What follows belongs to an exercise in optimizing a design on an open flow for a short achievable clock period and few clock cycles; a production flow would make more cautious choices. The RTL was checked by simulation tests, not by an equivalence proof against the original design. Some runs may be left out. An edit can pass the tests and still lose a function that they never use. No activity file was given, so power comes from the tool's default toggle rates.

==> flow/design.v <==
module encryption_engine (
    input wire sysclk,
    input wire arduino_execute,
    output reg arduino_isfinished,
    input wire arduino_reset,
    input wire [7:0] mem_src_dout,
    output reg mem_src_clk,
    output wire mem_src_oce,
    output reg mem_src_ce,
    output reg mem_src_wre,
    output reg [13:0] mem_src_ad,
    output reg [7:0] mem_src_din,
    input wire [7:0] mem_key_dout,
    output reg mem_key_clk,
    output wire mem_key_oce,
    output reg mem_key_ce,
    output reg mem_key_wre,
    output reg [13:0] mem_key_ad,
    output reg [7:0] mem_key_din,
    input wire [7:0] mem_cmd_dout,
    output reg mem_cmd_clk,
    output wire mem_cmd_oce,
    output reg mem_cmd_ce,
    output reg mem_cmd_wre,
    output reg [13:0] mem_cmd_ad,
    output reg [7:0] mem_cmd_din,
    input wire [7:0] mem_dst_dout,
    output reg mem_dst_clk,
    output wire mem_dst_oce,
    output reg mem_dst_ce,
    output reg mem_dst_wre,
    output reg [13:0] mem_dst_ad,
    output reg [7:0] mem_dst_din,
    input wire [7:0] mem_ram_dout,
    output reg mem_ram_clk,
    output wire mem_ram_oce,
    output reg mem_ram_ce,
    output reg mem_ram_wre,
    output reg [13:0] mem_ram_ad,
    output reg [7:0] mem_ram_din
);
    assign mem_src_oce = 1'b0;
    assign mem_key_oce = 1'b0;
    assign mem_cmd_oce = 1'b0;
    assign mem_dst_oce = 1'b0;
    assign mem_ram_oce = 1'b0;
    localparam S_IDLE  = 3'd0;    
    localparam S_RD    = 3'd1;    
    localparam S_DEC   = 3'd2;    
    localparam S_BULK  = 3'd3;    
    localparam S_WR    = 3'd4;    
    localparam S_DONE  = 3'd5;    
    reg        ph;                
    reg        exe_r;
    reg [2:0]  state;
    reg [13:0] pc;
    reg [7:0]  opc;               
    reg [1:0]  nopr;              
    reg [7:0]  reg_bank_select;
    reg [15:0] lfsr;
    reg [7:0]  imm;               
    reg [7:0] r_src, r_key, r_cmd, r_dst, r_ram;
    reg [13:0] ar;                
    reg [13:0] a1;                
    reg        rv;                
    reg        p1;                
    reg [4:0]  sel_a, sel_b;      
    reg [4:0]  wr;                
    reg        is35, is22;
    wire [15:0] l8 = {lfsr[7:0],
                      lfsr[14]^lfsr[12]^lfsr[11]^lfsr[9],
                      lfsr[13]^lfsr[11]^lfsr[10]^lfsr[8],
                      lfsr[12]^lfsr[10]^lfsr[9]^lfsr[7],
                      lfsr[11]^lfsr[9]^lfsr[8]^lfsr[6],
                      lfsr[10]^lfsr[8]^lfsr[7]^lfsr[5],
                      lfsr[9]^lfsr[7]^lfsr[6]^lfsr[4],
                      lfsr[8]^lfsr[6]^lfsr[5]^lfsr[3],
                      lfsr[7]^lfsr[5]^lfsr[4]^lfsr[2]};
    wire [7:0] key = {l8[0], l8[1], l8[2], l8[3], l8[4], l8[5], l8[6], l8[7]};
    function [7:0] pick;
        input [4:0] s;
        input [7:0] d0, d1, d2, d3, d4;
        pick = ({8{s[0]}} & d0) | ({8{s[1]}} & d1) | ({8{s[2]}} & d2) |
               ({8{s[3]}} & d3) | ({8{s[4]}} & d4);
    endfunction
    wire [7:0] va = pick(sel_a, r_src, r_key, r_cmd, r_dst, r_ram);
    wire [7:0] vb = pick(sel_b, r_src, r_key, r_cmd, r_dst, r_ram);
    wire [7:0] wdata = va ^ vb ^ (is35 ? key : 8'd0) ^ (is22 ? imm : 8'd0);
    function [4:0] onehot4;
        input [1:0] b;
        onehot4 = {1'b0, b == 2'd3, b == 2'd2, b == 2'd1, b == 2'd0};
    endfunction
    wire [4:0] bank_a = onehot4(reg_bank_select[7:6]);
    wire [4:0] bank_b = onehot4(reg_bank_select[5:4]);
    wire [4:0] bank_c = onehot4(reg_bank_select[3:2]);
    wire [13:0] pc1 = pc + 14'd1;
    wire [13:0] an = ar + 14'd1;
    always @(posedge sysclk) begin
        r_src <= mem_src_dout;
        r_key <= mem_key_dout;
        r_cmd <= mem_cmd_dout;
        r_dst <= mem_dst_dout;
        r_ram <= mem_ram_dout;
    end
    always @(posedge sysclk) begin
        if (arduino_reset) begin
            ph <= 1'b0;
            mem_src_clk <= 1'b0;
            mem_key_clk <= 1'b0;
            mem_cmd_clk <= 1'b0;
            mem_dst_clk <= 1'b0;
            mem_ram_clk <= 1'b0;
            exe_r <= 1'b0;
        end else begin
            ph <= ~ph;
            mem_src_clk <= ~ph;
            mem_key_clk <= ~ph;
            mem_cmd_clk <= ~ph;
            mem_dst_clk <= ~ph;
            mem_ram_clk <= ~ph;
            exe_r <= arduino_execute;
        end
    end
    always @(posedge sysclk) begin
        if (arduino_reset) begin
            arduino_isfinished <= 1'b0;
            state <= S_IDLE;
            pc <= 14'd0;
            opc <= 8'd0;
            nopr <= 2'd0;
            reg_bank_select <= 8'd0;
            lfsr <= 16'd0;
            imm <= 8'd0;
            ar <= 14'd0;
            a1 <= 14'd0;
            rv <= 1'b0;
            p1 <= 1'b0;
            sel_a <= 5'd0;
            sel_b <= 5'd0;
            wr <= 5'd0;
            is35 <= 1'b0;
            is22 <= 1'b0;
            mem_src_ce <= 1'b0; mem_src_wre <= 1'b0; mem_src_ad <= 14'd0; mem_src_din <= 8'd0;
            mem_key_ce <= 1'b0; mem_key_wre <= 1'b0; mem_key_ad <= 14'd0; mem_key_din <= 8'd0;
            mem_cmd_ce <= 1'b0; mem_cmd_wre <= 1'b0; mem_cmd_ad <= 14'd0; mem_cmd_din <= 8'd0;
            mem_dst_ce <= 1'b0; mem_dst_wre <= 1'b0; mem_dst_ad <= 14'd0; mem_dst_din <= 8'd0;
            mem_ram_ce <= 1'b0; mem_ram_wre <= 1'b0; mem_ram_ad <= 14'd0; mem_ram_din <= 8'd0;
        end else if (ph) begin
            case (state)
                S_IDLE: begin
                    arduino_isfinished <= 1'b0;
                    if (exe_r) begin
                        pc <= 14'd0;
                        nopr <= 2'd0;
                        mem_cmd_ad <= 14'd0;
                        mem_cmd_ce <= 1'b1;
                        state <= S_RD;
                    end
                end
                S_RD: state <= S_DEC;
                S_DEC: begin
                    if (nopr == 2'd0) opc <= r_cmd;
                    case (nopr == 2'd0 ? r_cmd : opc)
                        8'h01: begin
                            mem_cmd_ce <= 1'b0;
                            arduino_isfinished <= 1'b1;
                            state <= S_DONE;
                        end
                        8'h19: begin
                            mem_cmd_ce <= 1'b0;
                            mem_dst_ad <= 14'd0;
                            mem_dst_din <= reg_bank_select;
                            mem_dst_ce <= 1'b1;
                            mem_dst_wre <= 1'b1;
                            nopr <= 2'd1;
                            state <= S_WR;
                        end
                        8'h20: begin
                            if (nopr == 2'd0) begin
                                nopr <= 2'd1;
                                pc <= pc1;
                                mem_cmd_ad <= pc1;
                                state <= S_RD;
                            end else begin
                                reg_bank_select <= r_cmd;
                                nopr <= 2'd0;
                                pc <= pc1;
                                mem_cmd_ad <= pc1;
                                state <= S_RD;
                            end
                        end
                        8'h31: begin
                            if (nopr == 2'd1) lfsr[15:8] <= r_cmd;
                            if (nopr == 2'd2) begin
                                lfsr[7:0] <= r_cmd;
                                nopr <= 2'd0;
                            end else begin
                                nopr <= nopr + 2'd1;
                            end
                            pc <= pc1;
                            mem_cmd_ad <= pc1;
                            state <= S_RD;
                        end
                        8'h33: begin
                            lfsr <= {lfsr[14:0], lfsr[14]^lfsr[12]^lfsr[11]^lfsr[9]};
                            pc <= pc1;
                            mem_cmd_ad <= pc1;
                            state <= S_RD;
                        end
                        8'h34: begin
                            mem_cmd_ce <= 1'b0;
                            mem_dst_ad <= 14'd0;
                            mem_dst_din <= lfsr[15:8];
                            mem_dst_ce <= 1'b1;
                            mem_dst_wre <= 1'b1;
                            nopr <= 2'd2;
                            state <= S_WR;
                        end
                        8'h22, 8'h24, 8'h25, 8'h26, 8'h30, 8'h35: begin
                            if ((nopr == 2'd0) && (r_cmd == 8'h22)) begin
                                nopr <= 2'd1;
                                pc <= pc1;
                                mem_cmd_ad <= pc1;
                                state <= S_RD;
                            end else begin
                                if (nopr != 2'd0) imm <= r_cmd;
                                nopr <= 2'd0;
                                is22 <= (opc == 8'h22) && (nopr != 2'd0);
                                is35 <= (r_cmd == 8'h35) && (nopr == 2'd0);
                                case (nopr == 2'd0 ? r_cmd : 8'h22)
                                    8'h22: begin sel_a <= 5'd0;  sel_b <= 5'd0;   wr <= bank_a; end
                                    8'h24: begin sel_a <= bank_a; sel_b <= 5'd0;  wr <= bank_b; end
                                    8'h25: begin sel_a <= bank_a; sel_b <= 5'd0;  wr <= 5'b10000; end
                                    8'h26: begin sel_a <= 5'b10000; sel_b <= 5'd0; wr <= bank_a; end
                                    8'h30: begin sel_a <= bank_a; sel_b <= bank_b; wr <= bank_c; end
                                    default: begin sel_a <= bank_a; sel_b <= 5'd0; wr <= bank_b; end
                                endcase
                                mem_src_ad <= 14'd0; mem_key_ad <= 14'd0; mem_cmd_ad <= 14'd0;
                                mem_dst_ad <= 14'd0; mem_ram_ad <= 14'd0;
                                mem_src_ce <= 1'b1; mem_key_ce <= 1'b1; mem_cmd_ce <= 1'b1;
                                mem_dst_ce <= 1'b1; mem_ram_ce <= 1'b1;
                                ar <= 14'd0;
                                rv <= 1'b1;
                                p1 <= 1'b0;
                                state <= S_BULK;
                            end
                        end
                        default: begin
                            pc <= pc1;
                            mem_cmd_ad <= pc1;
                            state <= S_RD;
                        end
                    endcase
                end
                S_WR: begin
                    if (nopr == 2'd2) begin
                        mem_dst_ad <= 14'd1;
                        mem_dst_din <= lfsr[7:0];
                        nopr <= 2'd1;
                    end else begin
                        mem_dst_ce <= 1'b0;
                        mem_dst_wre <= 1'b0;
                        nopr <= 2'd0;
                        pc <= pc1;
                        mem_cmd_ad <= pc1;
                        mem_cmd_ce <= 1'b1;
                        state <= S_RD;
                    end
                end
                S_BULK: begin
                    ar <= an;
                    if (ar == 14'h3fff) rv <= 1'b0;
                    p1 <= rv;
                    a1 <= ar;
                    if (is35 && p1) lfsr <= l8;
                    if (wr[0]) begin mem_src_ad <= a1; mem_src_din <= wdata; mem_src_wre <= 1'b1; mem_src_ce <= p1; end
                    else begin mem_src_ad <= an; mem_src_ce <= rv; end
                    if (wr[1]) begin mem_key_ad <= a1; mem_key_din <= wdata; mem_key_wre <= 1'b1; mem_key_ce <= p1; end
                    else begin mem_key_ad <= an; mem_key_ce <= rv; end
                    if (wr[3]) begin mem_dst_ad <= a1; mem_dst_din <= wdata; mem_dst_wre <= 1'b1; mem_dst_ce <= p1; end
                    else begin mem_dst_ad <= an; mem_dst_ce <= rv; end
                    if (wr[4]) begin mem_ram_ad <= a1; mem_ram_din <= wdata; mem_ram_wre <= 1'b1; mem_ram_ce <= p1; end
                    else begin mem_ram_ad <= an; mem_ram_ce <= rv; end
                    mem_cmd_ad <= an;
                    mem_cmd_ce <= rv;
                    if (!rv && !p1) begin
                        mem_src_wre <= 1'b0; mem_key_wre <= 1'b0;
                        mem_dst_wre <= 1'b0; mem_ram_wre <= 1'b0;
                        mem_src_ce <= 1'b0; mem_key_ce <= 1'b0;
                        mem_dst_ce <= 1'b0; mem_ram_ce <= 1'b0;
                        pc <= pc1;
                        mem_cmd_ad <= pc1;
                        mem_cmd_ce <= 1'b1;
                        state <= S_RD;
                    end
                end
                S_DONE: begin
                    if (!exe_r) begin
                        arduino_isfinished <= 1'b0;
                        state <= S_IDLE;
                    end
                end
                default: state <= S_IDLE;
            endcase
        end
    end
endmodule
==> flow/run.sh <==
#!/bin/bash
# synth_recipe.tcl (not shown) runs the flow's synth.tcl, then flattens the netlist and writes it again
# the make line also repeats each setting of config.mk as NAME=value (left out here)
make -C /OpenROAD-flow-scripts/flow DESIGN_CONFIG=/design/flow/config.mk WORK_HOME=/design/flow/orfs CLKGATE_MAP_FILE= SYNTH_SCRIPT=/design/flow/synth_recipe.tcl finish
==> flow/config.mk <==
export PLATFORM = sky130hd
export DESIGN_NAME = encryption_engine
export DESIGN_NICKNAME = encryption_engine
export VERILOG_FILES = /design/flow/design.v
export SDC_FILE = /design/flow/constraint.sdc
export NUM_CORES = 4
export LEC_CHECK = 0
export CAP_MARGIN = 20
export CORE_MARGIN = 2
export CORE_UTILIZATION = 40
export SLEW_MARGIN = 20
==> flow/constraint.sdc <==
create_clock -name core_clock -period 6.0 [get_ports {sysclk}]
set_input_delay 1.2000 -clock core_clock [delete_from_list [all_inputs] [get_ports {sysclk}]]
set_output_delay 1.2000 -clock core_clock [all_outputs]
set_load 0.01 [all_outputs]
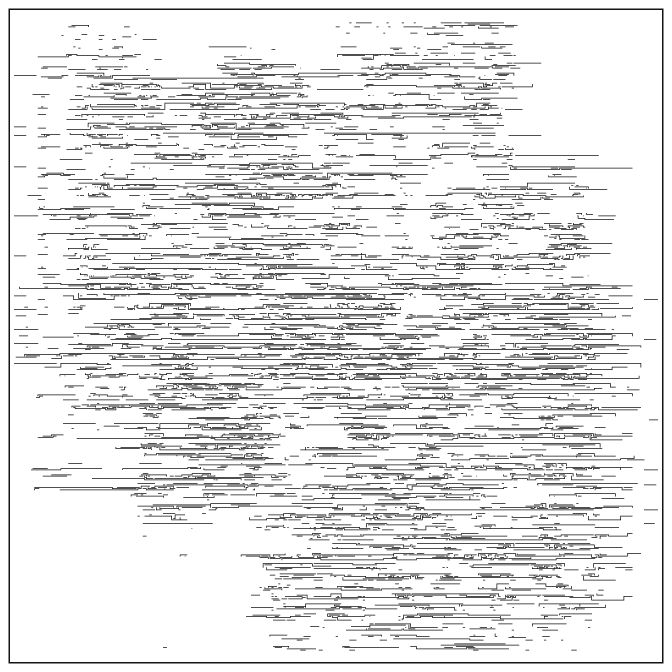
(run_1/m1.png)
The longest straight run is 46.5 µm. The wires run mostly horizontal. The layer carries 16400 µm of wire. 1369 nets have wire on it. The layer holds 47% of the routed length.
met1 usage: 30.0%
final WL: 35.1 mm
via count: 10400

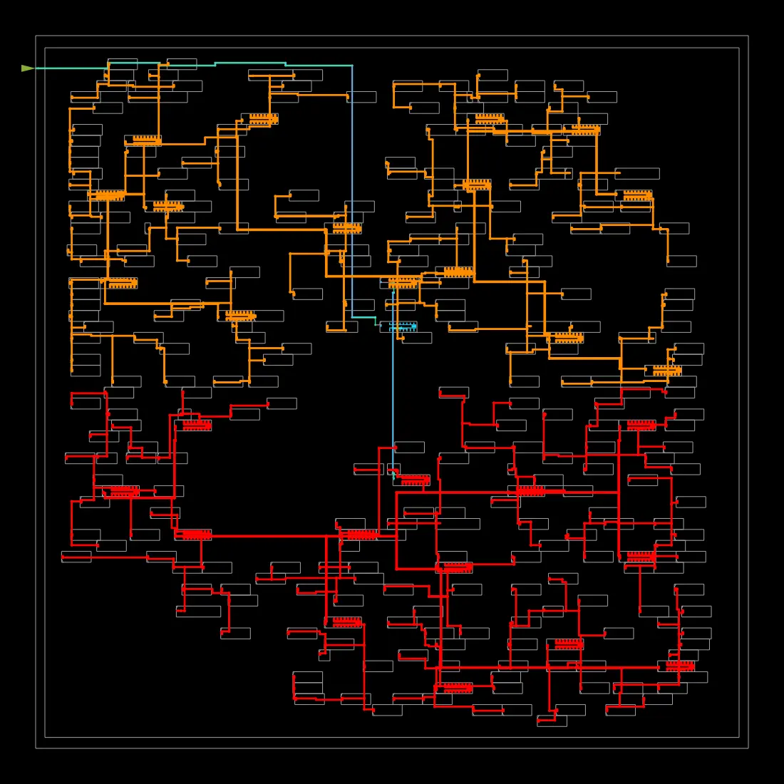
(run_1/cts.png)
H-tree levels: 1
FF+latch count: 258
clock sink total: 258
root buf cell: clkbuf_16

==> summary.txt, run 1 <==
Outcome
  • Status: no timing/DRC/antenna violations

Synth
  • Top cells by count, synth: dfxtp_1, nand2_1, nor2_1, a21oi_1, clkbuf_1
  • EDFF count, synth: 0
  • FFs w/ async S/R, synth: 0%
  • Largest cells by area after synthesis: dfxtp_1, nand2_1, a22o_1
  • Yosys warns: 1
  • Post-Synthesis Cells: 1381
  • #FFs+latches synth: 258
  • Synth top area share: 43.1%
  • Most used DFF post-synth: dfxtp_1
  • Library cells used by synthesis: 80
  • Sequential area share after synthesis: 43.1%
  • Syn_area_per_cell: 8.68 µm²
  • Mapped Area: 0.0120 mm²
  • Post-synth top area cell: dfxtp_1
  • Count leader, synth: dfxtp_1

Route
  • Drt wl/cell: 18.8 µm
  • DRC viols: 0
  • Routed Antenna Nets: 0
  • DRC marker count from the first detailed-route iteration: 1005
  • Vias/cell: 5.58
  • First-pass detailed-route iteration total: 6

Worst setup path
  • Kind of cell adding the most delay to the critical path: compound AO/OA/AOI/OAI gates
  • Worst setup SP type: register
  • Worst setup path category: register to register
  • Worst path slowest cell: a21oi_1
  • Critical Path Fanout Max: 18
  • Crit path cell chain: or2_1 -> a21oi_4 -> nor4_1 -> o21ai_1 -> a21oi_1 -> a22o_1
  • CP Buf/Inv Count: 0
  • Critical path's largest stage delay: 0.93 ns
  • CP Data Arrival Time: 4.27 ns
  • WP data required: 6.48 ns
  • Worst setup EP type: register

Place
  • Gp weighted congestion: 0.868
  • Placed insts: 1819
  • Post-DP HPWL: 24.7 mm
  • Pre-CTS setup slack: 2.05 ns
  • Placement Cell Area: 0.0136 mm²
  • Port bufs: 159

STA
  • Worst slew pin tran: 1.10 ns
  • Fmax: 0.264 GHz
  • Setup TNS Final: 0 ns
  • Final setup fails: 0
  • Fin worst setup slack: 2.21 ns
  • Fin crit share: 63.1%
  • Final Hold Fails: 0
  • Hold slack: 0.457 ns
  • Worst Skew: 0.0174 ns
  • Unrepaired setup endpoints after global routing: no
  • Relative slew slack: 26.6%
  • Minimum clock period: 3.79 ns
  • Max Slew Vio Count: 0

Die
  • Core Region: 0.0296 mm²
  • Die Wd: 177 µm
  • Initial Utilization: 40.5%
  • Die height: 177 µm
  • Site Rows: 63
  • Die area: 0.0314 mm²
  • I/O Pins: 174

Cells and area
  • Area of the multi-input gates: 0.00620 mm²
  • Register area: 0.00517 mm²
  • Final Cell Area: 0.0147 mm²
  • Antenna cells: 0
  • Final Non-Filler Cells: 1871
  • Fin nets: 1505
  • Share of layout cells above drive strength 1: 6.82%
  • # fillers: 2821
  • P&R area growth vs syn: 22.3%
  • Post-layout util: 49.6%

Pwr
  • Final Power: 3.83 mW
  • Sw Share: 21.4%
  • Sequential share of power: 45.9%
  • Clock power share: 50.7%
  • Peak VDD IR: 0.205 mV
  • Pwr dens: 261 mW/mm²
  • Pleak: 5.17 nW
  • Switch Pwr: 0.820 mW
  • Comb pwr share: 3.4%
  • Internal: 3.01 mW

Clocking
  • PostCTS Resize Cnt: 0
  • Num CTS Buffers: 29
  • CTS tree: built
  • Clk Latency, worst-skew pair: 0.55 ns
  • Clock Pin Slew Worst Setup and Hold Paths: 0.06 ns
  • Cts hold-fix bufs: 0
  • Bufs on Longest Clock Path: 3
  • # Post-CTS Setup Buffers: 0

Flow run
  • Maxcap violations: 0

Global routing
  • Total grt overflow: 0
  • Vias in the first global route: 9455
  • GRT Total Usage: 21.4%
  • Initial antenna violation count: 0
  • Pin count of the biggest net entering global routing: 84
  • First-pass GRT wire length: 53.8 mm

Hold path
  • Hold Crit Class: register to register
Testbench counts for the RTL of run 1, summed over its fixed seeds: cycles 1,574,018.
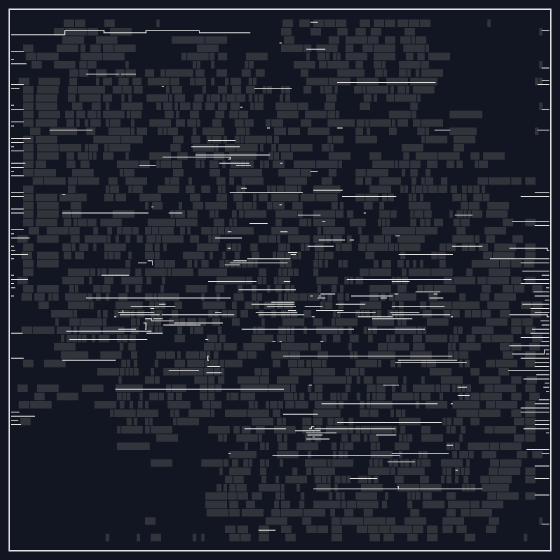
(run_1/m3.png)
Cells faint in the background.
The layer holds 5.7% of the routed length. 181 nets have wire on it. The layer carries 1990 µm of wire.
M3 GR Usage: 2.88%

[run 1: final cells by class]
type                            instances  share of cell area, %
Multi-Input combinational cell        984                   42.3
Sequential cell                       258                   35.2
Clock inverter                         14                   1.57
Tap cell                              390                   3.33
Inverter                               15                  0.384
Timing Repair Buffer                  172                   11.5
Clock buffer                           38                   5.66
[run 1: layer usage]
layer / GRT usage (%) / routed length, µm / up-vias
met5: 0 / 0 / -
met4: 6.85 / 975 / 0
met3: 2.88 / 1990 / 71
met2: 34.1 / 15800 / 354
met1: 30.0 / 16400 / 4919
li1: - / - / 5103
[run 1: state kept, by name (all words and copies together) (netlist names), 4 cells and up]
name / count
mem_cmd_ad: 14
a1: 14
r_cmd: 8
mem_dst_ad: 14
ar: 14
reg_bank_select: 8
sel_a: 5
r_dst: 8
r_src: 8
mem_src_ad: 14
mem_dst_din: 8
wr: 4
mem_key_din: 8
pc: 14
mem_ram_din: 8
r_ram: 8
sel_b: 4
mem_ram_ad: 14
lfsr: 16
r_key: 8
mem_key_ad: 14
opc: 8
imm: 8
mem_src_din: 8
[run 1: path summary, 6_finish.rpt]
kind / start / to / slack (ns) / cells after the start
setup reg to reg: nopr[0] / mem_cmd_ad[6] / 2.21 / 6
hold reg to reg: lfsr[15] / lfsr[15] / 0.46 / 2
hold / removal: lfsr[15] / lfsr[15] / 0.46 / 2
setup / recovery: nopr[0] / mem_cmd_ad[6] / 2.21 / 6
[run 1: cells by family after synthesis]
kind of cell    Yosys count  synth area share [%]
compound gates          395                  23.4
xor+xnor                 65                  4.75
fa+ha+maj                 2                 0.209
buf+inv                 152                  5.88
flops                   258                  43.1
mux                      56                  4.78
other cells               1                0.0313
simple gates            452                  17.8
[run 1: worst min-delay path: cells and delay by family (launching register included)]
kind / cells / cell delay [ns]
DFF: 1 / 0.31
and+or+nand+nor: 1 / 0.05
AOI/OAI and AO/OA: 1 / 0.05
[run 1: cells in the final DEF, fill, tap and decap left out, types with 7 or more instances in the layout]
cell / netlist / final
conb_1: 1 / 14
xnor2_1: 42 / 42
a22oi_1: 8 / 8
clkdlybuf4s50_1: 0 / 158
a211o_1: 16 / 16
clkbuf_16: 0 / 29
dfxtp_1: 258 / 257
o221a_2: 9 / 9
nor2_1: 117 / 116
buf_4: 25 / 14
inv_1: 14 / 14
clkbuf_8: 0 / 7
nor3b_1: 7 / 7
o22ai_1: 16 / 16
a22o_1: 65 / 65
a21oi_1: 99 / 98
a221o_1: 9 / 9
nor3_1: 24 / 23
a222oi_1: 8 / 8
nand3_1: 28 / 28
mux2i_1: 51 / 51
o2bb2ai_1: 9 / 9
o21a_1: 8 / 8
nor2b_1: 12 / 12
or3_1: 12 / 12
a211oi_1: 32 / 32
and3_1: 9 / 9
a311oi_1: 7 / 7
o21ai_0: 68 / 68
nand2_1: 184 / 184
xor2_1: 23 / 23
a221oi_1: 11 / 11
[run 1: power by group through the flow]
stage / Sequential (mW) / Clock [mW] / Combinational (mW)
4_1_cts: 1.76 / 1.97 / 0.127
2_1_floorplan: 1.78 / 0 / 0.0968
6_report: 1.76 / 1.94 / 0.129
3_5_place_dp: 1.80 / 0 / 0.127
3_3_place_gp: 1.79 / 0 / 0.126
5_1_grt: 1.76 / 2.05 / 0.139
==> run_1/routed.png <==
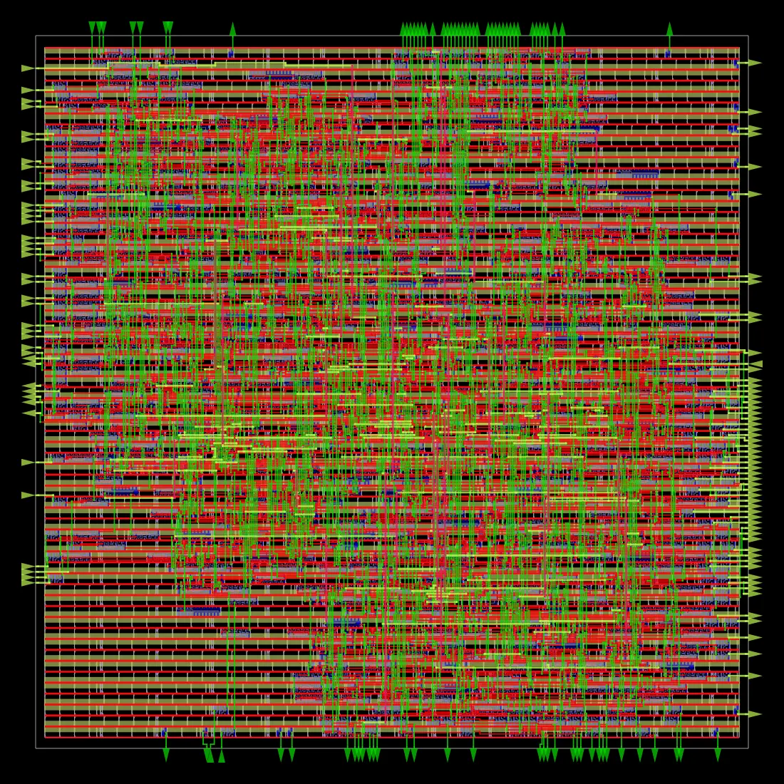

==> run 1 -> run 2 <==
--- a/flow/config.mk
+++ b/flow/config.mk
@@ -5,7 +5,9 @@
 export SDC_FILE = /design/flow/constraint.sdc
 export NUM_CORES = 4
 export LEC_CHECK = 0
+export ABC_CLOCK_PERIOD_IN_PS = 2000
 export CAP_MARGIN = 20
 export CORE_MARGIN = 2
 export CORE_UTILIZATION = 40
+export SETUP_SLACK_MARGIN = 4.0
 export SLEW_MARGIN = 20
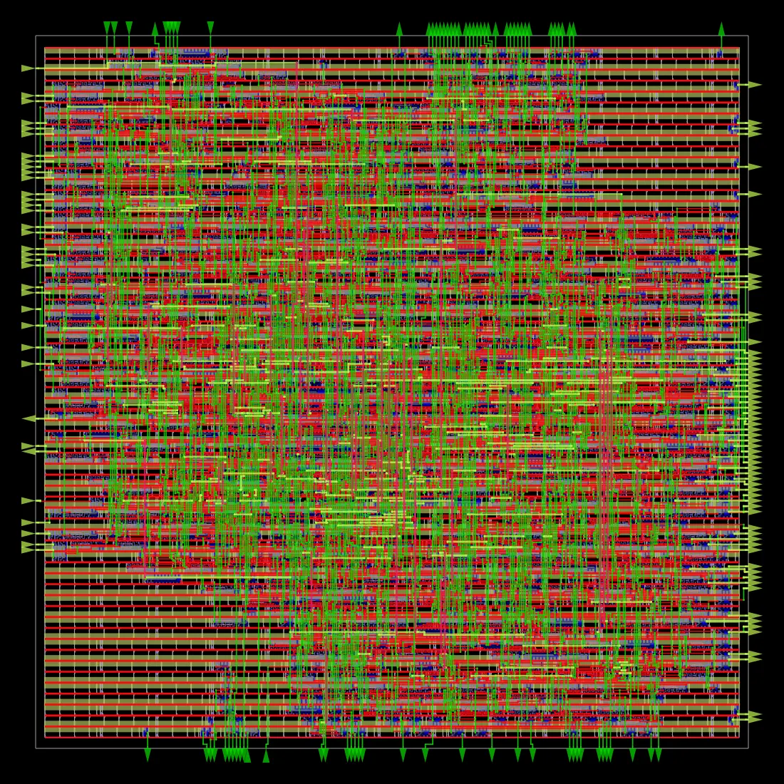
(run_2/routed.png)
top sig layer: met4
drt wl/cell: 20.0 µm
met3 routed WL: 2.44 mm
final WL: 40.8 mm

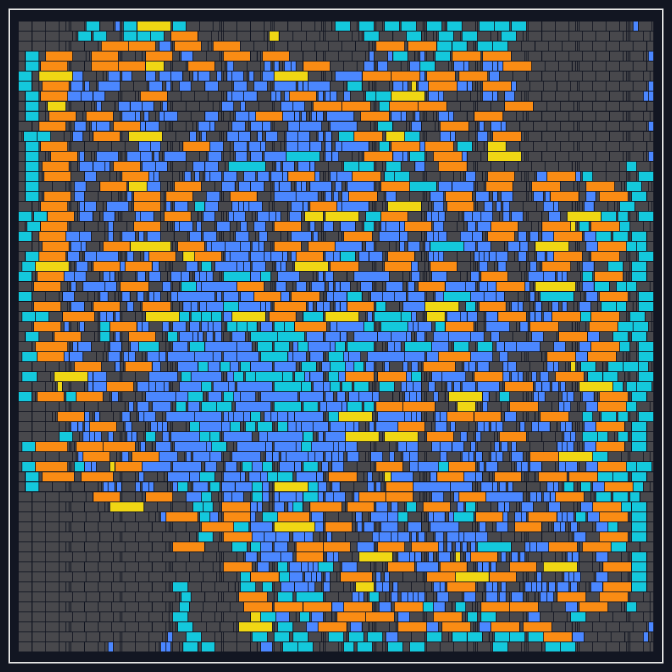
(run_2/class_map.png)
Fill, decap, tap and diode cells in gray.
Key: remaining buffers and delay cells = cyan [cells 332]; remaining logic cells = blue [cells 1008]; registers = orange [cells 258]; clock drivers and dummy loads = yellow [cells 51]
Site Rows: 63
Final Cell Area: 0.0177 mm²
post-layout util: 60.0%
Core Region: 0.0296 mm²

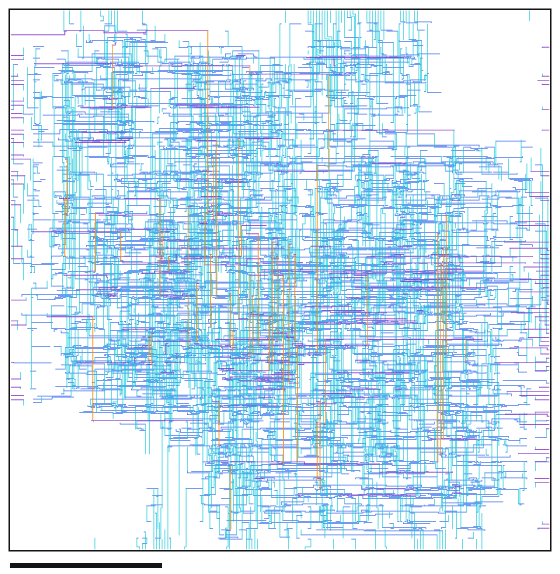
(run_2/layers.png)
Bar = 50 µm.
Key: M2 = cyan [wire length 19300 µm]; M3 = purple [wire length 2440 µm]; M4 = orange [wire length 1330 µm]; M1 = blue [wire length 17800 µm]
via count: 11600
GRT Total Usage: 24.3%

==> run 2 against run 1 <==
Global-route usage up 2.8 points. Sequential share of layout area down 4.9 points. Register-to-register slack better by 1.2 ns.
==> summary.txt, run 2 <==
Synth
  • Post-synthesis mux area share: 4.78%
  • Mapped Area: 0.0120 mm²
  • EDFF count, synth: 0
  • Synth Area in Compound Gates: 23.4%
  • #FFs+latches synth: 258
  • Post-Synthesis Cells: 1381
  • Synth top area share: 43.1%
  • Most used DFF post-synth: dfxtp_1
  • Yosys warns: 1
  • Library cells used by synthesis: 80
  • Syn_area_per_cell: 8.68 µm²
  • Largest family of logic cells by synthesized area: compound AO/OA/AOI/OAI gates
  • Adder-cell share of the synthesized area: 0.209%
  • Simple-gate share of the synthesized area: 17.8%
  • Count leader, synth: dfxtp_1
  • Top cells by count, synth: dfxtp_1, nand2_1, nor2_1, a21oi_1, clkbuf_1
  • FFs w/ async S/R, synth: 0%
  • Sequential area share after synthesis: 43.1%
  • Largest cells by area after synthesis: dfxtp_1, nand2_1, a22o_1
  • Post-synth top area cell: dfxtp_1
  • Post-Synth XOR/XNOR Area: 4.75%

Pwr
  • Peak VDD IR: 0.215 mV
  • Sw Share: 22.3%
  • Pleak: 6.83 nW
  • Switch Pwr: 0.849 mW
  • Comb pwr share: 5.9%
  • Clock power share: 48.1%
  • Pwr dens: 214 mW/mm²
  • Internal: 2.95 mW
  • Sequential share of power: 46.0%

STA
  • Worst Skew: 0.0140 ns
  • Final Hold Fails: 0
  • Fmax: 0.385 GHz
  • Setup TNS Final: 0 ns
  • Max Slew Vio Count: 0
  • Unrepaired setup endpoints after global routing: yes
  • Fin worst setup slack: 3.40 ns
  • Final setup fails: 0
  • Minimum clock period: 2.60 ns
  • Relative slew slack: 28.9%
  • Fin crit share: 43.3%
  • Worst slew pin tran: 1.07 ns

Clocking
  • Root buf cell: clkbuf_16
  • Clock Pin Slew Worst Setup and Hold Paths: 0.06 ns
  • Bufs on Longest Clock Path: 3
  • Clk Latency, worst-skew pair: 0.55 ns
  • CTS tree: built
  • H-tree levels: 1
  • Cts hold-fix bufs: 0
  • Clock sink total: 258
  • Num CTS Buffers: 28

Route
  • DRC marker count from the first detailed-route iteration: 962
  • DRC viols: 0
  • Vias/cell: 5.69
  • First-pass detailed-route iteration total: 6
  • Routed Antenna Nets: 0

Cells and area
  • P&R area growth vs syn: 47.9%
  • # fillers: 2451
  • Fin nets: 1673
  • Antenna cells: 0
  • Largest register FFs: 16
  • Share of layout cells above drive strength 1: 39.0%
  • Biggest register: lfsr
  • Most frequent cells in the layout: nand2_1, buf_6, dfxtp_1
  • Most common cell after layout, fill and taps aside: nand2_1

Worst setup path
  • CP Data Arrival Time: 3.09 ns
  • Worst setup path category: register to register
  • Critical Path Fanout Max: 8
  • CP Depth: 9
  • WP data required: 6.49 ns
  • Kind of cell adding the most delay to the critical path: compound AO/OA/AOI/OAI gates
  • Crit path cell chain: or2_4 -> a21oi_4 -> and4bb_4 -> buf_6 -> o41a_4 -> a311oi_4 -> buf_12 -> and3_1 -> a221o_1
  • Worst setup EP type: register
  • CP Buf/Inv Count: 2
  • Critical path's largest stage delay: 0.39 ns
  • Worst path slowest cell: o41a_4
  • R2r worst-path depth: 9
  • Worst setup SP type: register

Hold path
  • Hold Crit Class: register to register
  • Hold path cells: 2

Global routing
  • Initial antenna violation count: 0
  • First-pass GRT wire length: 61.0 mm
  • Vias in the first global route: 10800
  • Total grt overflow: 0
  • Pin count of the biggest net entering global routing: 85

Place
  • Gp weighted congestion: 0.874
  • Pre-CTS setup slack: 2.06 ns
  • Post-DP HPWL: 24.6 mm
  • Port bufs: 159
  • Placement Cell Area: 0.0138 mm²

Die
  • Die height: 177 µm
  • Initial Utilization: 40.5%
  • Die Wd: 177 µm
  • Die area: 0.0314 mm²
  • I/O Pins: 174

Flow run
  • Maxcap violations: 0

Outcome
  • Status: no timing/DRC/antenna violations
-- run 2: cell counts after synthesis --
Identical to the previous run, type by type.
-- run 2: layout make-up --
class	instances	area, µm²	area share [%]
Multi-Input combinational cell	993	7360	41.5
Tap cell	390	488	2.75
Sequential cell	258	5370	30.3
Inverter	15	72.6	0.409
Timing Repair Buffer	332	3450	19.4
Clock inverter	7	119	0.670
Clock buffer	44	872	4.92
-- run 2: power by group through the flow --
stage | Combinational (mW) | Sequential (mW) | Clock, mW
finish | 0.225 | 1.75 | 1.83
global route | 0.236 | 1.75 | 1.93
CTS | 0.184 | 1.75 | 1.85
detailed placement | 0.136 | 1.79 | 0
global placement | 0.135 | 1.79 | 0
floorplan | 0.109 | 1.78 | 0
-- run 2: path summary, 6_finish.rpt --
check | start | endpoint | slack [ns]
worst min-delay path | mem_dst_ad[9] | mem_dst_ad[9] | 0.46
worst max-delay path | nopr[1] | pc[12] | 3.40
worst max register to register | nopr[1] | pc[12] | 3.40
worst min register to register | mem_dst_ad[9] | mem_dst_ad[9] | 0.46
-- run 2: logic make-up after synthesis --
| logic type | Yosys count |
|---|---|
| AND/OR/NAND/NOR | 452 |
| adder cells (fa/ha/maj) | 2 |
| AO/OA/AOI/OAI | 395 |
| multiplexers | 56 |
| other | 1 |
| buffers and inverters | 152 |
| flip-flops | 258 |
| XOR/XNOR | 65 |
-- run 2: what timing repair did --
item                                    CTS  global route
pin swaps                                55            56
setup buffers                           109            48
resized for setup                       870            91
cloned                                   10             6
endpoints found under the setup margin  335           335
-- run 2: routing by layer --
metal  vias up  global-route usage, %  share of wire [%]  wire [µm]
li1       5462                      -                  -          -
met1      5564                   32.4                 44      17800
met2       481                   40.4                 47      19300
met3       103                   3.41                6.0       2440
met4         0                   7.89                3.3       1330
met5         -                      0                  0          0
-- run 2: worst min-delay path, delay by kind of cell, from the launching register on --
kind | cells | cell delay [ns]
and+or+nand+nor | 1 | 0.05
DFF | 1 | 0.32
AOI/OAI and AO/OA | 1 | 0.05
-- run 2: through the flow --
stage	instances	power [mW]	hold WS (ns)
after floorplan	1394	1.89	0.436
final	2039	3.80	0.464
after global routing	2039	3.92	0.480
after global placement	1815	1.93	0.445
after detailed placement	1815	1.93	0.448
after CTS	1985	3.79	0.456
==> run_2/m1.png <==
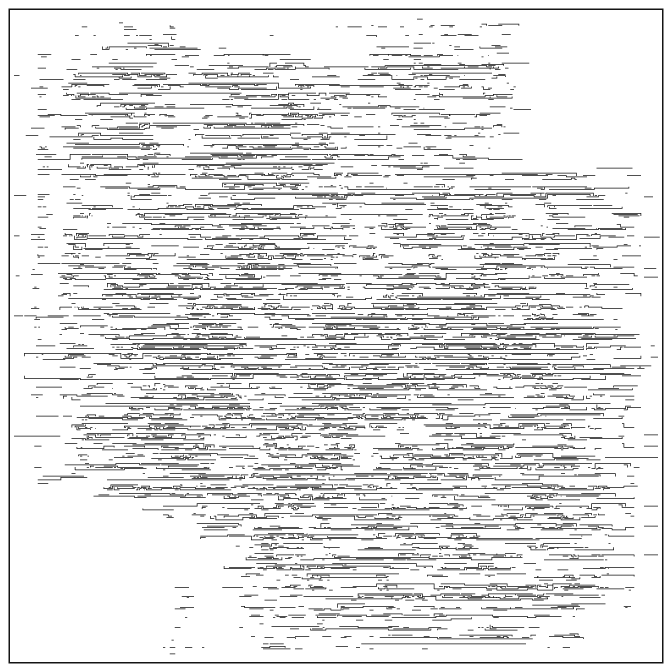

==> run 2 -> run 3 <==
--- a/flow/config.mk
+++ b/flow/config.mk
@@ -5,9 +5,9 @@
 export SDC_FILE = /design/flow/constraint.sdc
 export NUM_CORES = 4
 export LEC_CHECK = 0
-export ABC_CLOCK_PERIOD_IN_PS = 2000
+export ABC_CLOCK_PERIOD_IN_PS = 2500
 export CAP_MARGIN = 20
 export CORE_MARGIN = 2
 export CORE_UTILIZATION = 40
-export SETUP_SLACK_MARGIN = 4.0
+export SETUP_SLACK_MARGIN = 3.0
 export SLEW_MARGIN = 20
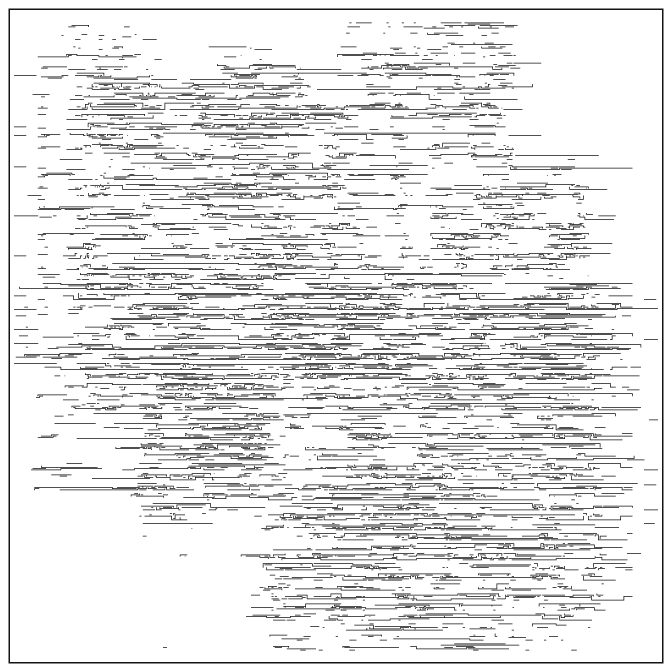
(run_3/m1.png)
The layer carries 16400 µm of wire. The wires run mostly horizontal. 1367 nets have wire on it. The layer holds 47% of the routed length. The longest straight run is 50.8 µm.
via count: 10500
final WL: 35.1 mm
met1 usage: 30.1%

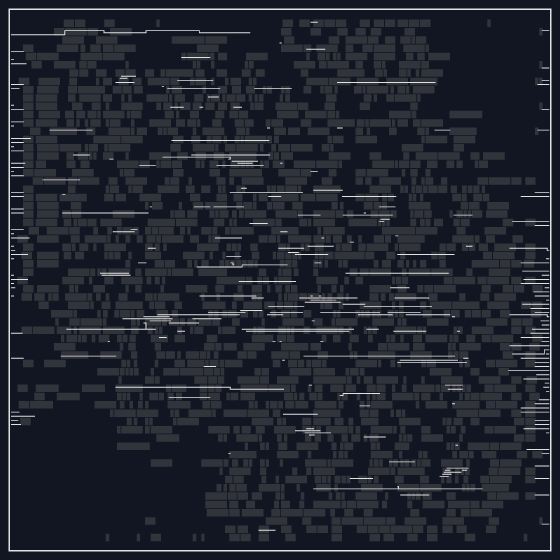
(run_3/m3.png)
Cells faint in the background.
186 nets have wire on it. The longest straight run is 55.2 µm. The layer holds 5.3% of the routed length. The layer carries 1870 µm of wire.
M3 GR Usage: 2.68%

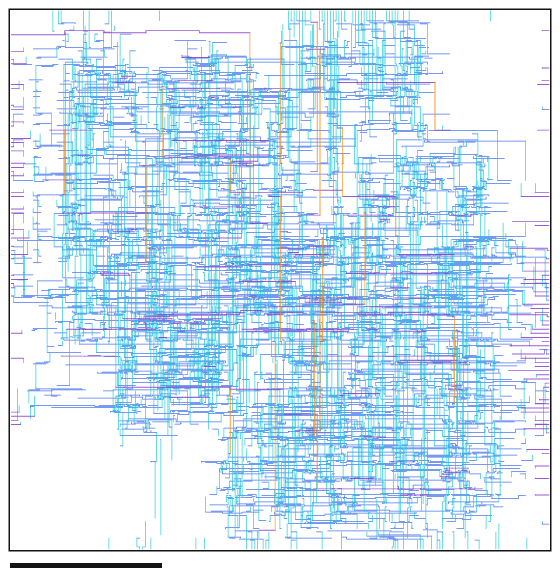
(run_3/layers.png)
Bar = 50 µm.
Key: M4 = orange [wire length 934 µm]; M3 = purple [wire length 1870 µm]; M1 = blue [wire length 16400 µm]; M2 = cyan [wire length 15900 µm]
drt wl/cell: 18.7 µm
GRT Total Usage: 21.5%

==> run 3 against run 2 <==
Sequential share of layout area grew 4.5 points. Clock skew grew 0.0047 ns. Die area is the same. Flip-flop and latch count is the same. Critical path depth shrank 7. Clock power grew 6%. Routed wire length shrank 14%. Synthesized cell count is the same. Final area shrank 16%. Sequential power is essentially flat. Global-route usage shrank 2.8 points. Critical endpoint is now mem_dst_clk.
==> summary.txt, run 3 <==
Synth
  • Top cells by count, synth: dfxtp_1, nand2_1, nor2_1, a21oi_1, clkbuf_1
  • Most used DFF post-synth: dfxtp_1
  • Synth top area share: 43.1%
  • Count leader, synth: dfxtp_1
  • Simple-gate share of the synthesized area: 17.8%
  • Syn_area_per_cell: 8.68 µm²
  • Post-Synthesis Cells: 1381
  • Post-Synth XOR/XNOR Area: 4.75%
  • Library cells used by synthesis: 80
  • Largest cells by area after synthesis: dfxtp_1, nand2_1, a22o_1
  • Synth Area in Compound Gates: 23.4%
  • Sequential area share after synthesis: 43.1%
  • Largest family of logic cells by synthesized area: compound AO/OA/AOI/OAI gates
  • Mapped Area: 0.0120 mm²
  • Post-synthesis mux area share: 4.78%
  • #FFs+latches synth: 258
  • Yosys warns: 1
  • EDFF count, synth: 0
  • Post-synth top area cell: dfxtp_1
  • Adder-cell share of the synthesized area: 0.209%

Global routing
  • Initial antenna violation count: 0
  • Pin count of the biggest net entering global routing: 84
  • First-pass GRT wire length: 54.0 mm
  • Vias in the first global route: 9534
  • Total grt overflow: 0

STA
  • Relative slew slack: 37.5%
  • Setup TNS Final: 0 ns
  • Worst Skew: 0.0188 ns
  • Final setup fails: 0
  • Fin worst setup slack: 3.06 ns
  • Worst slew pin tran: 0.937 ns
  • Unrepaired setup endpoints after global routing: yes
  • Final Hold Fails: 0
  • Fin crit share: 49.0%
  • Fmax: 0.340 GHz
  • Max Slew Vio Count: 0

Route
  • DRC marker count from the first detailed-route iteration: 973
  • DRC viols: 0
  • Vias/cell: 5.61
  • Routed Antenna Nets: 0

Cells and area
  • Largest register FFs: 16
  • Most frequent cells in the layout: dfxtp_1, nand2_1, clkdlybuf4s50_1
  • Biggest register: lfsr
  • Share of layout cells above drive strength 1: 9.23%
  • P&R area growth vs syn: 24.0%
  • Antenna cells: 0
  • Fin nets: 1508
  • Most common cell after layout, fill and taps aside: dfxtp_1

Clocking
  • CTS tree: built
  • Clk Latency, worst-skew pair: 0.55 ns
  • Num CTS Buffers: 29
  • Clock Pin Slew Worst Setup and Hold Paths: 0.06 ns
  • Clock sink total: 258
  • Cts hold-fix bufs: 0
  • H-tree levels: 1
  • Root buf cell: clkbuf_16
  • Bufs on Longest Clock Path: 3

Pwr
  • Pleak: 5.22 nW
  • Clock power share: 50.7%
  • Peak VDD IR: 0.206 mV
  • Pwr dens: 258 mW/mm²
  • Sequential share of power: 45.9%
  • Switch Pwr: 0.824 mW
  • Comb pwr share: 3.5%
  • Sw Share: 21.5%
  • Internal: 3.01 mW

Worst setup path
  • Worst setup EP type: primary output
  • Critical path's largest stage delay: 0.56 ns
  • CP Data Arrival Time: 1.74 ns
  • R2r worst-path depth: 8
  • Reg2reg end: pc[12]
  • Critical Path Fanout Max: 17
  • Worst setup SP type: register
  • Reg2Reg Setup Slack: 3.12 ns
  • Worst r2r src: r_cmd[7]
  • Worst setup path category: register to primary output
  • Worst path slowest cell: clkdlybuf4s50_1
  • WP data required: 4.80 ns
  • Crit path cell chain: buf_6 -> clkdlybuf4s50_1

Die
  • Site Rows: 63
  • Initial Utilization: 40.5%
  • Die Wd: 177 µm
  • Die area: 0.0314 mm²
  • Core Region: 0.0296 mm²
  • Die height: 177 µm
  • I/O Pins: 174

Place
  • Port bufs: 159
  • Pre-CTS setup slack: 2.05 ns
  • Gp weighted congestion: 0.868
  • Post-DP HPWL: 24.7 mm

Outcome
  • Status: no timing/DRC/antenna violations

Flow run
  • Maxcap violations: 0

Hold path
  • Hold path cells: 2
  • Hold_sp: lfsr[15]
  • Worst Hold Path EP: lfsr[15]
[run 3: cell counts after synthesis]
Identical to the previous run, type by type.
[run 3: critical path: cells and delay by family, from the launching register on]
| kind | cells | cell delay, ns |
|---|---|---|
| flops | 1 | 0.43 |
| buf+inv | 2 | 0.78 |
[run 3: worst max-delay path by stage]
| stage | from | endpoint | slack (ns) | cells past startpoint |
|---|---|---|---|---|
| finish | ph | mem_dst_clk | 3.06 | 2 |
| global route | arduino_reset | pc[12] | 2.94 | 8 |
| CTS | r_cmd[5] | pc[3] | 2.95 | 7 |
| detailed placement | arduino_reset | pc[12] | 2.05 | 7 |
| global placement | arduino_reset | pc[12] | 2.06 | 7 |
| floorplan | arduino_reset | pc[11] | 3.37 | 8 |
[run 3: routing by layer]
metal | vias up | track usage (%) | routed length [µm] | part of all wire, %
li1 | 5116 | - | - | -
met4 | 0 | 6.75 | 934 | 2.7
met1 | 4984 | 30.1 | 16400 | 47
met5 | - | 0 | 0 | 0
met2 | 356 | 34.4 | 15900 | 45
met3 | 62 | 2.68 | 1870 | 5.3
[run 3: stage by stage]
step / area [µm²] / hold WS, ns / power [mW] / utilization [%] / cells
4_1_cts: 14800 / 0.455 / 3.86 / 50.0 / 1873
6_report: 14900 / 0.457 / 3.84 / 50.3 / 1874
2_1_floorplan: 12000 / 0.436 / 1.87 / - / 1394
5_1_grt: 14900 / 0.480 / 3.95 / 50.3 / 1874
3_3_place_gp: 13600 / 0.443 / 1.92 / 45.9 / 1819
3_5_place_dp: 13600 / 0.447 / 1.92 / 45.9 / 1819
[run 3: power groups by stage]
stage               logic, mW  clock network, mW  registers [mW]
finish                  0.133               1.94            1.76
global route            0.144               2.05            1.76
CTS                     0.130               1.97            1.76
detailed placement      0.127                  0            1.80
global placement        0.126                  0            1.79
floorplan              0.0968                  0            1.78
[run 3: cell type report]
class,instances,area [µm²]
Fill cell,2804,14700
Multi-Input combinational cell,984,6350
Sequential cell,258,5180
Timing Repair Buffer,175,1730
Clock buffer,38,830
Tap cell,390,488
Clock inverter,14,230
Inverter,15,60.1
[run 3: timing repair]
| action | CTS | global route |
|---|---|---|
| pin swaps | 1 | 1 |
| resized for setup | 27 | 16 |
| setup buffers | 2 | 1 |
| endpoints found under the hold margin | 0 | 0 |
| endpoints found under the setup margin | 151 | 123 |
[run 3: logic make-up after synthesis]
kind of cell | Yosys count
buf+inv | 152
simple gates | 452
fa+ha+maj | 2
flops | 258
compound gates | 395
xor+xnor | 65
other cells | 1
mux | 56
==> run_3/routed.png <==
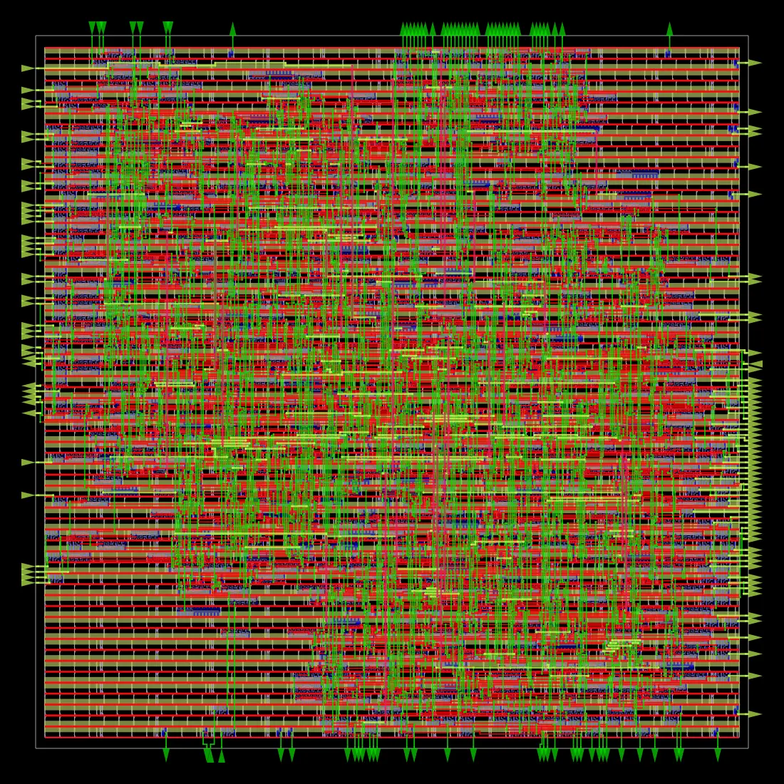

==> run 4: a larger rewrite; changed files in full <==
==> flow/design.v <==
module encryption_engine (
    input wire sysclk,
    input wire arduino_execute,
    output reg arduino_isfinished,
    input wire arduino_reset,
    input wire [7:0] mem_src_dout,
    output reg mem_src_clk,
    output wire mem_src_oce,
    output reg mem_src_ce,
    output reg mem_src_wre,
    output reg [13:0] mem_src_ad,
    output reg [7:0] mem_src_din,
    input wire [7:0] mem_key_dout,
    output reg mem_key_clk,
    output wire mem_key_oce,
    output reg mem_key_ce,
    output reg mem_key_wre,
    output reg [13:0] mem_key_ad,
    output reg [7:0] mem_key_din,
    input wire [7:0] mem_cmd_dout,
    output reg mem_cmd_clk,
    output wire mem_cmd_oce,
    output reg mem_cmd_ce,
    output reg mem_cmd_wre,
    output reg [13:0] mem_cmd_ad,
    output reg [7:0] mem_cmd_din,
    input wire [7:0] mem_dst_dout,
    output reg mem_dst_clk,
    output wire mem_dst_oce,
    output reg mem_dst_ce,
    output reg mem_dst_wre,
    output reg [13:0] mem_dst_ad,
    output reg [7:0] mem_dst_din,
    input wire [7:0] mem_ram_dout,
    output reg mem_ram_clk,
    output wire mem_ram_oce,
    output reg mem_ram_ce,
    output reg mem_ram_wre,
    output reg [13:0] mem_ram_ad,
    output reg [7:0] mem_ram_din
);
    assign mem_src_oce = 1'b0;
    assign mem_key_oce = 1'b0;
    assign mem_cmd_oce = 1'b0;
    assign mem_dst_oce = 1'b0;
    assign mem_ram_oce = 1'b0;
    localparam NK = 3;            
    localparam FW = 16;           
    localparam IDLE = 0;          
    localparam RD   = 1;          
    localparam DEC  = 2;          
    localparam CHK  = 3;          
    localparam APP  = 4;          
    localparam EXE  = 5;          
    localparam DONE = 6;          
    localparam PWA  = 7;          
    localparam PWB  = 8;          
    reg        ph;                
    reg        exe_r;
    reg [8:0]  st;
    reg [13:0] pcn;               
    reg [2:0]  nopr;              
    reg [7:0]  reg_bank_select;
    reg [4:0]  bank_a, bank_b, bank_c;    
    reg [15:0] lfsr;
    reg [7:0] r_src, r_key, r_cmd, r_dst, r_ram;
    wire [39:0] rall = {r_ram, r_dst, r_cmd, r_key, r_src};
    localparam D01 = 0, D19 = 1, D20 = 2, D22 = 3, D24 = 4, D25 = 5, D26 = 6,
               D30 = 7, D31 = 8, D33 = 9, D34 = 10, D35 = 11;
    reg [11:0] dq;
    reg [11:0] oq;                
    wire [11:0] cf = nopr[0] ? dq : oq;
    wire cf_bulk = cf[D24] | cf[D25] | cf[D26] | cf[D30] | cf[D35];
    wire cf_small = cf[D19] | cf[D34];
    reg        p_small;           
    reg        p_two;             
    reg        p_35;
    reg [4:0]  p_x, p_y, p_d;     
    reg [7:0]  p_v0, p_v1;        
    reg        conf;              
    reg [15*FW-1:0] fm;           
    reg [14:0]      fw;           
    reg [4:0]       g_rd;         
    reg [4:0]       g_wr;         
    reg [4:0]       g_wrb;        
    reg             pw;           
    reg             g_ne;         
    reg             g_bulk;       
    reg [NK:0]      nks;          
    reg [16*NK-1:0] lk;           
    reg [8*NK-1:0]  kq;           
    reg             fin;          
    reg [13:0] ar;                
    reg [13:0] a1;                
    reg        rv;                
    reg        p1;                
    reg        c0, c1;            
    reg [4:0]  wrr;               
    reg [24:0] sc;                
    reg [39:0] kc;                
    reg [4:0]  wc;                
    function [15:0] lstep8;
        input [15:0] l;
        lstep8 = {l[7:0],
                  l[14]^l[12]^l[11]^l[9],
                  l[13]^l[11]^l[10]^l[8],
                  l[12]^l[10]^l[9]^l[7],
                  l[11]^l[9]^l[8]^l[6],
                  l[10]^l[8]^l[7]^l[5],
                  l[9]^l[7]^l[6]^l[4],
                  l[8]^l[6]^l[5]^l[3],
                  l[7]^l[5]^l[4]^l[2]};
    endfunction
    function [15:0] lstep4;
        input [15:0] l;
        lstep4 = {l[11:0],
                  l[14]^l[12]^l[11]^l[9],
                  l[13]^l[11]^l[10]^l[8],
                  l[12]^l[10]^l[9]^l[7],
                  l[11]^l[9]^l[8]^l[6]};
    endfunction
    function [7:0] keyb;
        input [15:0] l;
        reg [15:0] n;
        begin
            n = lstep8(l);
            keyb = {n[0], n[1], n[2], n[3], n[4], n[5], n[6], n[7]};
        end
    endfunction
    function [4:0] onehot4;
        input [1:0] b;
        onehot4 = {1'b0, b == 2'd3, b == 2'd2, b == 2'd1, b == 2'd0};
    endfunction
    wire [13:0] an = ar + 14'd1;
    wire [13:0] pcn1 = pcn + 14'd1;
    reg [24:0] su;
    reg [4:0] sux, suy;
    integer i, j, c;
    always @(*) begin
        for (j = 0; j < 5; j = j + 1)
            su[j*5 +: 5] = fm[(0*5+j)*FW +: 5] | fm[(1*5+j)*FW +: 5] | fm[(2*5+j)*FW +: 5];
        sux = 5'd0;
        suy = 5'd0;
        for (j = 0; j < 5; j = j + 1) begin
            sux = sux | ({5{p_x[j]}} & su[j*5 +: 5]);
            suy = suy | ({5{p_y[j]}} & su[j*5 +: 5]);
        end
    end
    reg [3*FW-1:0] nf;
    always @(*) begin
        for (c = 0; c < 3; c = c + 1) begin
            nf[c*FW +: FW] = {p_v0, (p_35 ? nks[NK-1:0] : {NK{1'b0}}), 5'd0};
            for (j = 0; j < 5; j = j + 1)
                nf[c*FW +: FW] = nf[c*FW +: FW]
                    ^ ({FW{p_x[j]}} & fm[(c*5+j)*FW +: FW])
                    ^ ({FW{p_y[j]}} & fm[(c*5+j)*FW +: FW]);
        end
    end
    reg [24:0] sc_n;
    reg [39:0] kc_n;
    reg [4:0]  wc_n;
    reg [FW-1:0] f;
    always @(*) begin
        for (j = 0; j < 5; j = j + 1) begin
            f = c0 ? fm[(0*5+j)*FW +: FW] : c1 ? fm[(1*5+j)*FW +: FW] : fm[(2*5+j)*FW +: FW];
            sc_n[j*5 +: 5] = f[4:0];
            kc_n[j*8 +: 8] = f[15:8];
            for (i = 0; i < NK; i = i + 1)
                kc_n[j*8 +: 8] = kc_n[j*8 +: 8] ^ ({8{f[5+i]}} & kq[i*8 +: 8]);
            wc_n[j] = (c0 ? fw[0*5+j] : c1 ? fw[1*5+j] : fw[2*5+j]) & rv;
        end
    end
    reg [39:0] wd;
    always @(*) begin
        for (j = 0; j < 5; j = j + 1) begin
            wd[j*8 +: 8] = kc[j*8 +: 8];
            for (i = 0; i < 5; i = i + 1)
                wd[j*8 +: 8] = wd[j*8 +: 8] ^ ({8{sc[j*5+i]}} & rall[i*8 +: 8]);
        end
    end
    always @(posedge sysclk) begin
        r_src <= mem_src_dout;
        r_key <= mem_key_dout;
        r_cmd <= mem_cmd_dout;
        r_dst <= mem_dst_dout;
        r_ram <= mem_ram_dout;
        dq[D01] <= (r_cmd == 8'h01);
        dq[D19] <= (r_cmd == 8'h19);
        dq[D20] <= (r_cmd == 8'h20);
        dq[D22] <= (r_cmd == 8'h22);
        dq[D24] <= (r_cmd == 8'h24);
        dq[D25] <= (r_cmd == 8'h25);
        dq[D26] <= (r_cmd == 8'h26);
        dq[D30] <= (r_cmd == 8'h30);
        dq[D31] <= (r_cmd == 8'h31);
        dq[D33] <= (r_cmd == 8'h33);
        dq[D34] <= (r_cmd == 8'h34);
        dq[D35] <= (r_cmd == 8'h35);
    end
    always @(posedge sysclk) begin
        if (arduino_reset) begin
            ph <= 1'b0;
            mem_src_clk <= 1'b0;
            mem_key_clk <= 1'b0;
            mem_cmd_clk <= 1'b0;
            mem_dst_clk <= 1'b0;
            mem_ram_clk <= 1'b0;
            exe_r <= 1'b0;
        end else begin
            ph <= ~ph;
            mem_src_clk <= ~mem_src_clk;
            mem_key_clk <= ~mem_key_clk;
            mem_cmd_clk <= ~mem_cmd_clk;
            mem_dst_clk <= ~mem_dst_clk;
            mem_ram_clk <= ~mem_ram_clk;
            exe_r <= arduino_execute;
        end
    end
    wire grp_end = (st[EXE] && !rv && !p1 && !pw) || st[PWB];
    wire go_exec = (st[DEC] && nopr[0] && dq[D01] && g_ne) || (st[APP] && conf && g_ne);
    wire fetch = (st[DEC] && (cf[D20] || cf[D31] || cf[D33] || (cf[D22] && nopr[0]) ||
                              !(cf[D01] || cf[D19] || cf[D22] || cf_bulk || cf[D34])))
              || (st[APP] && !(conf && g_ne));
    always @(posedge sysclk) begin
        if (arduino_reset) begin
            arduino_isfinished <= 1'b0;
            st <= 9'd1 << IDLE;
            pcn <= 14'd0;
            oq <= 12'd0;
            nopr <= 3'd1;
            reg_bank_select <= 8'd0;
            bank_a <= 5'b00001;
            bank_b <= 5'b00001;
            bank_c <= 5'b00001;
            lfsr <= 16'd0;
            p_small <= 1'b0;
            p_two <= 1'b0;
            p_35 <= 1'b0;
            p_x <= 5'd0;
            p_y <= 5'd0;
            p_d <= 5'd0;
            p_v0 <= 8'd0;
            p_v1 <= 8'd0;
            conf <= 1'b0;
            for (c = 0; c < 3; c = c + 1)
                for (j = 0; j < 5; j = j + 1)
                    fm[(c*5+j)*FW +: FW] <= (16'd1 << j);
            fw <= 15'd0;
            g_rd <= 5'd0;
            g_wr <= 5'd0;
            g_wrb <= 5'd0;
            pw <= 1'b0;
            g_ne <= 1'b0;
            g_bulk <= 1'b0;
            nks <= 1;
            lk <= {16*NK{1'b0}};
            kq <= {8*NK{1'b0}};
            fin <= 1'b0;
            ar <= 14'd0;
            a1 <= 14'd0;
            rv <= 1'b0;
            p1 <= 1'b0;
            c0 <= 1'b0;
            c1 <= 1'b0;
            wrr <= 5'd0;
            sc <= 25'd0;
            kc <= 40'd0;
            wc <= 5'd0;
            mem_src_ce <= 1'b0; mem_src_wre <= 1'b0; mem_src_ad <= 14'd0; mem_src_din <= 8'd0;
            mem_key_ce <= 1'b0; mem_key_wre <= 1'b0; mem_key_ad <= 14'd0; mem_key_din <= 8'd0;
            mem_cmd_ce <= 1'b0; mem_cmd_wre <= 1'b0; mem_cmd_ad <= 14'd0; mem_cmd_din <= 8'd0;
            mem_dst_ce <= 1'b0; mem_dst_wre <= 1'b0; mem_dst_ad <= 14'd0; mem_dst_din <= 8'd0;
            mem_ram_ce <= 1'b0; mem_ram_wre <= 1'b0; mem_ram_ad <= 14'd0; mem_ram_din <= 8'd0;
        end else if (ph) begin
            if (st[IDLE]) begin
                arduino_isfinished <= 1'b0;
                if (exe_r) begin
                    pcn <= 14'd1;
                    nopr <= 3'd1;
                    mem_cmd_ad <= 14'd0;
                    mem_cmd_ce <= 1'b1;
                    st <= 9'd1 << RD;
                end
            end
            if (st[RD]) st <= 9'd1 << DEC;
            if (st[DEC]) begin
                if (nopr[0]) oq <= dq;
                p_small <= cf_small;
                p_two <= cf[D34];
                p_35 <= cf[D35];
                p_v0 <= cf[D19] ? reg_bank_select :
                        cf[D34] ? lfsr[15:8] :
                        cf[D22] ? r_cmd : 8'd0;
                p_v1 <= lfsr[7:0];
                p_x <= cf[D26] ? 5'b10000 : cf[D22] ? 5'd0 : bank_a;
                p_y <= cf[D30] ? bank_b : 5'd0;
                p_d <= (cf[D22] | cf[D26]) ? bank_a :
                       cf[D25] ? 5'b10000 :
                       cf[D30] ? bank_c :
                       cf_small ? 5'b01000 : bank_b;
                if (cf[D20] && nopr[1]) begin
                    reg_bank_select <= r_cmd;
                    bank_a <= onehot4(r_cmd[7:6]);
                    bank_b <= onehot4(r_cmd[5:4]);
                    bank_c <= onehot4(r_cmd[3:2]);
                end
                if (cf[D31] && nopr[1]) lfsr[15:8] <= r_cmd;
                if (cf[D31] && nopr[2]) lfsr[7:0] <= r_cmd;
                if (cf[D33]) lfsr <= {lfsr[14:0], lfsr[14]^lfsr[12]^lfsr[11]^lfsr[9]};
                if (cf[D20] || cf[D22] || cf[D31])
                    nopr <= (nopr[1] && !cf[D31]) || nopr[2] ? 3'b001 : {nopr[1:0], 1'b0};
                if (cf[D01]) begin
                    mem_cmd_ce <= 1'b0;
                    fin <= 1'b1;
                    if (!g_ne) begin
                        arduino_isfinished <= 1'b1;
                        st <= 9'd1 << DONE;
                    end
                end
                if (cf_small || cf_bulk || (cf[D22] && nopr[1])) st <= 9'd1 << CHK;
            end
            if (st[CHK]) begin
                conf <= !p_small &&
                        ((|(p_d & g_rd)) | (|((sux | suy) & (g_wrb | p_d)))
                         | (p_35 && nks[NK]));
                st <= 9'd1 << APP;
            end
            if (st[APP] && !(conf && g_ne)) begin
                g_ne <= 1'b1;
                if (p_small) begin
                    fm[(0*5+3)*FW +: FW] <= {p_v0, 8'd0};
                    fw[0*5+3] <= 1'b1;
                    if (p_two) begin
                        fm[(1*5+3)*FW +: FW] <= {p_v1, 8'd0};
                        fw[1*5+3] <= 1'b1;
                    end
                    g_wr[3] <= 1'b1;
                end else begin
                    g_bulk <= 1'b1;
                    for (c = 0; c < 3; c = c + 1)
                        for (j = 0; j < 5; j = j + 1)
                            if (p_d[j]) begin
                                fm[(c*5+j)*FW +: FW] <= nf[c*FW +: FW];
                                fw[c*5+j] <= 1'b1;
                            end
                    g_rd <= g_rd | sux | suy;
                    g_wr <= g_wr | p_d;
                    g_wrb <= g_wrb | p_d;
                    if (p_35) begin
                        for (i = 0; i < NK; i = i + 1)
                            if (nks[i]) lk[i*16 +: 16] <= lfsr;
                        nks <= {nks[NK-1:0], 1'b0};
                        lfsr <= lstep4(lfsr);
                    end
                end
            end
            if (fetch) begin
                pcn <= pcn1;
                mem_cmd_ad <= pcn;
                mem_cmd_ce <= 1'b1;
                st <= 9'd1 << RD;
            end
            if (st[EXE]) begin
                ar <= an;
                if (g_bulk ? (&ar) : c1) rv <= 1'b0;
                c0 <= 1'b0;
                c1 <= c0;
                p1 <= rv;
                a1 <= ar;
                sc <= sc_n;
                kc <= kc_n;
                wc <= wc_n;
                for (i = 0; i < NK; i = i + 1) begin
                    lk[i*16 +: 16] <= lstep8(lk[i*16 +: 16]);
                    kq[i*8 +: 8] <= keyb(lstep8(lk[i*16 +: 16]));
                end
                if (wrr[0]) begin mem_src_ad <= a1; mem_src_din <= wd[0*8 +: 8]; mem_src_ce <= wc[0]; end
                else begin mem_src_ad <= an; end
                if (wrr[1]) begin mem_key_ad <= a1; mem_key_din <= wd[1*8 +: 8]; mem_key_ce <= wc[1]; end
                else begin mem_key_ad <= an; end
                mem_cmd_ad <= an;
                if (wrr[3]) begin mem_dst_ad <= a1; mem_dst_din <= wd[3*8 +: 8]; mem_dst_ce <= wc[3]; end
                else begin mem_dst_ad <= an; end
                if (wrr[4]) begin mem_ram_ad <= a1; mem_ram_din <= wd[4*8 +: 8]; mem_ram_ce <= wc[4]; end
                else begin mem_ram_ad <= an; end
                if (!rv && !p1) begin
                    mem_src_ce <= 1'b0; mem_src_wre <= 1'b0;
                    mem_key_ce <= 1'b0; mem_key_wre <= 1'b0;
                    mem_cmd_ce <= 1'b0; mem_cmd_wre <= 1'b0;
                    mem_dst_ce <= 1'b0; mem_dst_wre <= 1'b0;
                    mem_ram_ce <= 1'b0; mem_ram_wre <= 1'b0;
                    if (pw) begin
                        mem_dst_ad <= 14'd0;
                        mem_dst_din <= fm[(0*5+3)*FW+8 +: 8];
                        mem_dst_ce <= fw[0*5+3];
                        mem_dst_wre <= 1'b1;
                        st <= 9'd1 << PWA;
                    end
                end
            end
            if (st[PWA]) begin
                mem_dst_ad <= 14'd1;
                mem_dst_din <= fm[(1*5+3)*FW+8 +: 8];
                mem_dst_ce <= fw[1*5+3];
                st <= 9'd1 << PWB;
            end
            if (st[PWB]) begin
                mem_dst_ce <= 1'b0;
                mem_dst_wre <= 1'b0;
            end
            if (grp_end) begin
                begin
                    for (c = 0; c < 3; c = c + 1)
                        for (j = 0; j < 5; j = j + 1)
                            fm[(c*5+j)*FW +: FW] <= (16'd1 << j);
                    fw <= 15'd0;
                    g_rd <= 5'd0;
                    g_wr <= 5'd0;
                    g_wrb <= 5'd0;
                    g_ne <= 1'b0;
                    g_bulk <= 1'b0;
                    nks <= 1;
                    if (fin) begin
                        arduino_isfinished <= 1'b1;
                        st <= 9'd1 << DONE;
                    end else begin
                        st <= 9'd1 << CHK;
                    end
                end
            end
            if (st[DONE]) begin
                fin <= 1'b0;
                if (!exe_r) begin
                    arduino_isfinished <= 1'b0;
                    st <= 9'd1 << IDLE;
                end
            end
            if (go_exec) begin
                wrr <= g_wrb | (g_wr & ~g_rd);
                pw <= g_wr[3] & ~g_wrb[3] & g_rd[3];
                mem_src_ad <= 14'd0; mem_src_ce <= g_rd[0] & ~g_wr[0]; mem_src_wre <= g_wr[0];
                mem_key_ad <= 14'd0; mem_key_ce <= g_rd[1] & ~g_wr[1]; mem_key_wre <= g_wr[1];
                mem_cmd_ad <= 14'd0; mem_cmd_ce <= g_rd[2];            mem_cmd_wre <= 1'b0;
                mem_dst_ad <= 14'd0; mem_dst_ce <= g_rd[3] & ~g_wrb[3];
                mem_dst_wre <= g_wrb[3] | (g_wr[3] & ~g_rd[3]);
                mem_ram_ad <= 14'd0; mem_ram_ce <= g_rd[4] & ~g_wr[4]; mem_ram_wre <= g_wr[4];
                for (i = 0; i < NK; i = i + 1)
                    kq[i*8 +: 8] <= keyb(lk[i*16 +: 16]);
                ar <= 14'd0;
                rv <= 1'b1;
                p1 <= 1'b0;
                c0 <= 1'b1;
                c1 <= 1'b0;
                st <= 9'd1 << EXE;
            end
        end
    end
endmodule
==> flow/config.mk <==
export PLATFORM = sky130hd
export DESIGN_NAME = encryption_engine
export DESIGN_NICKNAME = encryption_engine
export VERILOG_FILES = /design/flow/design.v
export SDC_FILE = /design/flow/constraint.sdc
export NUM_CORES = 4
export LEC_CHECK = 0
export ABC_CLOCK_PERIOD_IN_PS = 2000
export CAP_MARGIN = 20
export CORE_MARGIN = 2
export CORE_UTILIZATION = 65
export SETUP_SLACK_MARGIN = 3.7
export SLEW_MARGIN = 20
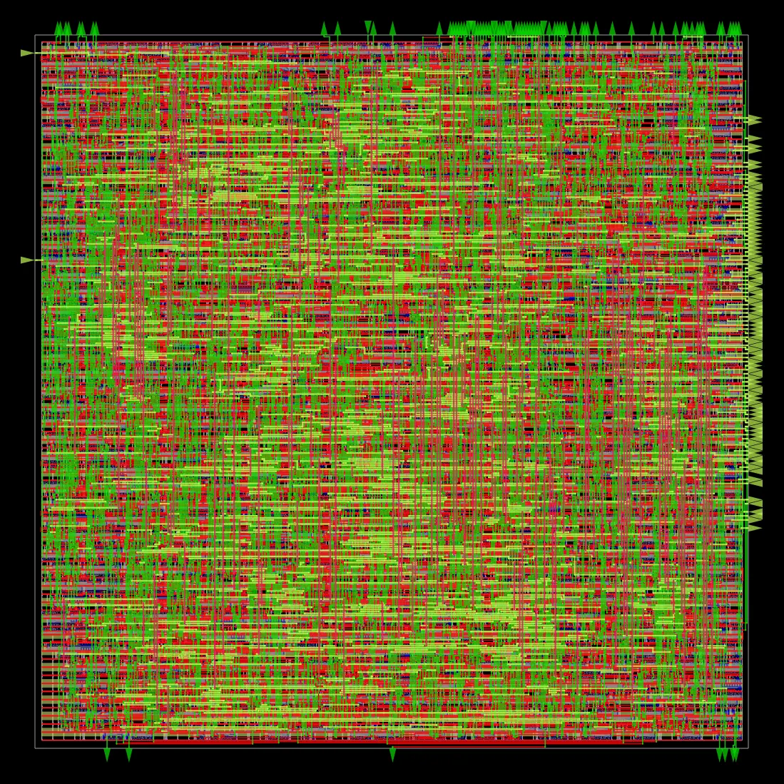
(run_4/routed.png)
met2 wire len: 53.0 mm
drt wl/cell: 24.2 µm
final WL: 124 mm
via count: 32900

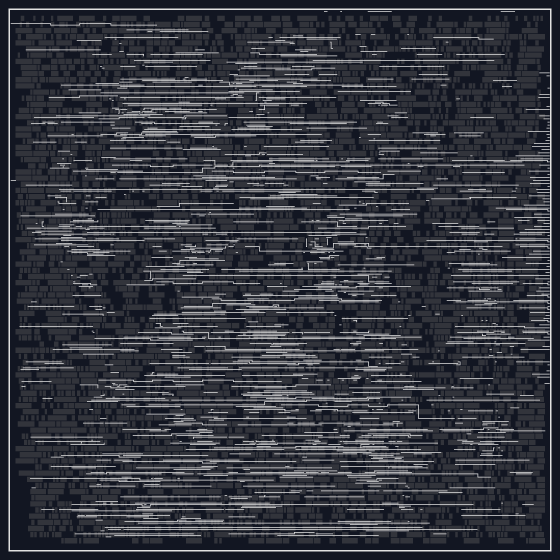
(run_4/m3.png)
Cells faint in the background.
The layer holds 12% of the routed length. The wires run mostly horizontal. 595 nets have wire on it. The layer carries 15500 µm of wire.
M3 GR Usage: 10.5%

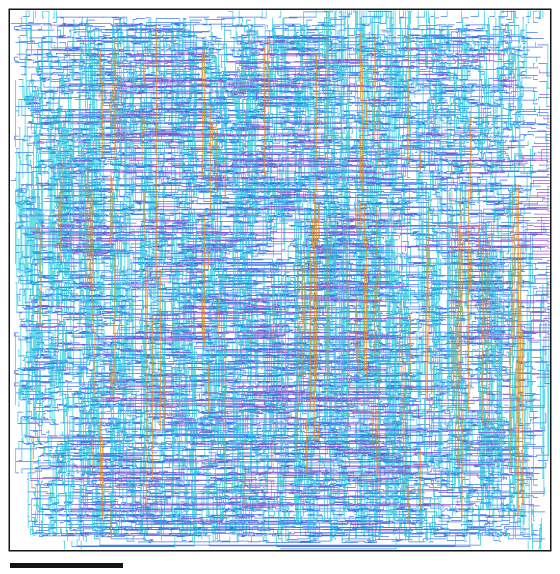
(run_4/layers.png)
Bar = 50 µm.
Key: M1 = blue [wire length 48.8 mm]; M3 = purple [wire length 15500 µm]; M4 = orange [wire length 7040 µm]; M2 = cyan [wire length 53.0 mm]
GRT Total Usage: 41.7%

==> run 4 against run 3 <==
Utilization grew 26 points. Worst setup slack gained 0.54 ns. Fmax grew 22%. Critical path type is now register to register. Largest power group unchanged.
==> summary.txt, run 4 <==
Synth
  • Count leader, synth: nand2_1
  • Most used DFF post-synth: dfxtp_1
  • Yosys warns: 1
  • Sequential area share after synthesis: 39.3%
  • Top cells by count, synth: nand2_1, dfxtp_1, xnor2_1, nor2_1, o21ai_0
  • EDFF count, synth: 0
  • Post-synth top area cell: dfxtp_1
  • Mapped Area: 0.0359 mm²
  • Library cells used by synthesis: 81
  • FFs w/ async S/R, synth: 0%
  • Largest cells by area after synthesis: dfxtp_1, xnor2_1, nand2_1
  • Syn_area_per_cell: 8.28 µm²

Cells and area
  • Final Cell Area: 0.0416 mm²
  • Fin nets: 4418
  • P&R area growth vs syn: 16.0%
  • Largest register FFs: 240
  • # fillers: 4200
  • Share of layout cells above drive strength 1: 14.3%
  • Regs by FF count: fm: 240 flops, lk: 45 flops, kc: 32 flops
  • Biggest register: fm
  • Most common cell after layout, fill and taps aside: nand2_1

STA
  • Final setup fails: 0
  • Relative slew slack: 15.5%
  • Worst slew pin tran: 1.27 ns
  • Unrepaired setup endpoints after global routing: yes
  • Fin worst setup slack: 3.59 ns
  • Setup TNS Final: 0 ns
  • Worst Skew: 0.0257 ns
  • Minimum clock period: 2.41 ns
  • Fin crit share: 40.1%
  • Fmax: 0.416 GHz

Die
  • Die height: 239 µm
  • Die area: 0.0571 mm²
  • Core Region: 0.0549 mm²
  • I/O Pins: 174
  • Initial Utilization: 65.4%

Place
  • Post-DP HPWL: 81.7 mm
  • Placement Cell Area: 0.0375 mm²
  • Pre-CTS setup slack: 2.16 ns
  • Gp weighted congestion: 0.999

Flow run
  • Maxcap violations: 0

Clocking
  • CTS tree: built
  • Num CTS Buffers: 75
  • Clock sink total: 705
  • H-tree levels: 3
  • Clk Latency, worst-skew pair: 0.63 ns
  • Cts hold-fix bufs: 0
  • Root buf cell: clkbuf_16

Global routing
  • Vias in the first global route: 29300
  • Initial antenna violation count: 7
  • Total grt overflow: 0
  • Pin count of the biggest net entering global routing: 104

Pwr
  • Pwr dens: 235 mW/mm²
  • Pleak: 14.5 nW

Worst setup path
  • Worst setup path category: register to register
  • CP Data Arrival Time: 2.89 ns
  • Worst r2r src: nopr[0]
  • Critical Path Fanout Max: 6
  • Worst setup SP type: register

Route
  • Routed Antenna Nets: 0
  • DRC marker count from the first detailed-route iteration: 3992
  • First-pass detailed-route iteration total: 6
  • Vias/cell: 6.41

Hold path
  • Hold Crit Class: register to register
  • Hold_sp: mem_key_clk

Outcome
  • Status: no timing/DRC/antenna violations
Testbench counts for the RTL of run 4, summed over its fixed seeds: cycles 787,772.
==> run 4: area by class of cell <==
cell class              count  area, µm²  area share, %
diodes                      7       17.5         0.0421
repair inverters            1       5.00         0.0120
flip-flops and latches    705      14300           34.3
clock inverters            25        334          0.803
well taps                 704        881           2.12
multi-input cells        3280      21100           50.6
repair buffers            288       2770           6.65
clock buffers             107       2170           5.21
inverters                  22        103          0.247
==> run 4: cell families (layout without fill, tap and decap cells) <==
logic type | count (synthesis) | in the layout | synth area share (%)
AND/OR/NAND/NOR | 1374 | 1376 | 15.9
flip-flops | 705 | 705 | 39.3
AO/OA/AOI/OAI | 1143 | 1145 | 20.8
buffers and inverters | 368 | 443 | 4.32
other | 1 | 21 | 0.0105
adder cells (fa/ha/maj) | 2 | 2 | 0.0697
multiplexers | 141 | 142 | 4.01
XOR/XNOR | 599 | 601 | 15.5
==> run 4: layer usage <==
metal / wire length [µm] / part of all wire [%] / vias to the layer above / global-route usage [%]
met3: 15500 / 12 / 419 / 10.5
li1: - / - / 15000 / -
met4: 7040 / 5.7 / 0 / 20.9
met2: 53000 / 43 / 2005 / 61.7
met5: 0 / 0 / - / 0
met1: 48800 / 39 / 15500 / 56.4
==> run 4: power breakdown <==
part           total (mW)  switching (mW)  internal (mW)
Sequential           4.74          0.0413           4.70
Clock                4.77            1.95           2.82
Combinational       0.268           0.183         0.0852
==> run 4: critical path, cell delays in order, from the launching register on <==
cell	delay, ns
dfxtp_4	0.38
buf_12	0.15
buf_8	0.12
nor4_4	0.18
o22ai_4	0.15
o311a_4	0.40
buf_12	0.15
o21a_4	0.23
o21ai_4	0.23
clkbuf_16	0.21
a211oi_2	0.06
==> run 4: path summary, 6_finish.rpt <==
check,depth (start not counted),to,slack [ns]
setup reg to reg,10,mem_cmd_ad[4],3.59
setup / recovery,10,mem_cmd_ad[4],3.59
hold / removal,1,mem_key_clk,0.39
hold reg to reg,1,mem_key_clk,0.39
==> run 4: metrics by stage <==
step / instances / util [%] / power, mW / hold WS (ns)
after floorplan: 4346 / - / 4.97 / 0.428
after global placement: 4914 / 68.3 / 5.08 / 0.400
after detailed placement: 4914 / 68.3 / 5.08 / 0.405
after CTS: 5094 / 74.1 / 9.77 / 0.400
after global routing: 5136 / 75.8 / 9.98 / 0.402
final: 5139 / 75.8 / 9.78 / 0.394
==> run 4: what timing repair did <==
| action | in CTS | in global routing |
|---|---|---|
| pin swaps | 16 | 23 |
| resized for setup | 696 | 147 |
| setup buffers | 43 | 31 |
| setup endpoints to repair | 653 | 456 |
| gates cloned | 5 | 7 |
==> run_4/m1.png <==
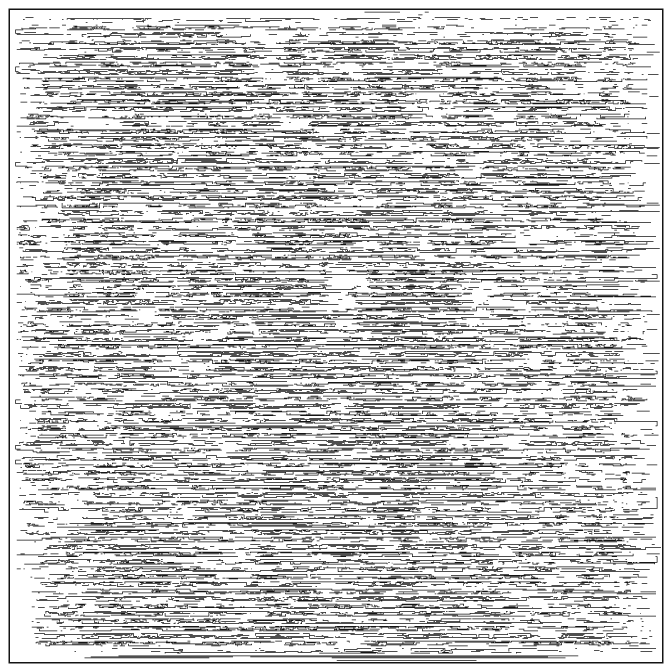

==> run 4 -> run 5 <==
--- a/flow/config.mk
+++ b/flow/config.mk
@@ -9,5 +9,7 @@
 export CAP_MARGIN = 20
 export CORE_MARGIN = 2
 export CORE_UTILIZATION = 65
+export CTS_CLUSTER_DIAMETER = 100
+export CTS_CLUSTER_SIZE = 22
 export SETUP_SLACK_MARGIN = 3.7
 export SLEW_MARGIN = 20
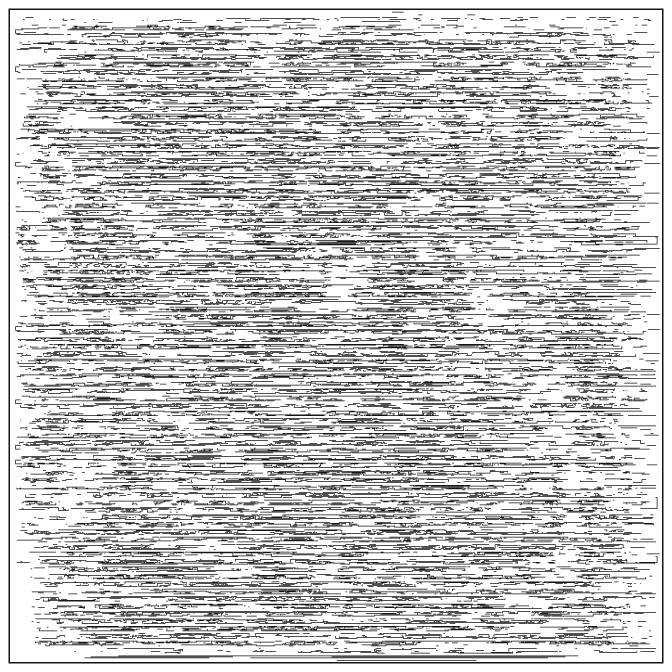
(run_5/m1.png)
The layer carries 48.4 mm of wire. The longest straight run is 168 µm.
via count: 32400
met1 usage: 56.5%

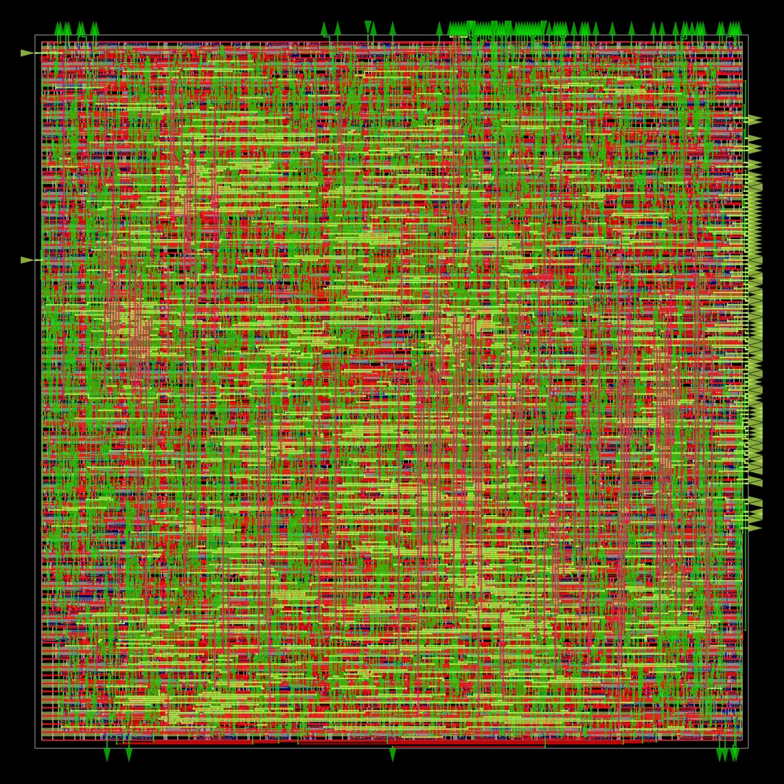
(run_5/routed.png)
drt wl/cell: 24.2 µm
final WL: 122 mm
met3 routed WL: 14.6 mm
met2 wire len: 52.3 mm

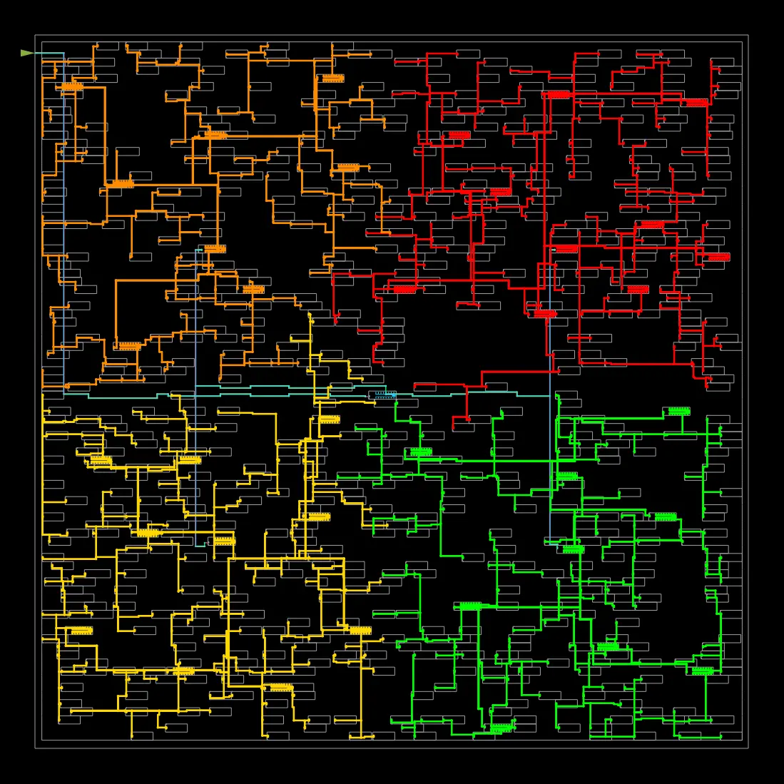
(run_5/cts.png)
Num CTS Buffers: 38
H-tree levels: 2
clock sink total: 705
FF+latch count: 705

==> run 5 against run 4 <==
Still clean. Via count is 1.7% lower. Die area stayed put. Count of clock-buffer cells in the layout is 67 lower. Worst setup slack better by 0.0082 ns. Sequential power hardly changed. Worst hold slack worse by 0.0036 ns. Synthesized cell count stayed put. Clock skew is 0.0040 ns lower. Area after synthesis stayed put. Combinational power is 2% lower.
==> summary.txt, run 5 <==
Synth
  • #FFs+latches synth: 705
  • Mapped Area: 0.0359 mm²
  • EDFF count, synth: 0
  • Synth top area share: 39.3%
  • Syn_area_per_cell: 8.28 µm²
  • Sequential area share after synthesis: 39.3%
  • Yosys warns: 1
  • Largest cells by area after synthesis: dfxtp_1, xnor2_1, nand2_1
  • Post-Synthesis Cells: 4333
  • Library cells used by synthesis: 81
  • FFs w/ async S/R, synth: 0%
  • Post-synth top area cell: dfxtp_1
  • Most used DFF post-synth: dfxtp_1
  • Top cells by count, synth: nand2_1, dfxtp_1, xnor2_1, nor2_1, o21ai_0
  • Count leader, synth: nand2_1

Global routing
  • Pin count of the biggest net entering global routing: 104
  • Vias in the first global route: 28900
  • First-pass GRT wire length: 181 mm
  • Total grt overflow: 0
  • Initial antenna violation count: 7
  • GRT Total Usage: 41.3%

Worst setup path
  • CP Data Arrival Time: 2.93 ns
  • Worst r2r src: c1
  • Worst setup EP type: register
  • Critical path's largest stage delay: 0.92 ns
  • WP data required: 6.54 ns
  • Reg2Reg Setup Slack: 3.60 ns
  • Crit path cell chain: buf_12 -> mux2i_1 -> o21ai_0 -> nand2_1 -> a21oi_1
  • Worst path slowest cell: o21ai_0
  • CP Depth: 5
  • CP Buf/Inv Count: 1
  • Worst setup path category: register to register
  • R2r worst-path depth: 5
  • Reg2reg end: sc[8]
  • Kind of cell adding the most delay to the critical path: compound AO/OA/AOI/OAI gates
  • Worst setup SP type: register
  • Critical Path Fanout Max: 36

STA
  • Fin worst setup slack: 3.60 ns
  • Final setup fails: 0
  • Fmax: 0.417 GHz
  • Worst Skew: 0.0217 ns
  • Final Hold Fails: 0
  • Fin crit share: 40.0%
  • Minimum clock period: 2.40 ns
  • Setup TNS Final: 0 ns
  • Hold slack: 0.390 ns
  • Unrepaired setup endpoints after global routing: yes
  • Max Slew Vio Count: 0
  • Worst slew pin tran: 1.19 ns
  • Relative slew slack: 20.0%

Cells and area
  • P&R area growth vs syn: 11.4%
  • Share of layout cells above drive strength 1: 13.0%
  • # fillers: 4485
  • Fin nets: 4380
  • Final Non-Filler Cells: 5052
  • Post-layout util: 72.8%
  • Largest register FFs: 240
  • Biggest register: fm
  • Regs by FF count: fm: 240 flops, lk: 45 flops, kc: 32 flops
  • Final Cell Area: 0.0400 mm²
  • Most frequent cells in the layout: nand2_1, dfxtp_1, xnor2_1
  • Most common cell after layout, fill and taps aside: nand2_1

Hold path
  • Worst Hold Path EP: mem_dst_clk
  • Hold Crit Class: register to register
  • Hold path cells: 1
  • Hold_sp: mem_dst_clk

Die
  • Die height: 239 µm
  • Initial Utilization: 65.4%
  • I/O Pins: 174
  • Core Region: 0.0549 mm²
  • Die Wd: 239 µm
  • Die area: 0.0571 mm²
  • Site Rows: 86

Route
  • DRC viols: 0
  • DRC marker count from the first detailed-route iteration: 4089
  • Routed Antenna Nets: 0
  • Vias/cell: 6.41
  • First-pass detailed-route iteration total: 8

Flow run
  • Maxcap violations: 0

Clocking
  • Bufs on Longest Clock Path: 3
  • Clock Pin Slew Worst Setup and Hold Paths: 0.09 ns
  • CTS tree: built
  • Root buf cell: clkbuf_16
  • Clk Latency, worst-skew pair: 0.61 ns

Outcome
  • Status: no timing/DRC/antenna violations

Pwr
  • Peak VDD IR: 0.282 mV
  • Pleak: 13.7 nW
  • Pwr dens: 196 mW/mm²
  • Final Power: 7.85 mW

Place
  • Placement Cell Area: 0.0375 mm²
  • Placed insts: 4914
  • Pre-CTS setup slack: 2.16 ns
  • Gp weighted congestion: 0.999
  • Post-DP HPWL: 81.7 mm
  • Port bufs: 159
-- run 5: how the worst max path moves through the flow --
stage                         startpoint  slack (ns)        endpoint
after global routing             nopr[0]        3.62  mem_cmd_ad[10]
after detailed placement   arduino_reset        2.16         fm[224]
after floorplan            arduino_reset        3.70         fm[167]
after global placement     arduino_reset        2.19           st[5]
after CTS                 mem_dst_din[1]        3.68  mem_dst_din[1]
final                                 c1        3.60           sc[8]
-- run 5: final cells by class --
type,instances,area (µm²),area share [%]
Antenna cell,8,20.0,0.0501
Clock inverter,5,86.3,0.216
Clock buffer,40,980,2.45
Timing Repair inverter,1,5.00,0.0125
Timing Repair Buffer,287,2600,6.50
Tap cell,704,881,2.20
Sequential cell,705,14300,35.8
Inverter,22,103,0.257
Multi-Input combinational cell,3280,21000,52.5
-- run 5: metal layers --
layer	track usage [%]	vias to the layer above	share of wire [%]	wire [µm]
li1	-	14900	-	-
met3	9.33	376	12	14600
met4	20.7	0	5.6	6810
met1	56.5	15200	40	48400
met2	61.2	1885	43	52300
met5	0	-	0	0
-- run 5: logic make-up after synthesis --
family / synth area share [%]
and+or+nand+nor: 15.9
AOI/OAI and AO/OA: 20.8
DFF: 39.3
xor gates and xnor gates: 15.5
buffers and inverters: 4.32
muxes: 4.01
adders and majority gates: 0.0697
other: 0.0105
-- run 5: where the power goes --
| part | internal (mW) | switching, mW |
|---|---|---|
| clock | 1.26 | 1.58 |
| sequential | 4.69 | 0.0405 |
| combinational | 0.0820 | 0.180 |
| total | 6.04 | 1.80 |
-- run 5: timing repair --
| item | 4_1_cts | 5_1_grt |
|---|---|---|
| endpoints found under the setup margin | 652 | 458 |
| setup buffers | 58 | 18 |
| hold buffers | 0 | 0 |
| cloned | 6 | 3 |
| pin swaps | 15 | 8 |
| gates resized for setup | 715 | 102 |
-- run 5: worst reg2reg max path: stages (launching register included) --
cell and delay, ns:
dfxtp_4 0.59, buf_12 0.36, mux2i_1 0.16, o21ai_0 0.92, nand2_1 0.15, a21oi_1 0.16
==> run_5/m3.png <==
Cells faint in the background.
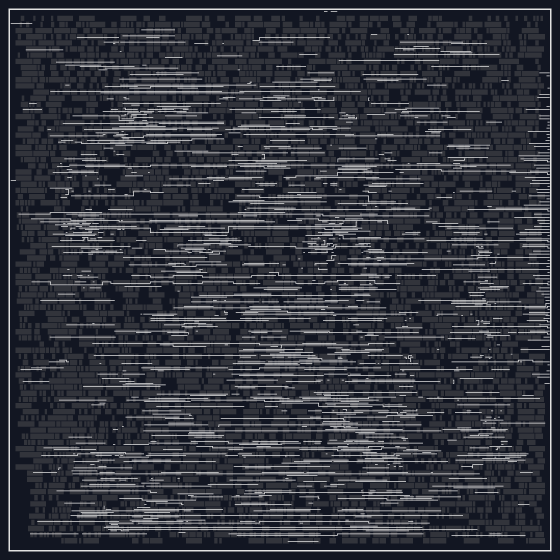

==> run 5 -> run 6 <==
--- a/flow/config.mk
+++ b/flow/config.mk
@@ -8,8 +8,6 @@
 export ABC_CLOCK_PERIOD_IN_PS = 2000
 export CAP_MARGIN = 20
 export CORE_MARGIN = 2
-export CORE_UTILIZATION = 65
-export CTS_CLUSTER_DIAMETER = 100
-export CTS_CLUSTER_SIZE = 22
-export SETUP_SLACK_MARGIN = 3.7
+export CORE_UTILIZATION = 40
+export SETUP_SLACK_MARGIN = 4.0
 export SLEW_MARGIN = 20
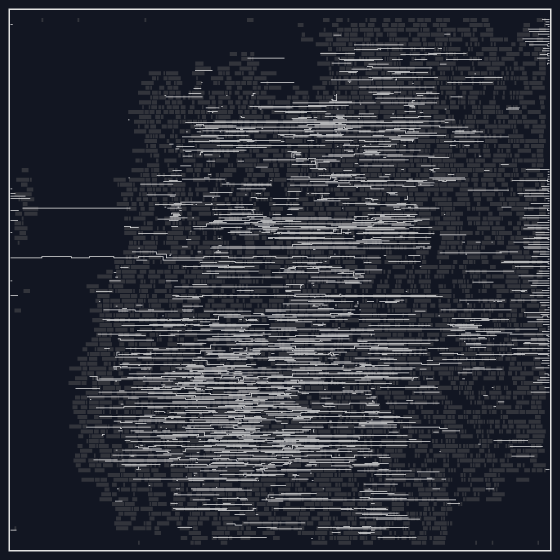
(run_6/m3.png)
Cells faint in the background.
The longest straight run is 133 µm. The layer holds 12% of the routed length. 732 nets have wire on it. The wires run mostly horizontal. The layer carries 18100 µm of wire.
via count: 35700
M3 GR Usage: 6.35%
final WL: 155 mm

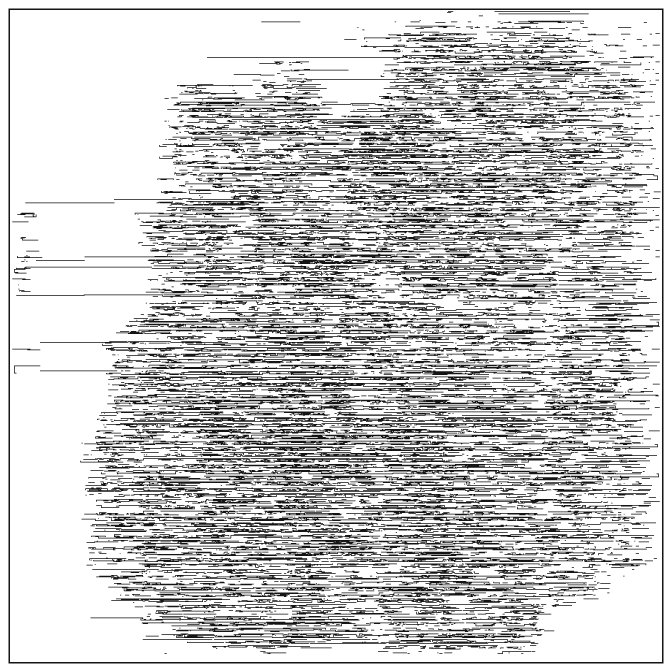
(run_6/m1.png)
The wires run mostly horizontal. 4395 nets have wire on it. The layer carries 60.9 mm of wire.
met1 usage: 40.8%

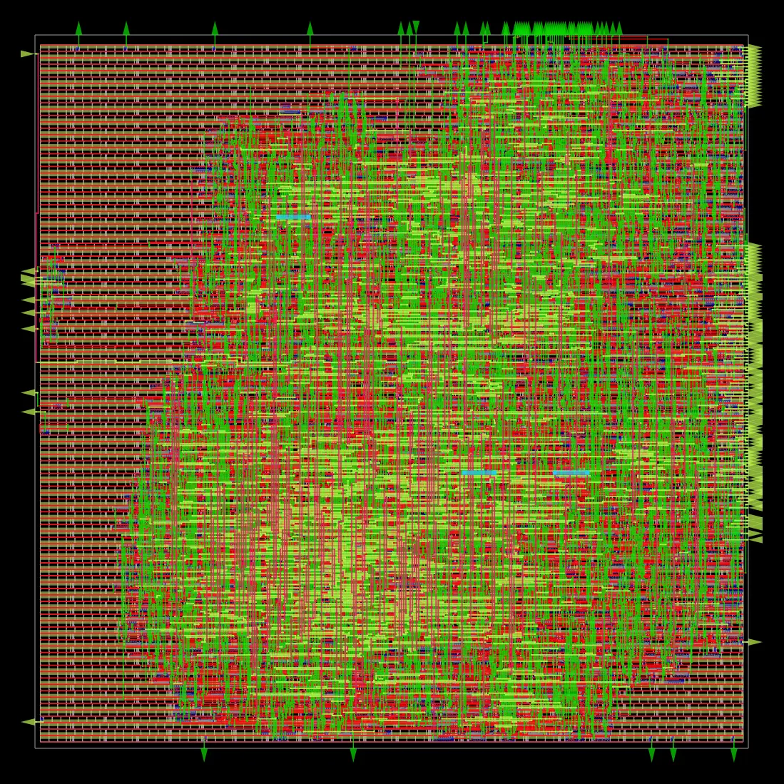
(run_6/routed.png)
GRT Total Usage: 30.2%
top sig layer: met5
met3 routed WL: 18.1 mm
wl on met1: 60.9 mm
drt wl/cell: 26.3 µm

==> run 6 against run 5 <==
Global-route usage down 11 points. Flip-flop and latch count stayed put. Critical path depth down 4. Non-clock buffer count is 288 higher. Final cell count increased by 17%. Sequential share of layout area is 7.1 points lower. Sequential power barely moved. Clock power is 87% higher. Critical endpoint is now mem_cmd_ce. Largest power group is now the clock network.
==> summary.txt, run 6 <==
Die
  • Die height: 304 µm
  • I/O Pins: 174
  • Die area: 0.0921 mm²
  • Initial Utilization: 40.5%
  • Site Rows: 109
  • Die Wd: 304 µm
  • Core Region: 0.0886 mm²

Worst setup path
  • CP Depth: 1
  • Critical path's largest stage delay: 0.41 ns
  • CP Data Arrival Time: 1.24 ns
  • Crit path cell chain: buf_6
  • CP Buf/Inv Count: 1
  • Kind of cell adding the most delay to the critical path: flip-flops
  • R2r worst-path depth: 9
  • Worst path slowest cell: dfxtp_4
  • Worst setup path category: register to primary output
  • Critical Path Fanout Max: 3
  • Worst setup SP type: register
  • Worst setup EP type: primary output
  • WP data required: 4.80 ns

Place
  • Post-DP HPWL: 85.1 mm
  • Pre-CTS setup slack: 2.54 ns
  • Gp weighted congestion: 0.937
  • Port bufs: 159

Synth
  • Syn_area_per_cell: 8.28 µm²
  • EDFF count, synth: 0
  • Yosys warns: 1
  • Post-Synthesis Cells: 4333
  • Count leader, synth: nand2_1
  • Largest family of logic cells by synthesized area: compound AO/OA/AOI/OAI gates
  • Post-synth top area cell: dfxtp_1
  • Most used DFF post-synth: dfxtp_1
  • FFs w/ async S/R, synth: 0%
  • Synth Area in Compound Gates: 20.8%
  • Library cells used by synthesis: 81
  • #FFs+latches synth: 705
  • Post-Synth XOR/XNOR Area: 15.5%
  • Top cells by count, synth: nand2_1, dfxtp_1, xnor2_1, nor2_1, o21ai_0
  • Sequential area share after synthesis: 39.3%
  • Simple-gate share of the synthesized area: 15.9%
  • Adder-cell share of the synthesized area: 0.0697%
  • Largest cells by area after synthesis: dfxtp_1, xnor2_1, nand2_1
  • Mapped Area: 0.0359 mm²
  • Post-synthesis mux area share: 4.01%
  • Synth top area share: 39.3%

Flow run
  • Maxcap violations: 0

Clocking
  • Clk Latency, worst-skew pair: 0.71 ns
  • Bufs on Longest Clock Path: 3
  • Clock Pin Slew Worst Setup and Hold Paths: 0.06 ns
  • Root buf cell: clkbuf_16
  • Clock sink total: 705
  • Cts hold-fix bufs: 0
  • Num CTS Buffers: 82
  • CTS tree: built
  • H-tree levels: 3

STA
  • Minimum clock period: 2.44 ns
  • Fmax: 0.410 GHz
  • Final Hold Fails: 0
  • Max Slew Vio Count: 0
  • Relative slew slack: 28.2%
  • Worst slew pin tran: 1.08 ns
  • Worst Skew: 0.0706 ns
  • Fin crit share: 40.7%
  • Unrepaired setup endpoints after global routing: yes
  • Setup TNS Final: 0 ns
  • Fin worst setup slack: 3.56 ns
  • Final setup fails: 0

Cells and area
  • Share of layout cells above drive strength 1: 29.4%
  • Fin nets: 4722
  • # fillers: 7506
  • Most frequent cells in the layout: nand2_1, dfxtp_1, xnor2_1
  • Most common cell after layout, fill and taps aside: nand2_1
  • Largest register FFs: 240
  • Regs by FF count: fm: 240 flops, lk: 45 flops, kc: 32 flops
  • Biggest register: fm
  • P&R area growth vs syn: 39.9%

Global routing
  • Pin count of the biggest net entering global routing: 84
  • Total grt overflow: 0
  • Initial antenna violation count: 6
  • First-pass GRT wire length: 208 mm
  • Vias in the first global route: 31300

Hold path
  • Hold path cells: 1
  • Hold Crit Class: register to register

Route
  • Vias/cell: 6.04
  • DRC marker count from the first detailed-route iteration: 4441
  • DRC viols: 0
  • Routed Antenna Nets: 0
  • First-pass detailed-route iteration total: 7

Pwr
  • Peak VDD IR: 0.193 mV
  • Final Power: 10.5 mW
  • Pwr dens: 210 mW/mm²
  • Pleak: 18.3 nW

Outcome
  • Status: no timing/DRC/antenna violations
run 6: cell count changes in the layout (fill, tap and decap cells not counted), moves of 70 or more:
cell | previous run | this run
buf_4 | 96 | 193
buf_6 | 54 | 191
clkbuf_16 | 40 | 110
nand2_1 | 817 | 720
xnor2_1 | 405 | 301
xnor2_2 | 15 | 115
run 6: cell families (layout without fill, tap and decap cells):
family,count (synthesis),after routing
and+or+nand+nor,1374,1384
DFF,705,705
buffers and inverters,368,745
AOI/OAI and AO/OA,1143,1147
adders and majority gates,2,2
xor gates and xnor gates,599,600
muxes,141,142
other,1,18
run 6: stage by stage:
stage	utilization, %	cell area, µm²	cells	hold slack (ns)
6_report	56.6	50200	5908	0.408
3_3_place_gp	43.1	38200	5371	0.400
4_1_cts	51.8	45900	5723	0.409
3_5_place_dp	43.1	38200	5371	0.400
5_1_grt	56.6	50200	5905	0.423
2_1_floorplan	-	36400	4346	0.428
run 6: layout make-up:
cell class | count | area [µm²] | share of cell area, %
multi-input combinational | 3289 | 23900 | 47.6
sequential | 705 | 14400 | 28.7
timing repair buffer | 575 | 7400 | 14.8
clock buffer | 116 | 2440 | 4.86
tap | 1165 | 1460 | 2.90
clock inverter | 30 | 445 | 0.888
inverter | 22 | 120 | 0.239
timing repair inverter | 2 | 16.3 | 0.0324
antenna | 4 | 10.0 | 0.0199
run 6: report_power, final:
part | switching (mW) | internal, mW | leakage (nW)
Clock | 2.24 | 3.09 | 1.39
Combinational | 0.258 | 0.194 | 11.2
Sequential | 0.0447 | 4.69 | 5.78
run 6: final timing paths:
check | start | end | slack [ns]
setup / recovery | mem_cmd_ce | mem_cmd_ce | 3.56
hold / removal | mem_ram_clk | mem_ram_clk | 0.41
setup reg to reg | nopr[0] | mem_cmd_ad[2] | 3.65
hold reg to reg | mem_ram_clk | mem_ram_clk | 0.41
run 6: timing repair:
action	CTS	global route
setup buffers	162	136
setup endpoints to repair	760	615
cloned	44	45
pin swaps	174	357
resized for setup	1145	522
run 6: layer usage:
metal | vias to the layer above | share of wire (%) | GRT usage [%]
met5 | - | 0.025 | 0
met4 | 6 | 6.5 | 15.5
met3 | 572 | 12 | 6.35
met2 | 2284 | 43 | 45.4
met1 | 17200 | 39 | 40.8
li1 | 15600 | - | -
==> run_6/cts.png <==
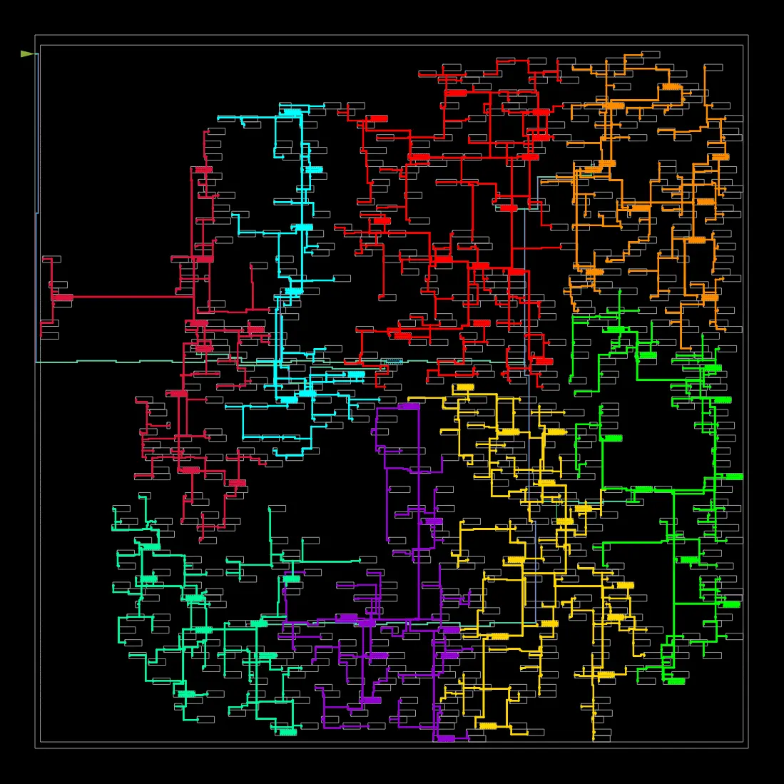

--- run 7: outline of the changes from run 6 ---
flow/design.v: 458 -> 465 lines; modules unchanged: 0
  encryption_engine: edited, 458 -> 465 lines
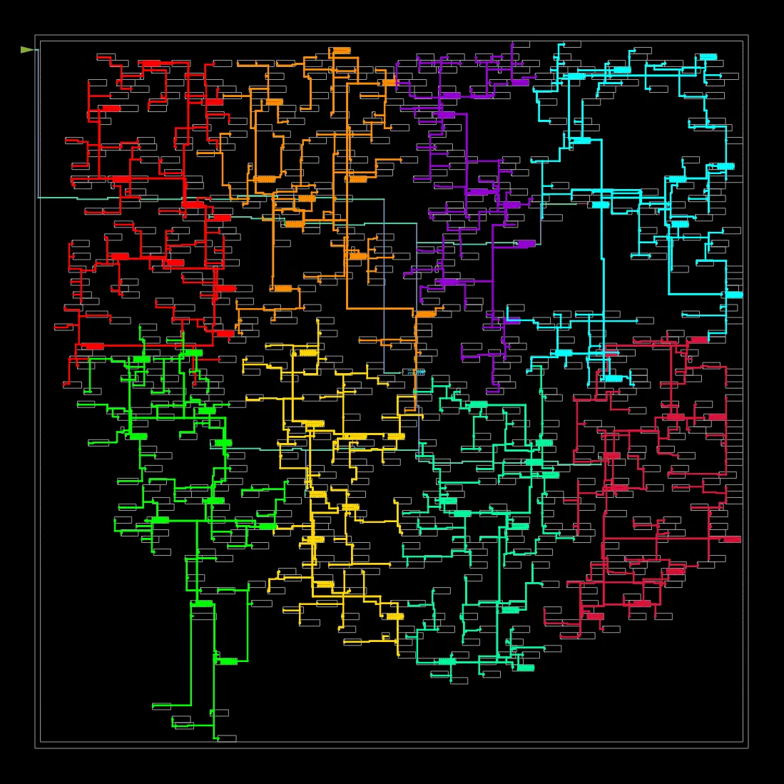
(run_7/cts.png)
clock sink total: 702
H-tree levels: 3

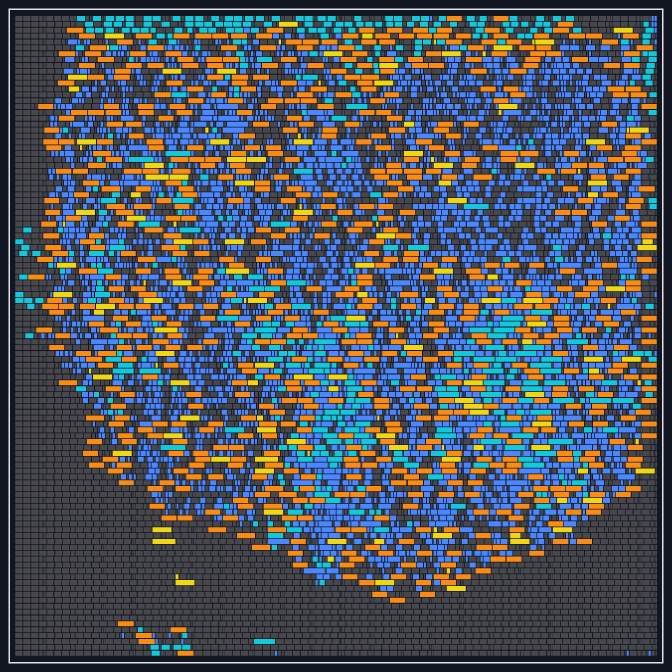
(run_7/class_map.png)
Fill, decap, tap and diode cells in gray.
Key: remaining buffers and delay cells = cyan [cells 489]; clock drivers and dummy loads = yellow [cells 143]; registers = orange [cells 702]; remaining logic cells = blue [cells 3277]
post-layout util: 53.8%
Final Cell Area: 0.0474 mm²

==> run 7 against run 6 <==
Critical path type unchanged. First-iteration DRC count shrank 6.6%. Largest cell class unchanged. Area after synthesis shrank 1.2%. Combinational power grew 6.6%. Sequential share of layout area grew 1.6 points. Power shrank 1.9%.
==> summary.txt, run 7 <==
STA
  • Final setup fails: 0
  • Final Hold Fails: 0
  • Max Slew Vio Count: 0
  • Setup TNS Final: 0 ns
  • Worst slew pin tran: 1.07 ns
  • Worst Skew: 0.0327 ns
  • Hold slack: 0.409 ns
  • Fmax: 0.421 GHz
  • Unrepaired setup endpoints after global routing: yes
  • Relative slew slack: 27.8%
  • Minimum clock period: 2.37 ns
  • Fin crit share: 39.6%

Die
  • Die Wd: 302 µm
  • Die height: 302 µm
  • Initial Utilization: 40.2%
  • Site Rows: 109
  • I/O Pins: 174
  • Core Region: 0.0881 mm²
  • Die area: 0.0910 mm²

Cells and area
  • Fin nets: 4595
  • Regs by FF count: fm: 240 flops, lk: 45 flops, kc: 32 flops
  • Share of layout cells above drive strength 1: 24.6%
  • # fillers: 7790
  • Largest register FFs: 240
  • Most common cell after layout, fill and taps aside: nand2_1
  • P&R area growth vs syn: 33.6%
  • Biggest register: fm
  • Most frequent cells in the layout: nand2_1, dfxtp_1, nor2_1

Worst setup path
  • Kind of cell adding the most delay to the critical path: flip-flops
  • R2r worst-path depth: 12
  • Worst path slowest cell: dfxtp_4
  • Crit path cell chain: buf_6
  • CP Buf/Inv Count: 1
  • Critical Path Fanout Max: 2
  • Critical path's largest stage delay: 0.40 ns
  • Reg2Reg Setup Slack: 3.64 ns
  • Worst setup SP type: register
  • CP Data Arrival Time: 1.17 ns
  • Reg2reg end: fm[66]
  • Worst setup path category: register to primary output
  • Worst setup EP type: primary output
  • Worst r2r src: p1
  • WP data required: 4.80 ns

Synth
  • Simple-gate share of the synthesized area: 16.7%
  • #FFs+latches synth: 702
  • Largest cells by area after synthesis: dfxtp_1, xnor2_1, nand2_1
  • Syn_area_per_cell: 8.23 µm²
  • Post-synth top area cell: dfxtp_1
  • Adder-cell share of the synthesized area: 0.0706%
  • Top cells by count, synth: nand2_1, dfxtp_1, xnor2_1, nor2_1, a21oi_1
  • Synth top area share: 39.6%
  • FFs w/ async S/R, synth: 0%
  • Post-synthesis mux area share: 2.40%
  • Library cells used by synthesis: 72
  • Synth Area in Compound Gates: 21.0%
  • Post-Synthesis Cells: 4311
  • Most used DFF post-synth: dfxtp_1
  • Count leader, synth: nand2_1
  • Mapped Area: 0.0355 mm²
  • Sequential area share after synthesis: 39.6%
  • Largest family of logic cells by synthesized area: compound AO/OA/AOI/OAI gates
  • EDFF count, synth: 0
  • Yosys warns: 1
  • Post-Synth XOR/XNOR Area: 15.7%

Route
  • First-pass detailed-route iteration total: 6
  • DRC marker count from the first detailed-route iteration: 4146
  • Vias/cell: 5.93
  • Routed Antenna Nets: 0
  • DRC viols: 0

Global routing
  • Initial antenna violation count: 1
  • First-pass GRT wire length: 209 mm
  • Total grt overflow: 0
  • GRT Total Usage: 30.3%
  • Vias in the first global route: 31800
  • Pin count of the biggest net entering global routing: 111

Hold path
  • Hold_sp: mem_ram_clk
  • Worst Hold Path EP: mem_ram_clk
  • Hold Crit Class: register to register
  • Hold path cells: 1

Place
  • Port bufs: 160
  • Post-DP HPWL: 85.4 mm
  • Gp weighted congestion: 0.940

Clocking
  • Clock Pin Slew Worst Setup and Hold Paths: 0.06 ns
  • Cts hold-fix bufs: 0
  • Num CTS Buffers: 80
  • Bufs on Longest Clock Path: 3
  • Root buf cell: clkbuf_16
  • CTS tree: built
  • Clk Latency, worst-skew pair: 0.65 ns

Flow run
  • Maxcap violations: 0

Pwr
  • Pleak: 16.7 nW
  • Peak VDD IR: 0.222 mV
  • Pwr dens: 218 mW/mm²

Outcome
  • Status: no timing/DRC/antenna violations
Testbench counts for the RTL of run 7, summed over its fixed seeds: cycles 787,820.
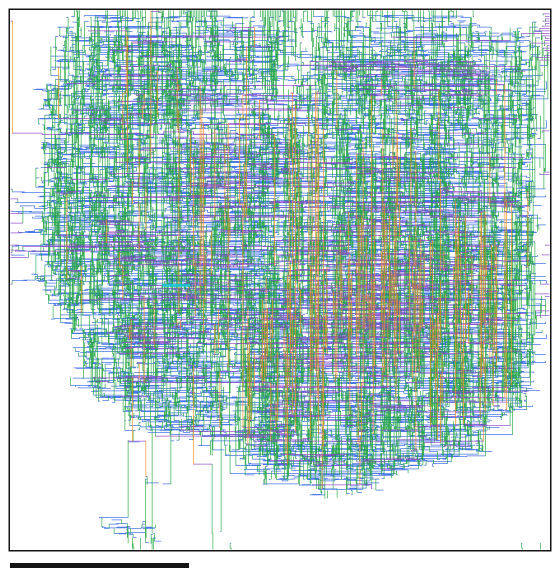
(run_7/layers.png)
Bar = 100 µm.
Key: M2 = green [wire length 62.1 mm]; M3 = purple [wire length 15300 µm]; M5 = cyan [wire length 13.8 µm]; M4 = orange [wire length 9380 µm]; M1 = blue [wire length 58.1 mm]
via count: 34200
final WL: 145 mm
drt wl/cell: 25.1 µm

run 7: metal layers:
metal	GRT usage [%]	part of all wire, %	wire [µm]
met3	6.59	11	15300
met1	40.6	40	58100
met2	45.1	43	62100
met4	17.0	6.5	9380
met5	0	0.0090	13
run 7: worst max path at each step:
stage             startpoint           to  slack [ns]  cells after the start
3_5_place_dp   arduino_reset        fm[9]        2.41                      6
5_1_grt          mem_src_wre  mem_src_wre        3.60                      1
4_1_cts          mem_key_wre  mem_key_wre        3.61                      1
6_report         mem_key_wre  mem_key_wre        3.63                      1
2_1_floorplan  arduino_reset      fm[100]        3.82                      6
3_3_place_gp   arduino_reset        fm[8]        2.51                      6
run 7: final cells by class:
class / instances / area [µm²] / area share (%)
Antenna cell: 1 / 2.50 / 0.00528
Clock buffer: 124 / 2460 / 5.20
Clock inverter: 19 / 239 / 0.504
Inverter: 17 / 71.3 / 0.151
Multi-Input combinational cell: 3259 / 22400 / 47.4
Sequential cell: 702 / 14300 / 30.3
Tap cell: 1165 / 1460 / 3.08
Timing Repair Buffer: 489 / 6350 / 13.4
Timing Repair inverter: 1 / 7.51 / 0.0158
run 7: cell families after synthesis:
family / Yosys count
other: 1
DFF: 702
muxes: 83
AOI/OAI and AO/OA: 1124
buffers and inverters: 375
and+or+nand+nor: 1418
xor gates and xnor gates: 606
adders and majority gates: 2
run 7: metrics by stage:
stage	cells	worst slack, ns	area (µm²)	total power [mW]	utilization (%)
after global routing	5776	3.60	47400	10.6	53.8
after global placement	5341	2.51	38100	5.14	43.3
after CTS	5703	3.61	45500	10.3	51.6
final	5777	3.63	47400	10.3	53.8
after floorplan	4323	3.82	36600	5.03	-
after detailed placement	5341	2.41	38100	5.14	43.3
run 7: what timing repair did:
action | 4_1_cts | 5_1_grt
cloned | 52 | 8
endpoints found under the setup margin | 735 | 571
hold endpoints to repair | 0 | 0
resized for setup | 1127 | 268
pin swaps | 233 | 214
setup buffers | 167 | 65
run 7: where the power goes:
part / internal [mW] / leakage, nW / switching, mW
registers: 4.68 / 5.76 / 0.0515
logic: 0.204 / 9.60 / 0.278
clock network: 3.03 / 1.34 / 2.08
total: 7.92 / 16.7 / 2.41
==> run_7/routed.png <==
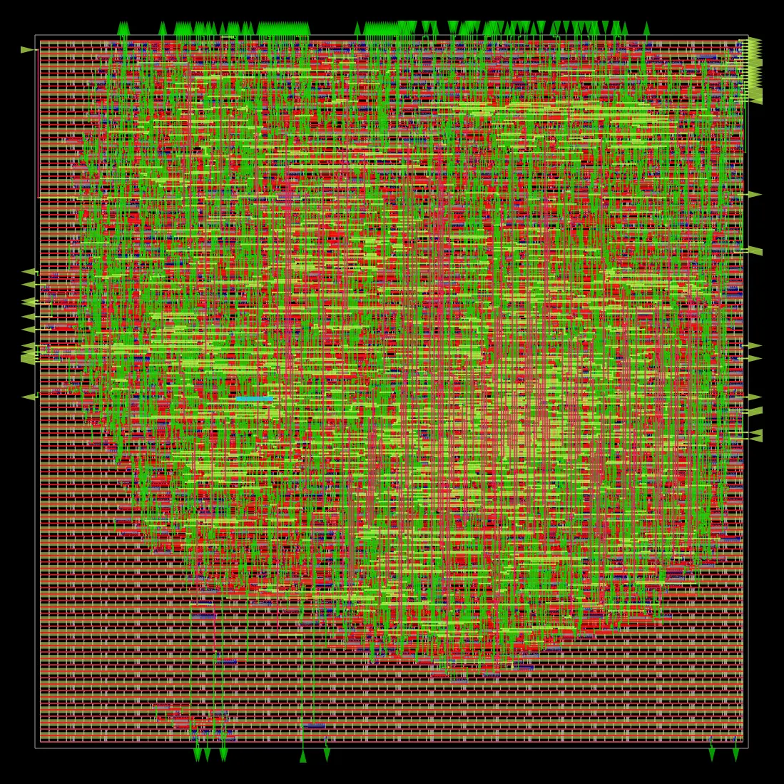

==> run 7 -> run 8 <==
--- a/flow/config.mk
+++ b/flow/config.mk
@@ -8,6 +8,6 @@
 export ABC_CLOCK_PERIOD_IN_PS = 2000
 export CAP_MARGIN = 20
 export CORE_MARGIN = 2
-export CORE_UTILIZATION = 40
-export SETUP_SLACK_MARGIN = 4.0
+export CORE_UTILIZATION = 65
+export SETUP_SLACK_MARGIN = 3.8
 export SLEW_MARGIN = 20
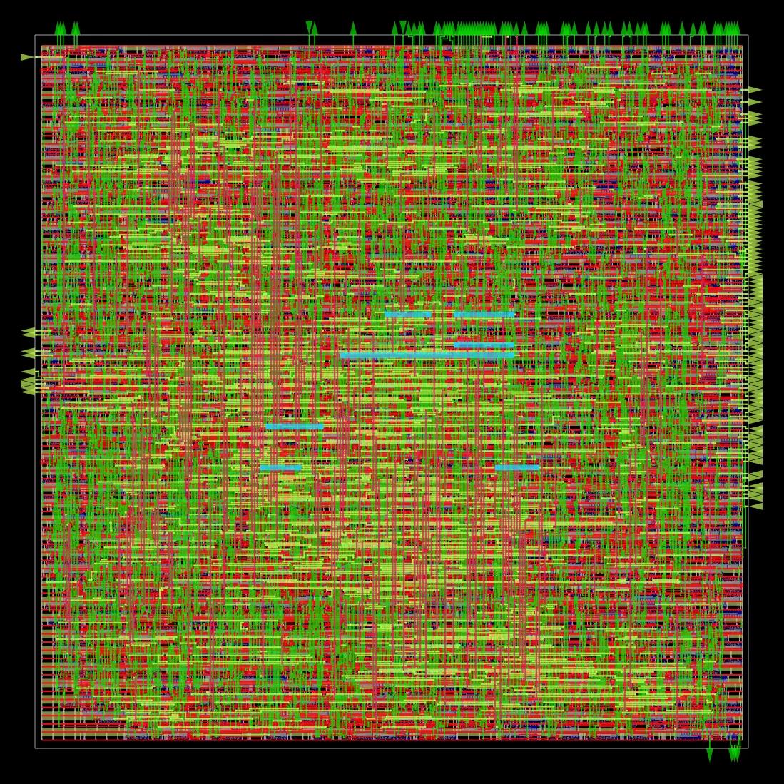
(run_8/routed.png)
GRT Total Usage: 40.9%
drt wl/cell: 23.6 µm

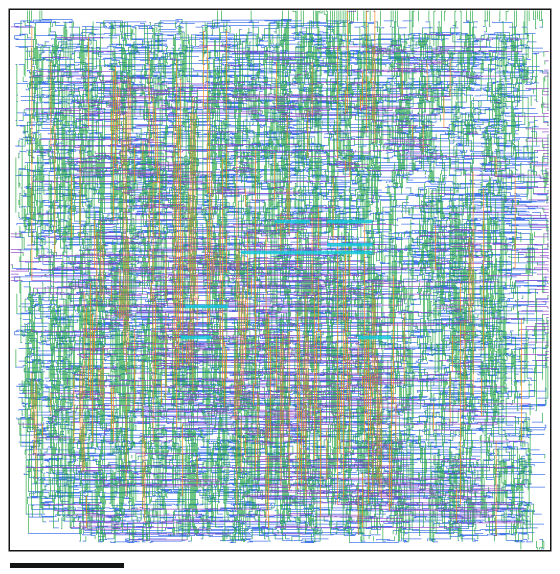
(run_8/layers.png)
Bar = 50 µm.
Key: M3 = purple [wire length 14800 µm]; M4 = orange [wire length 7600 µm]; M2 = green [wire length 51.4 mm]; M1 = blue [wire length 47.3 mm]; M5 = cyan [wire length 149 µm]
final WL: 121 mm
via count: 33000

==> run 8 against run 7 <==
Critical endpoint is now mem_dst_din[1]. Highest routed layer unchanged. Critical path depth is the same. Area after synthesis is the same. Still clean. Sequential power is essentially flat. Register-to-register slack gained 0.06 ns.
==> summary.txt, run 8 <==
STA
  • Worst slew pin tran: 0.964 ns
  • Hold slack: 0.405 ns
  • Unrepaired setup endpoints after global routing: yes
  • Final setup fails: 0
  • Setup TNS Final: 0 ns
  • Fmax: 0.429 GHz
  • Relative slew slack: 35.2%
  • Max Slew Vio Count: 0

Clocking
  • Clk Latency, worst-skew pair: 0.64 ns
  • H-tree levels: 3
  • Root buf cell: clkbuf_16

Die
  • Site Rows: 85
  • I/O Pins: 174

Global routing
  • Initial antenna violation count: 9
  • Vias in the first global route: 30100
  • Total grt overflow: 0

Cells and area
  • Antenna cells: 0
  • P&R area growth vs syn: 18.7%
  • Largest register FFs: 240

Synth
  • Adder-cell share of the synthesized area: 0.0706%
  • Post-Synthesis Cells: 4311
  • Largest cells by area after synthesis: dfxtp_1, xnor2_1, nand2_1
  • Top cells by count, synth: nand2_1, dfxtp_1, xnor2_1, nor2_1, a21oi_1
  • Sequential area share after synthesis: 39.6%
  • #FFs+latches synth: 702
  • Simple-gate share of the synthesized area: 16.7%
  • Library cells used by synthesis: 72
  • Post-synth top area cell: dfxtp_1
  • Post-synthesis mux area share: 2.40%
  • FFs w/ async S/R, synth: 0%

Pwr
  • Switch Pwr: 2.24 mW
  • Sequential share of power: 48.3%
  • Comb pwr share: 2.9%
  • Internal: 7.59 mW
  • Pwr dens: 233 mW/mm²

Place
  • Gp weighted congestion: 0.982
  • Post-DP HPWL: 76.4 mm
  • Port bufs: 160

Worst setup path
  • Worst r2r src: c1
  • Worst setup SP type: register
  • Worst setup path category: register to primary output
  • Kind of cell adding the most delay to the critical path: flip-flops
  • Critical path's largest stage delay: 0.39 ns
  • WP data required: 4.80 ns
  • R2r worst-path depth: 6

Hold path
  • Hold Crit Class: register to register
  • Hold_sp: mem_src_clk

Route
  • First-pass detailed-route iteration total: 7
  • DRC marker count from the first detailed-route iteration: 4187
  • DRC viols: 0
  • Vias/cell: 6.44
  • Routed Antenna Nets: 0

Outcome
  • Status: no timing/DRC/antenna violations

Flow run
  • Maxcap violations: 0
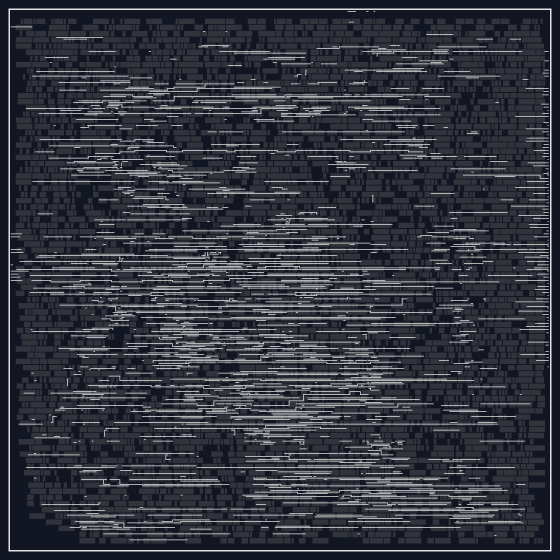
(run_8/m3.png)
Cells faint in the background.
The layer holds 12% of the routed length. 607 nets have wire on it. The wires run mostly horizontal. The longest straight run is 137 µm. The layer carries 14800 µm of wire.
M3 GR Usage: 10.5%

run 8: metal layers:
layer / wire [µm] / track usage [%] / part of all wire [%] / vias to the layer above
li1: - / - / - / 14900
met1: 47300 / 54.5 / 39 / 15600
met2: 51400 / 61.0 / 42 / 2009
met3: 14800 / 10.5 / 12 / 497
met4: 7600 / 21.9 / 6.3 / 14
met5: 149 / 0 / 0.12 / -
run 8: metrics by stage:
stage / setup slack, ns / util (%) / total power, mW / instance area, µm² / instances
after CTS: 3.67 / 76.4 / 9.80 / 41200 / 5084
after floorplan: 3.78 / - / 4.99 / 35700 / 4323
after global routing: 3.66 / 78.1 / 10.0 / 42100 / 5131
final: 3.67 / 78.1 / 9.82 / 42100 / 5131
after detailed placement: 2.59 / 68.7 / 5.10 / 37000 / 4867
after global placement: 2.64 / 68.7 / 5.10 / 37000 / 4867
run 8: worst max-delay path by stage:
| stage | slack [ns] | from | to | cells after the start |
|---|---|---|---|---|
| floorplan | 3.78 | arduino_reset | mem_dst_ad[10] | 4 |
| global placement | 2.64 | arduino_reset | st[2] | 7 |
| detailed placement | 2.59 | arduino_reset | st[2] | 7 |
| CTS | 3.67 | mem_dst_din[1] | mem_dst_din[1] | 1 |
| global route | 3.66 | mem_dst_din[7] | mem_dst_din[7] | 1 |
| finish | 3.67 | mem_dst_din[1] | mem_dst_din[1] | 1 |
run 8: power by group through the flow:
stage | Clock, mW | Sequential (mW) | Combinational, mW
2_1_floorplan | 0 | 4.82 | 0.168
3_3_place_gp | 0 | 4.86 | 0.240
3_5_place_dp | 0 | 4.86 | 0.242
4_1_cts | 4.78 | 4.74 | 0.271
5_1_grt | 4.98 | 4.74 | 0.302
6_report | 4.79 | 4.75 | 0.288
run 8: timing repair:
action | CTS | global route
resized for setup | 838 | 91
setup endpoints to repair | 634 | 523
pin swaps | 11 | 13
setup buffers | 74 | 41
cloned | 7 | 6
run 8: area by class of cell:
class | instances | area share, %
Clock inverter | 30 | 0.817
Multi-Input combinational cell | 3251 | 49.4
Tap cell | 696 | 2.07
Clock buffer | 106 | 5.16
Inverter | 17 | 0.160
Timing Repair Buffer | 328 | 8.46
Sequential cell | 702 | 33.9
Timing Repair inverter | 1 | 0.0178

==> screenshots <==
Cell classes on the final placement.
Fill, decap, tap and diode cells in gray.
Plate I
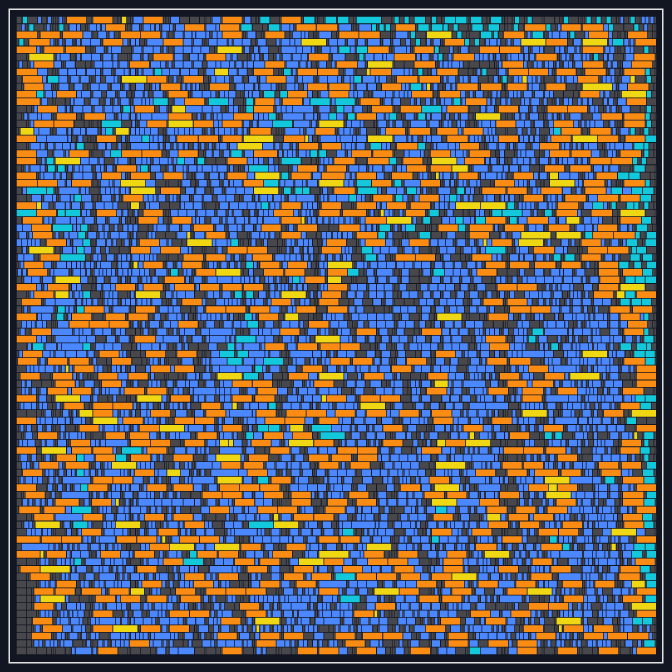
Plate II
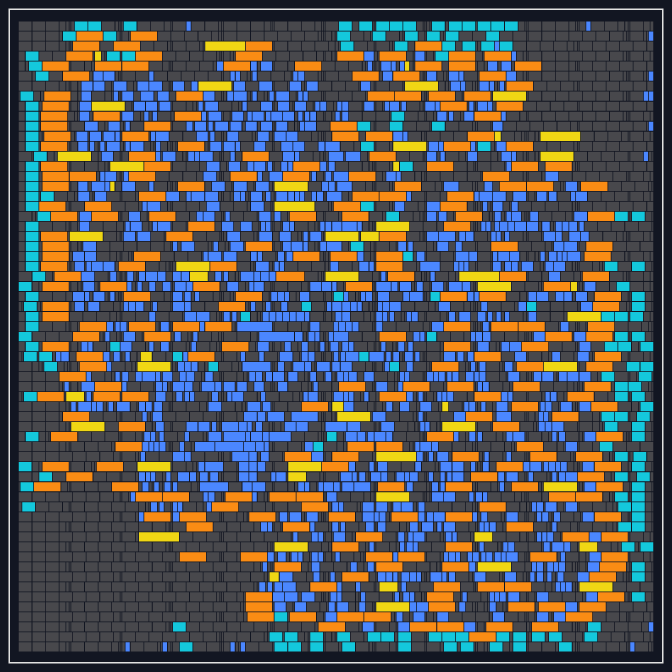
Plate III
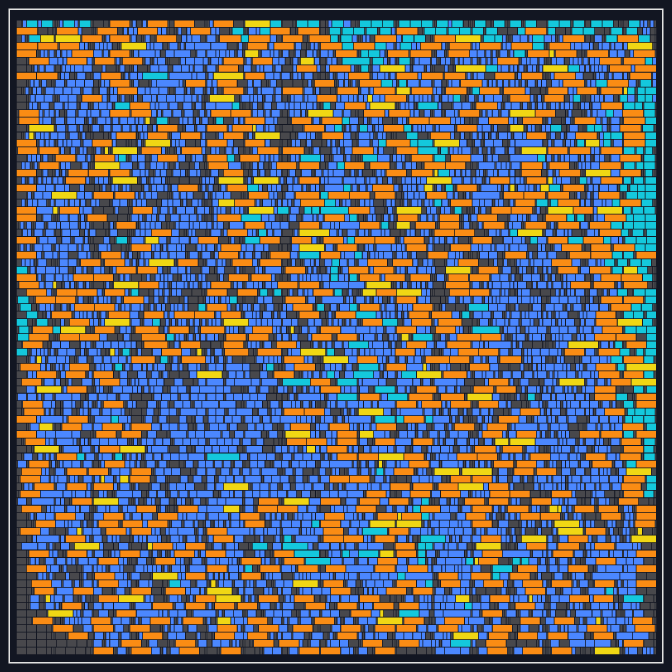
Plate IV
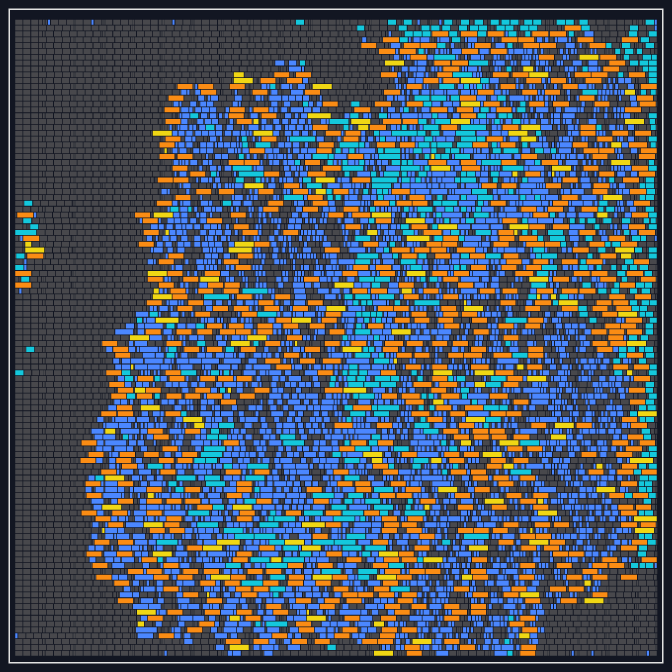
Plate III comes from run 8.
Plate IV comes from run 6.
Plate I comes from run 4.
Plate II comes from run 1.
- fewest sequential cells: Plate II
- fewest cells: Plate II


==> notes/layouts.md <==
Pictures saved along the way, in no particular order.

Metal layers overlaid.
panel A
Bar = 50 µm.
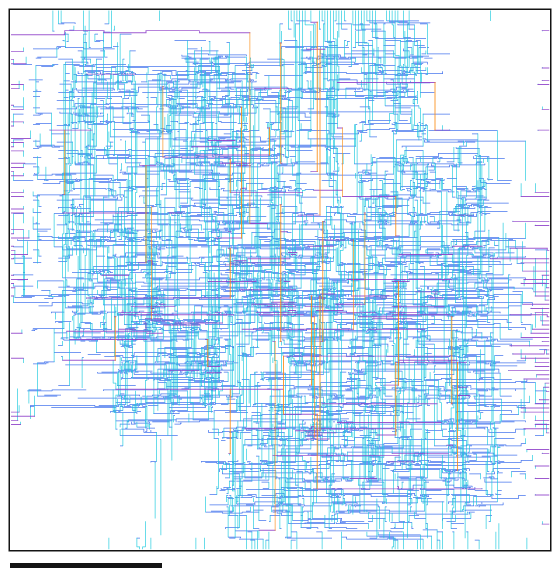
panel B
Bar = 100 µm.
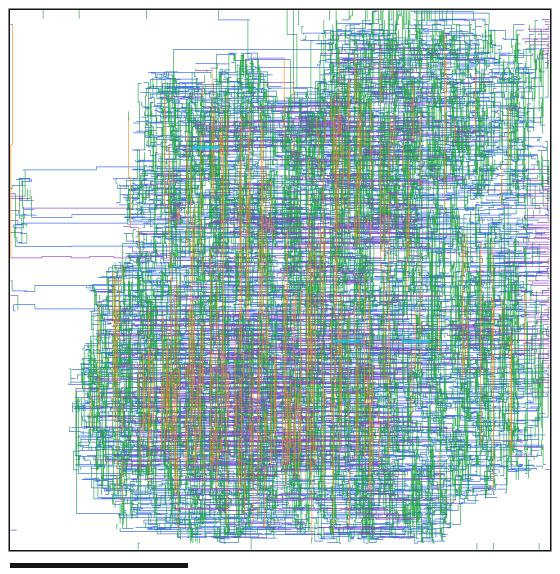
panel C
Bar = 50 µm.
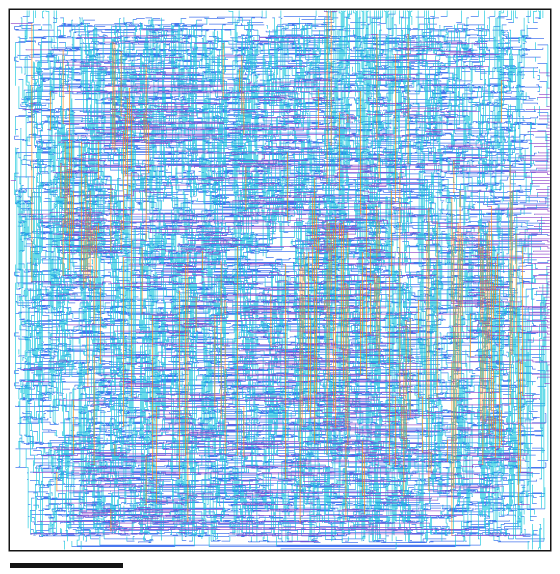
panel A: run 1
panel B: run 6
panel C: run 5
The one with the least wire is panel A.
The one with the most wire is panel B.

Key to panel A:
Key: M1 = blue [wire length 16400 µm]; M4 = orange [wire length 976 µm]; M3 = purple [wire length 1990 µm]; M2 = cyan [wire length 15800 µm]

-- re-timing with driven ports --
The flow's constraints put no driver on any port. The routed layouts listed below were extracted and timed again, unchanged, in two steps.
Step 1 assumes that a clkbuf_16 drives the clock port and a buf_2 every other input.
Step 2 times the ports against the registers' clock, not the clock port: input delays grow and output delays shrink by t, the midpoint of the rising clock arrivals with the driver on.
a / b / c = ideal / step 1 / step 2; a / b = the first two.
run	t (ns)	setup WS [ns]
run 1	0.587	2.213 / 2.213 / 2.016
run 2	0.592	3.405 / 3.405 / 2.855
run 3	0.589	3.058 / 3.012 / 2.463
run 4	0.679	3.595 / 3.595 / 3.092
run 5	0.663	3.603 / 3.603 / 3.025
run 6	0.739	3.559 / 3.495 / 3.031
run 7	0.704	3.627 / 3.557 / 3.063
run 8	0.699	3.668 / 3.601 / 3.040
After both steps setup and hold are still met in every run listed.
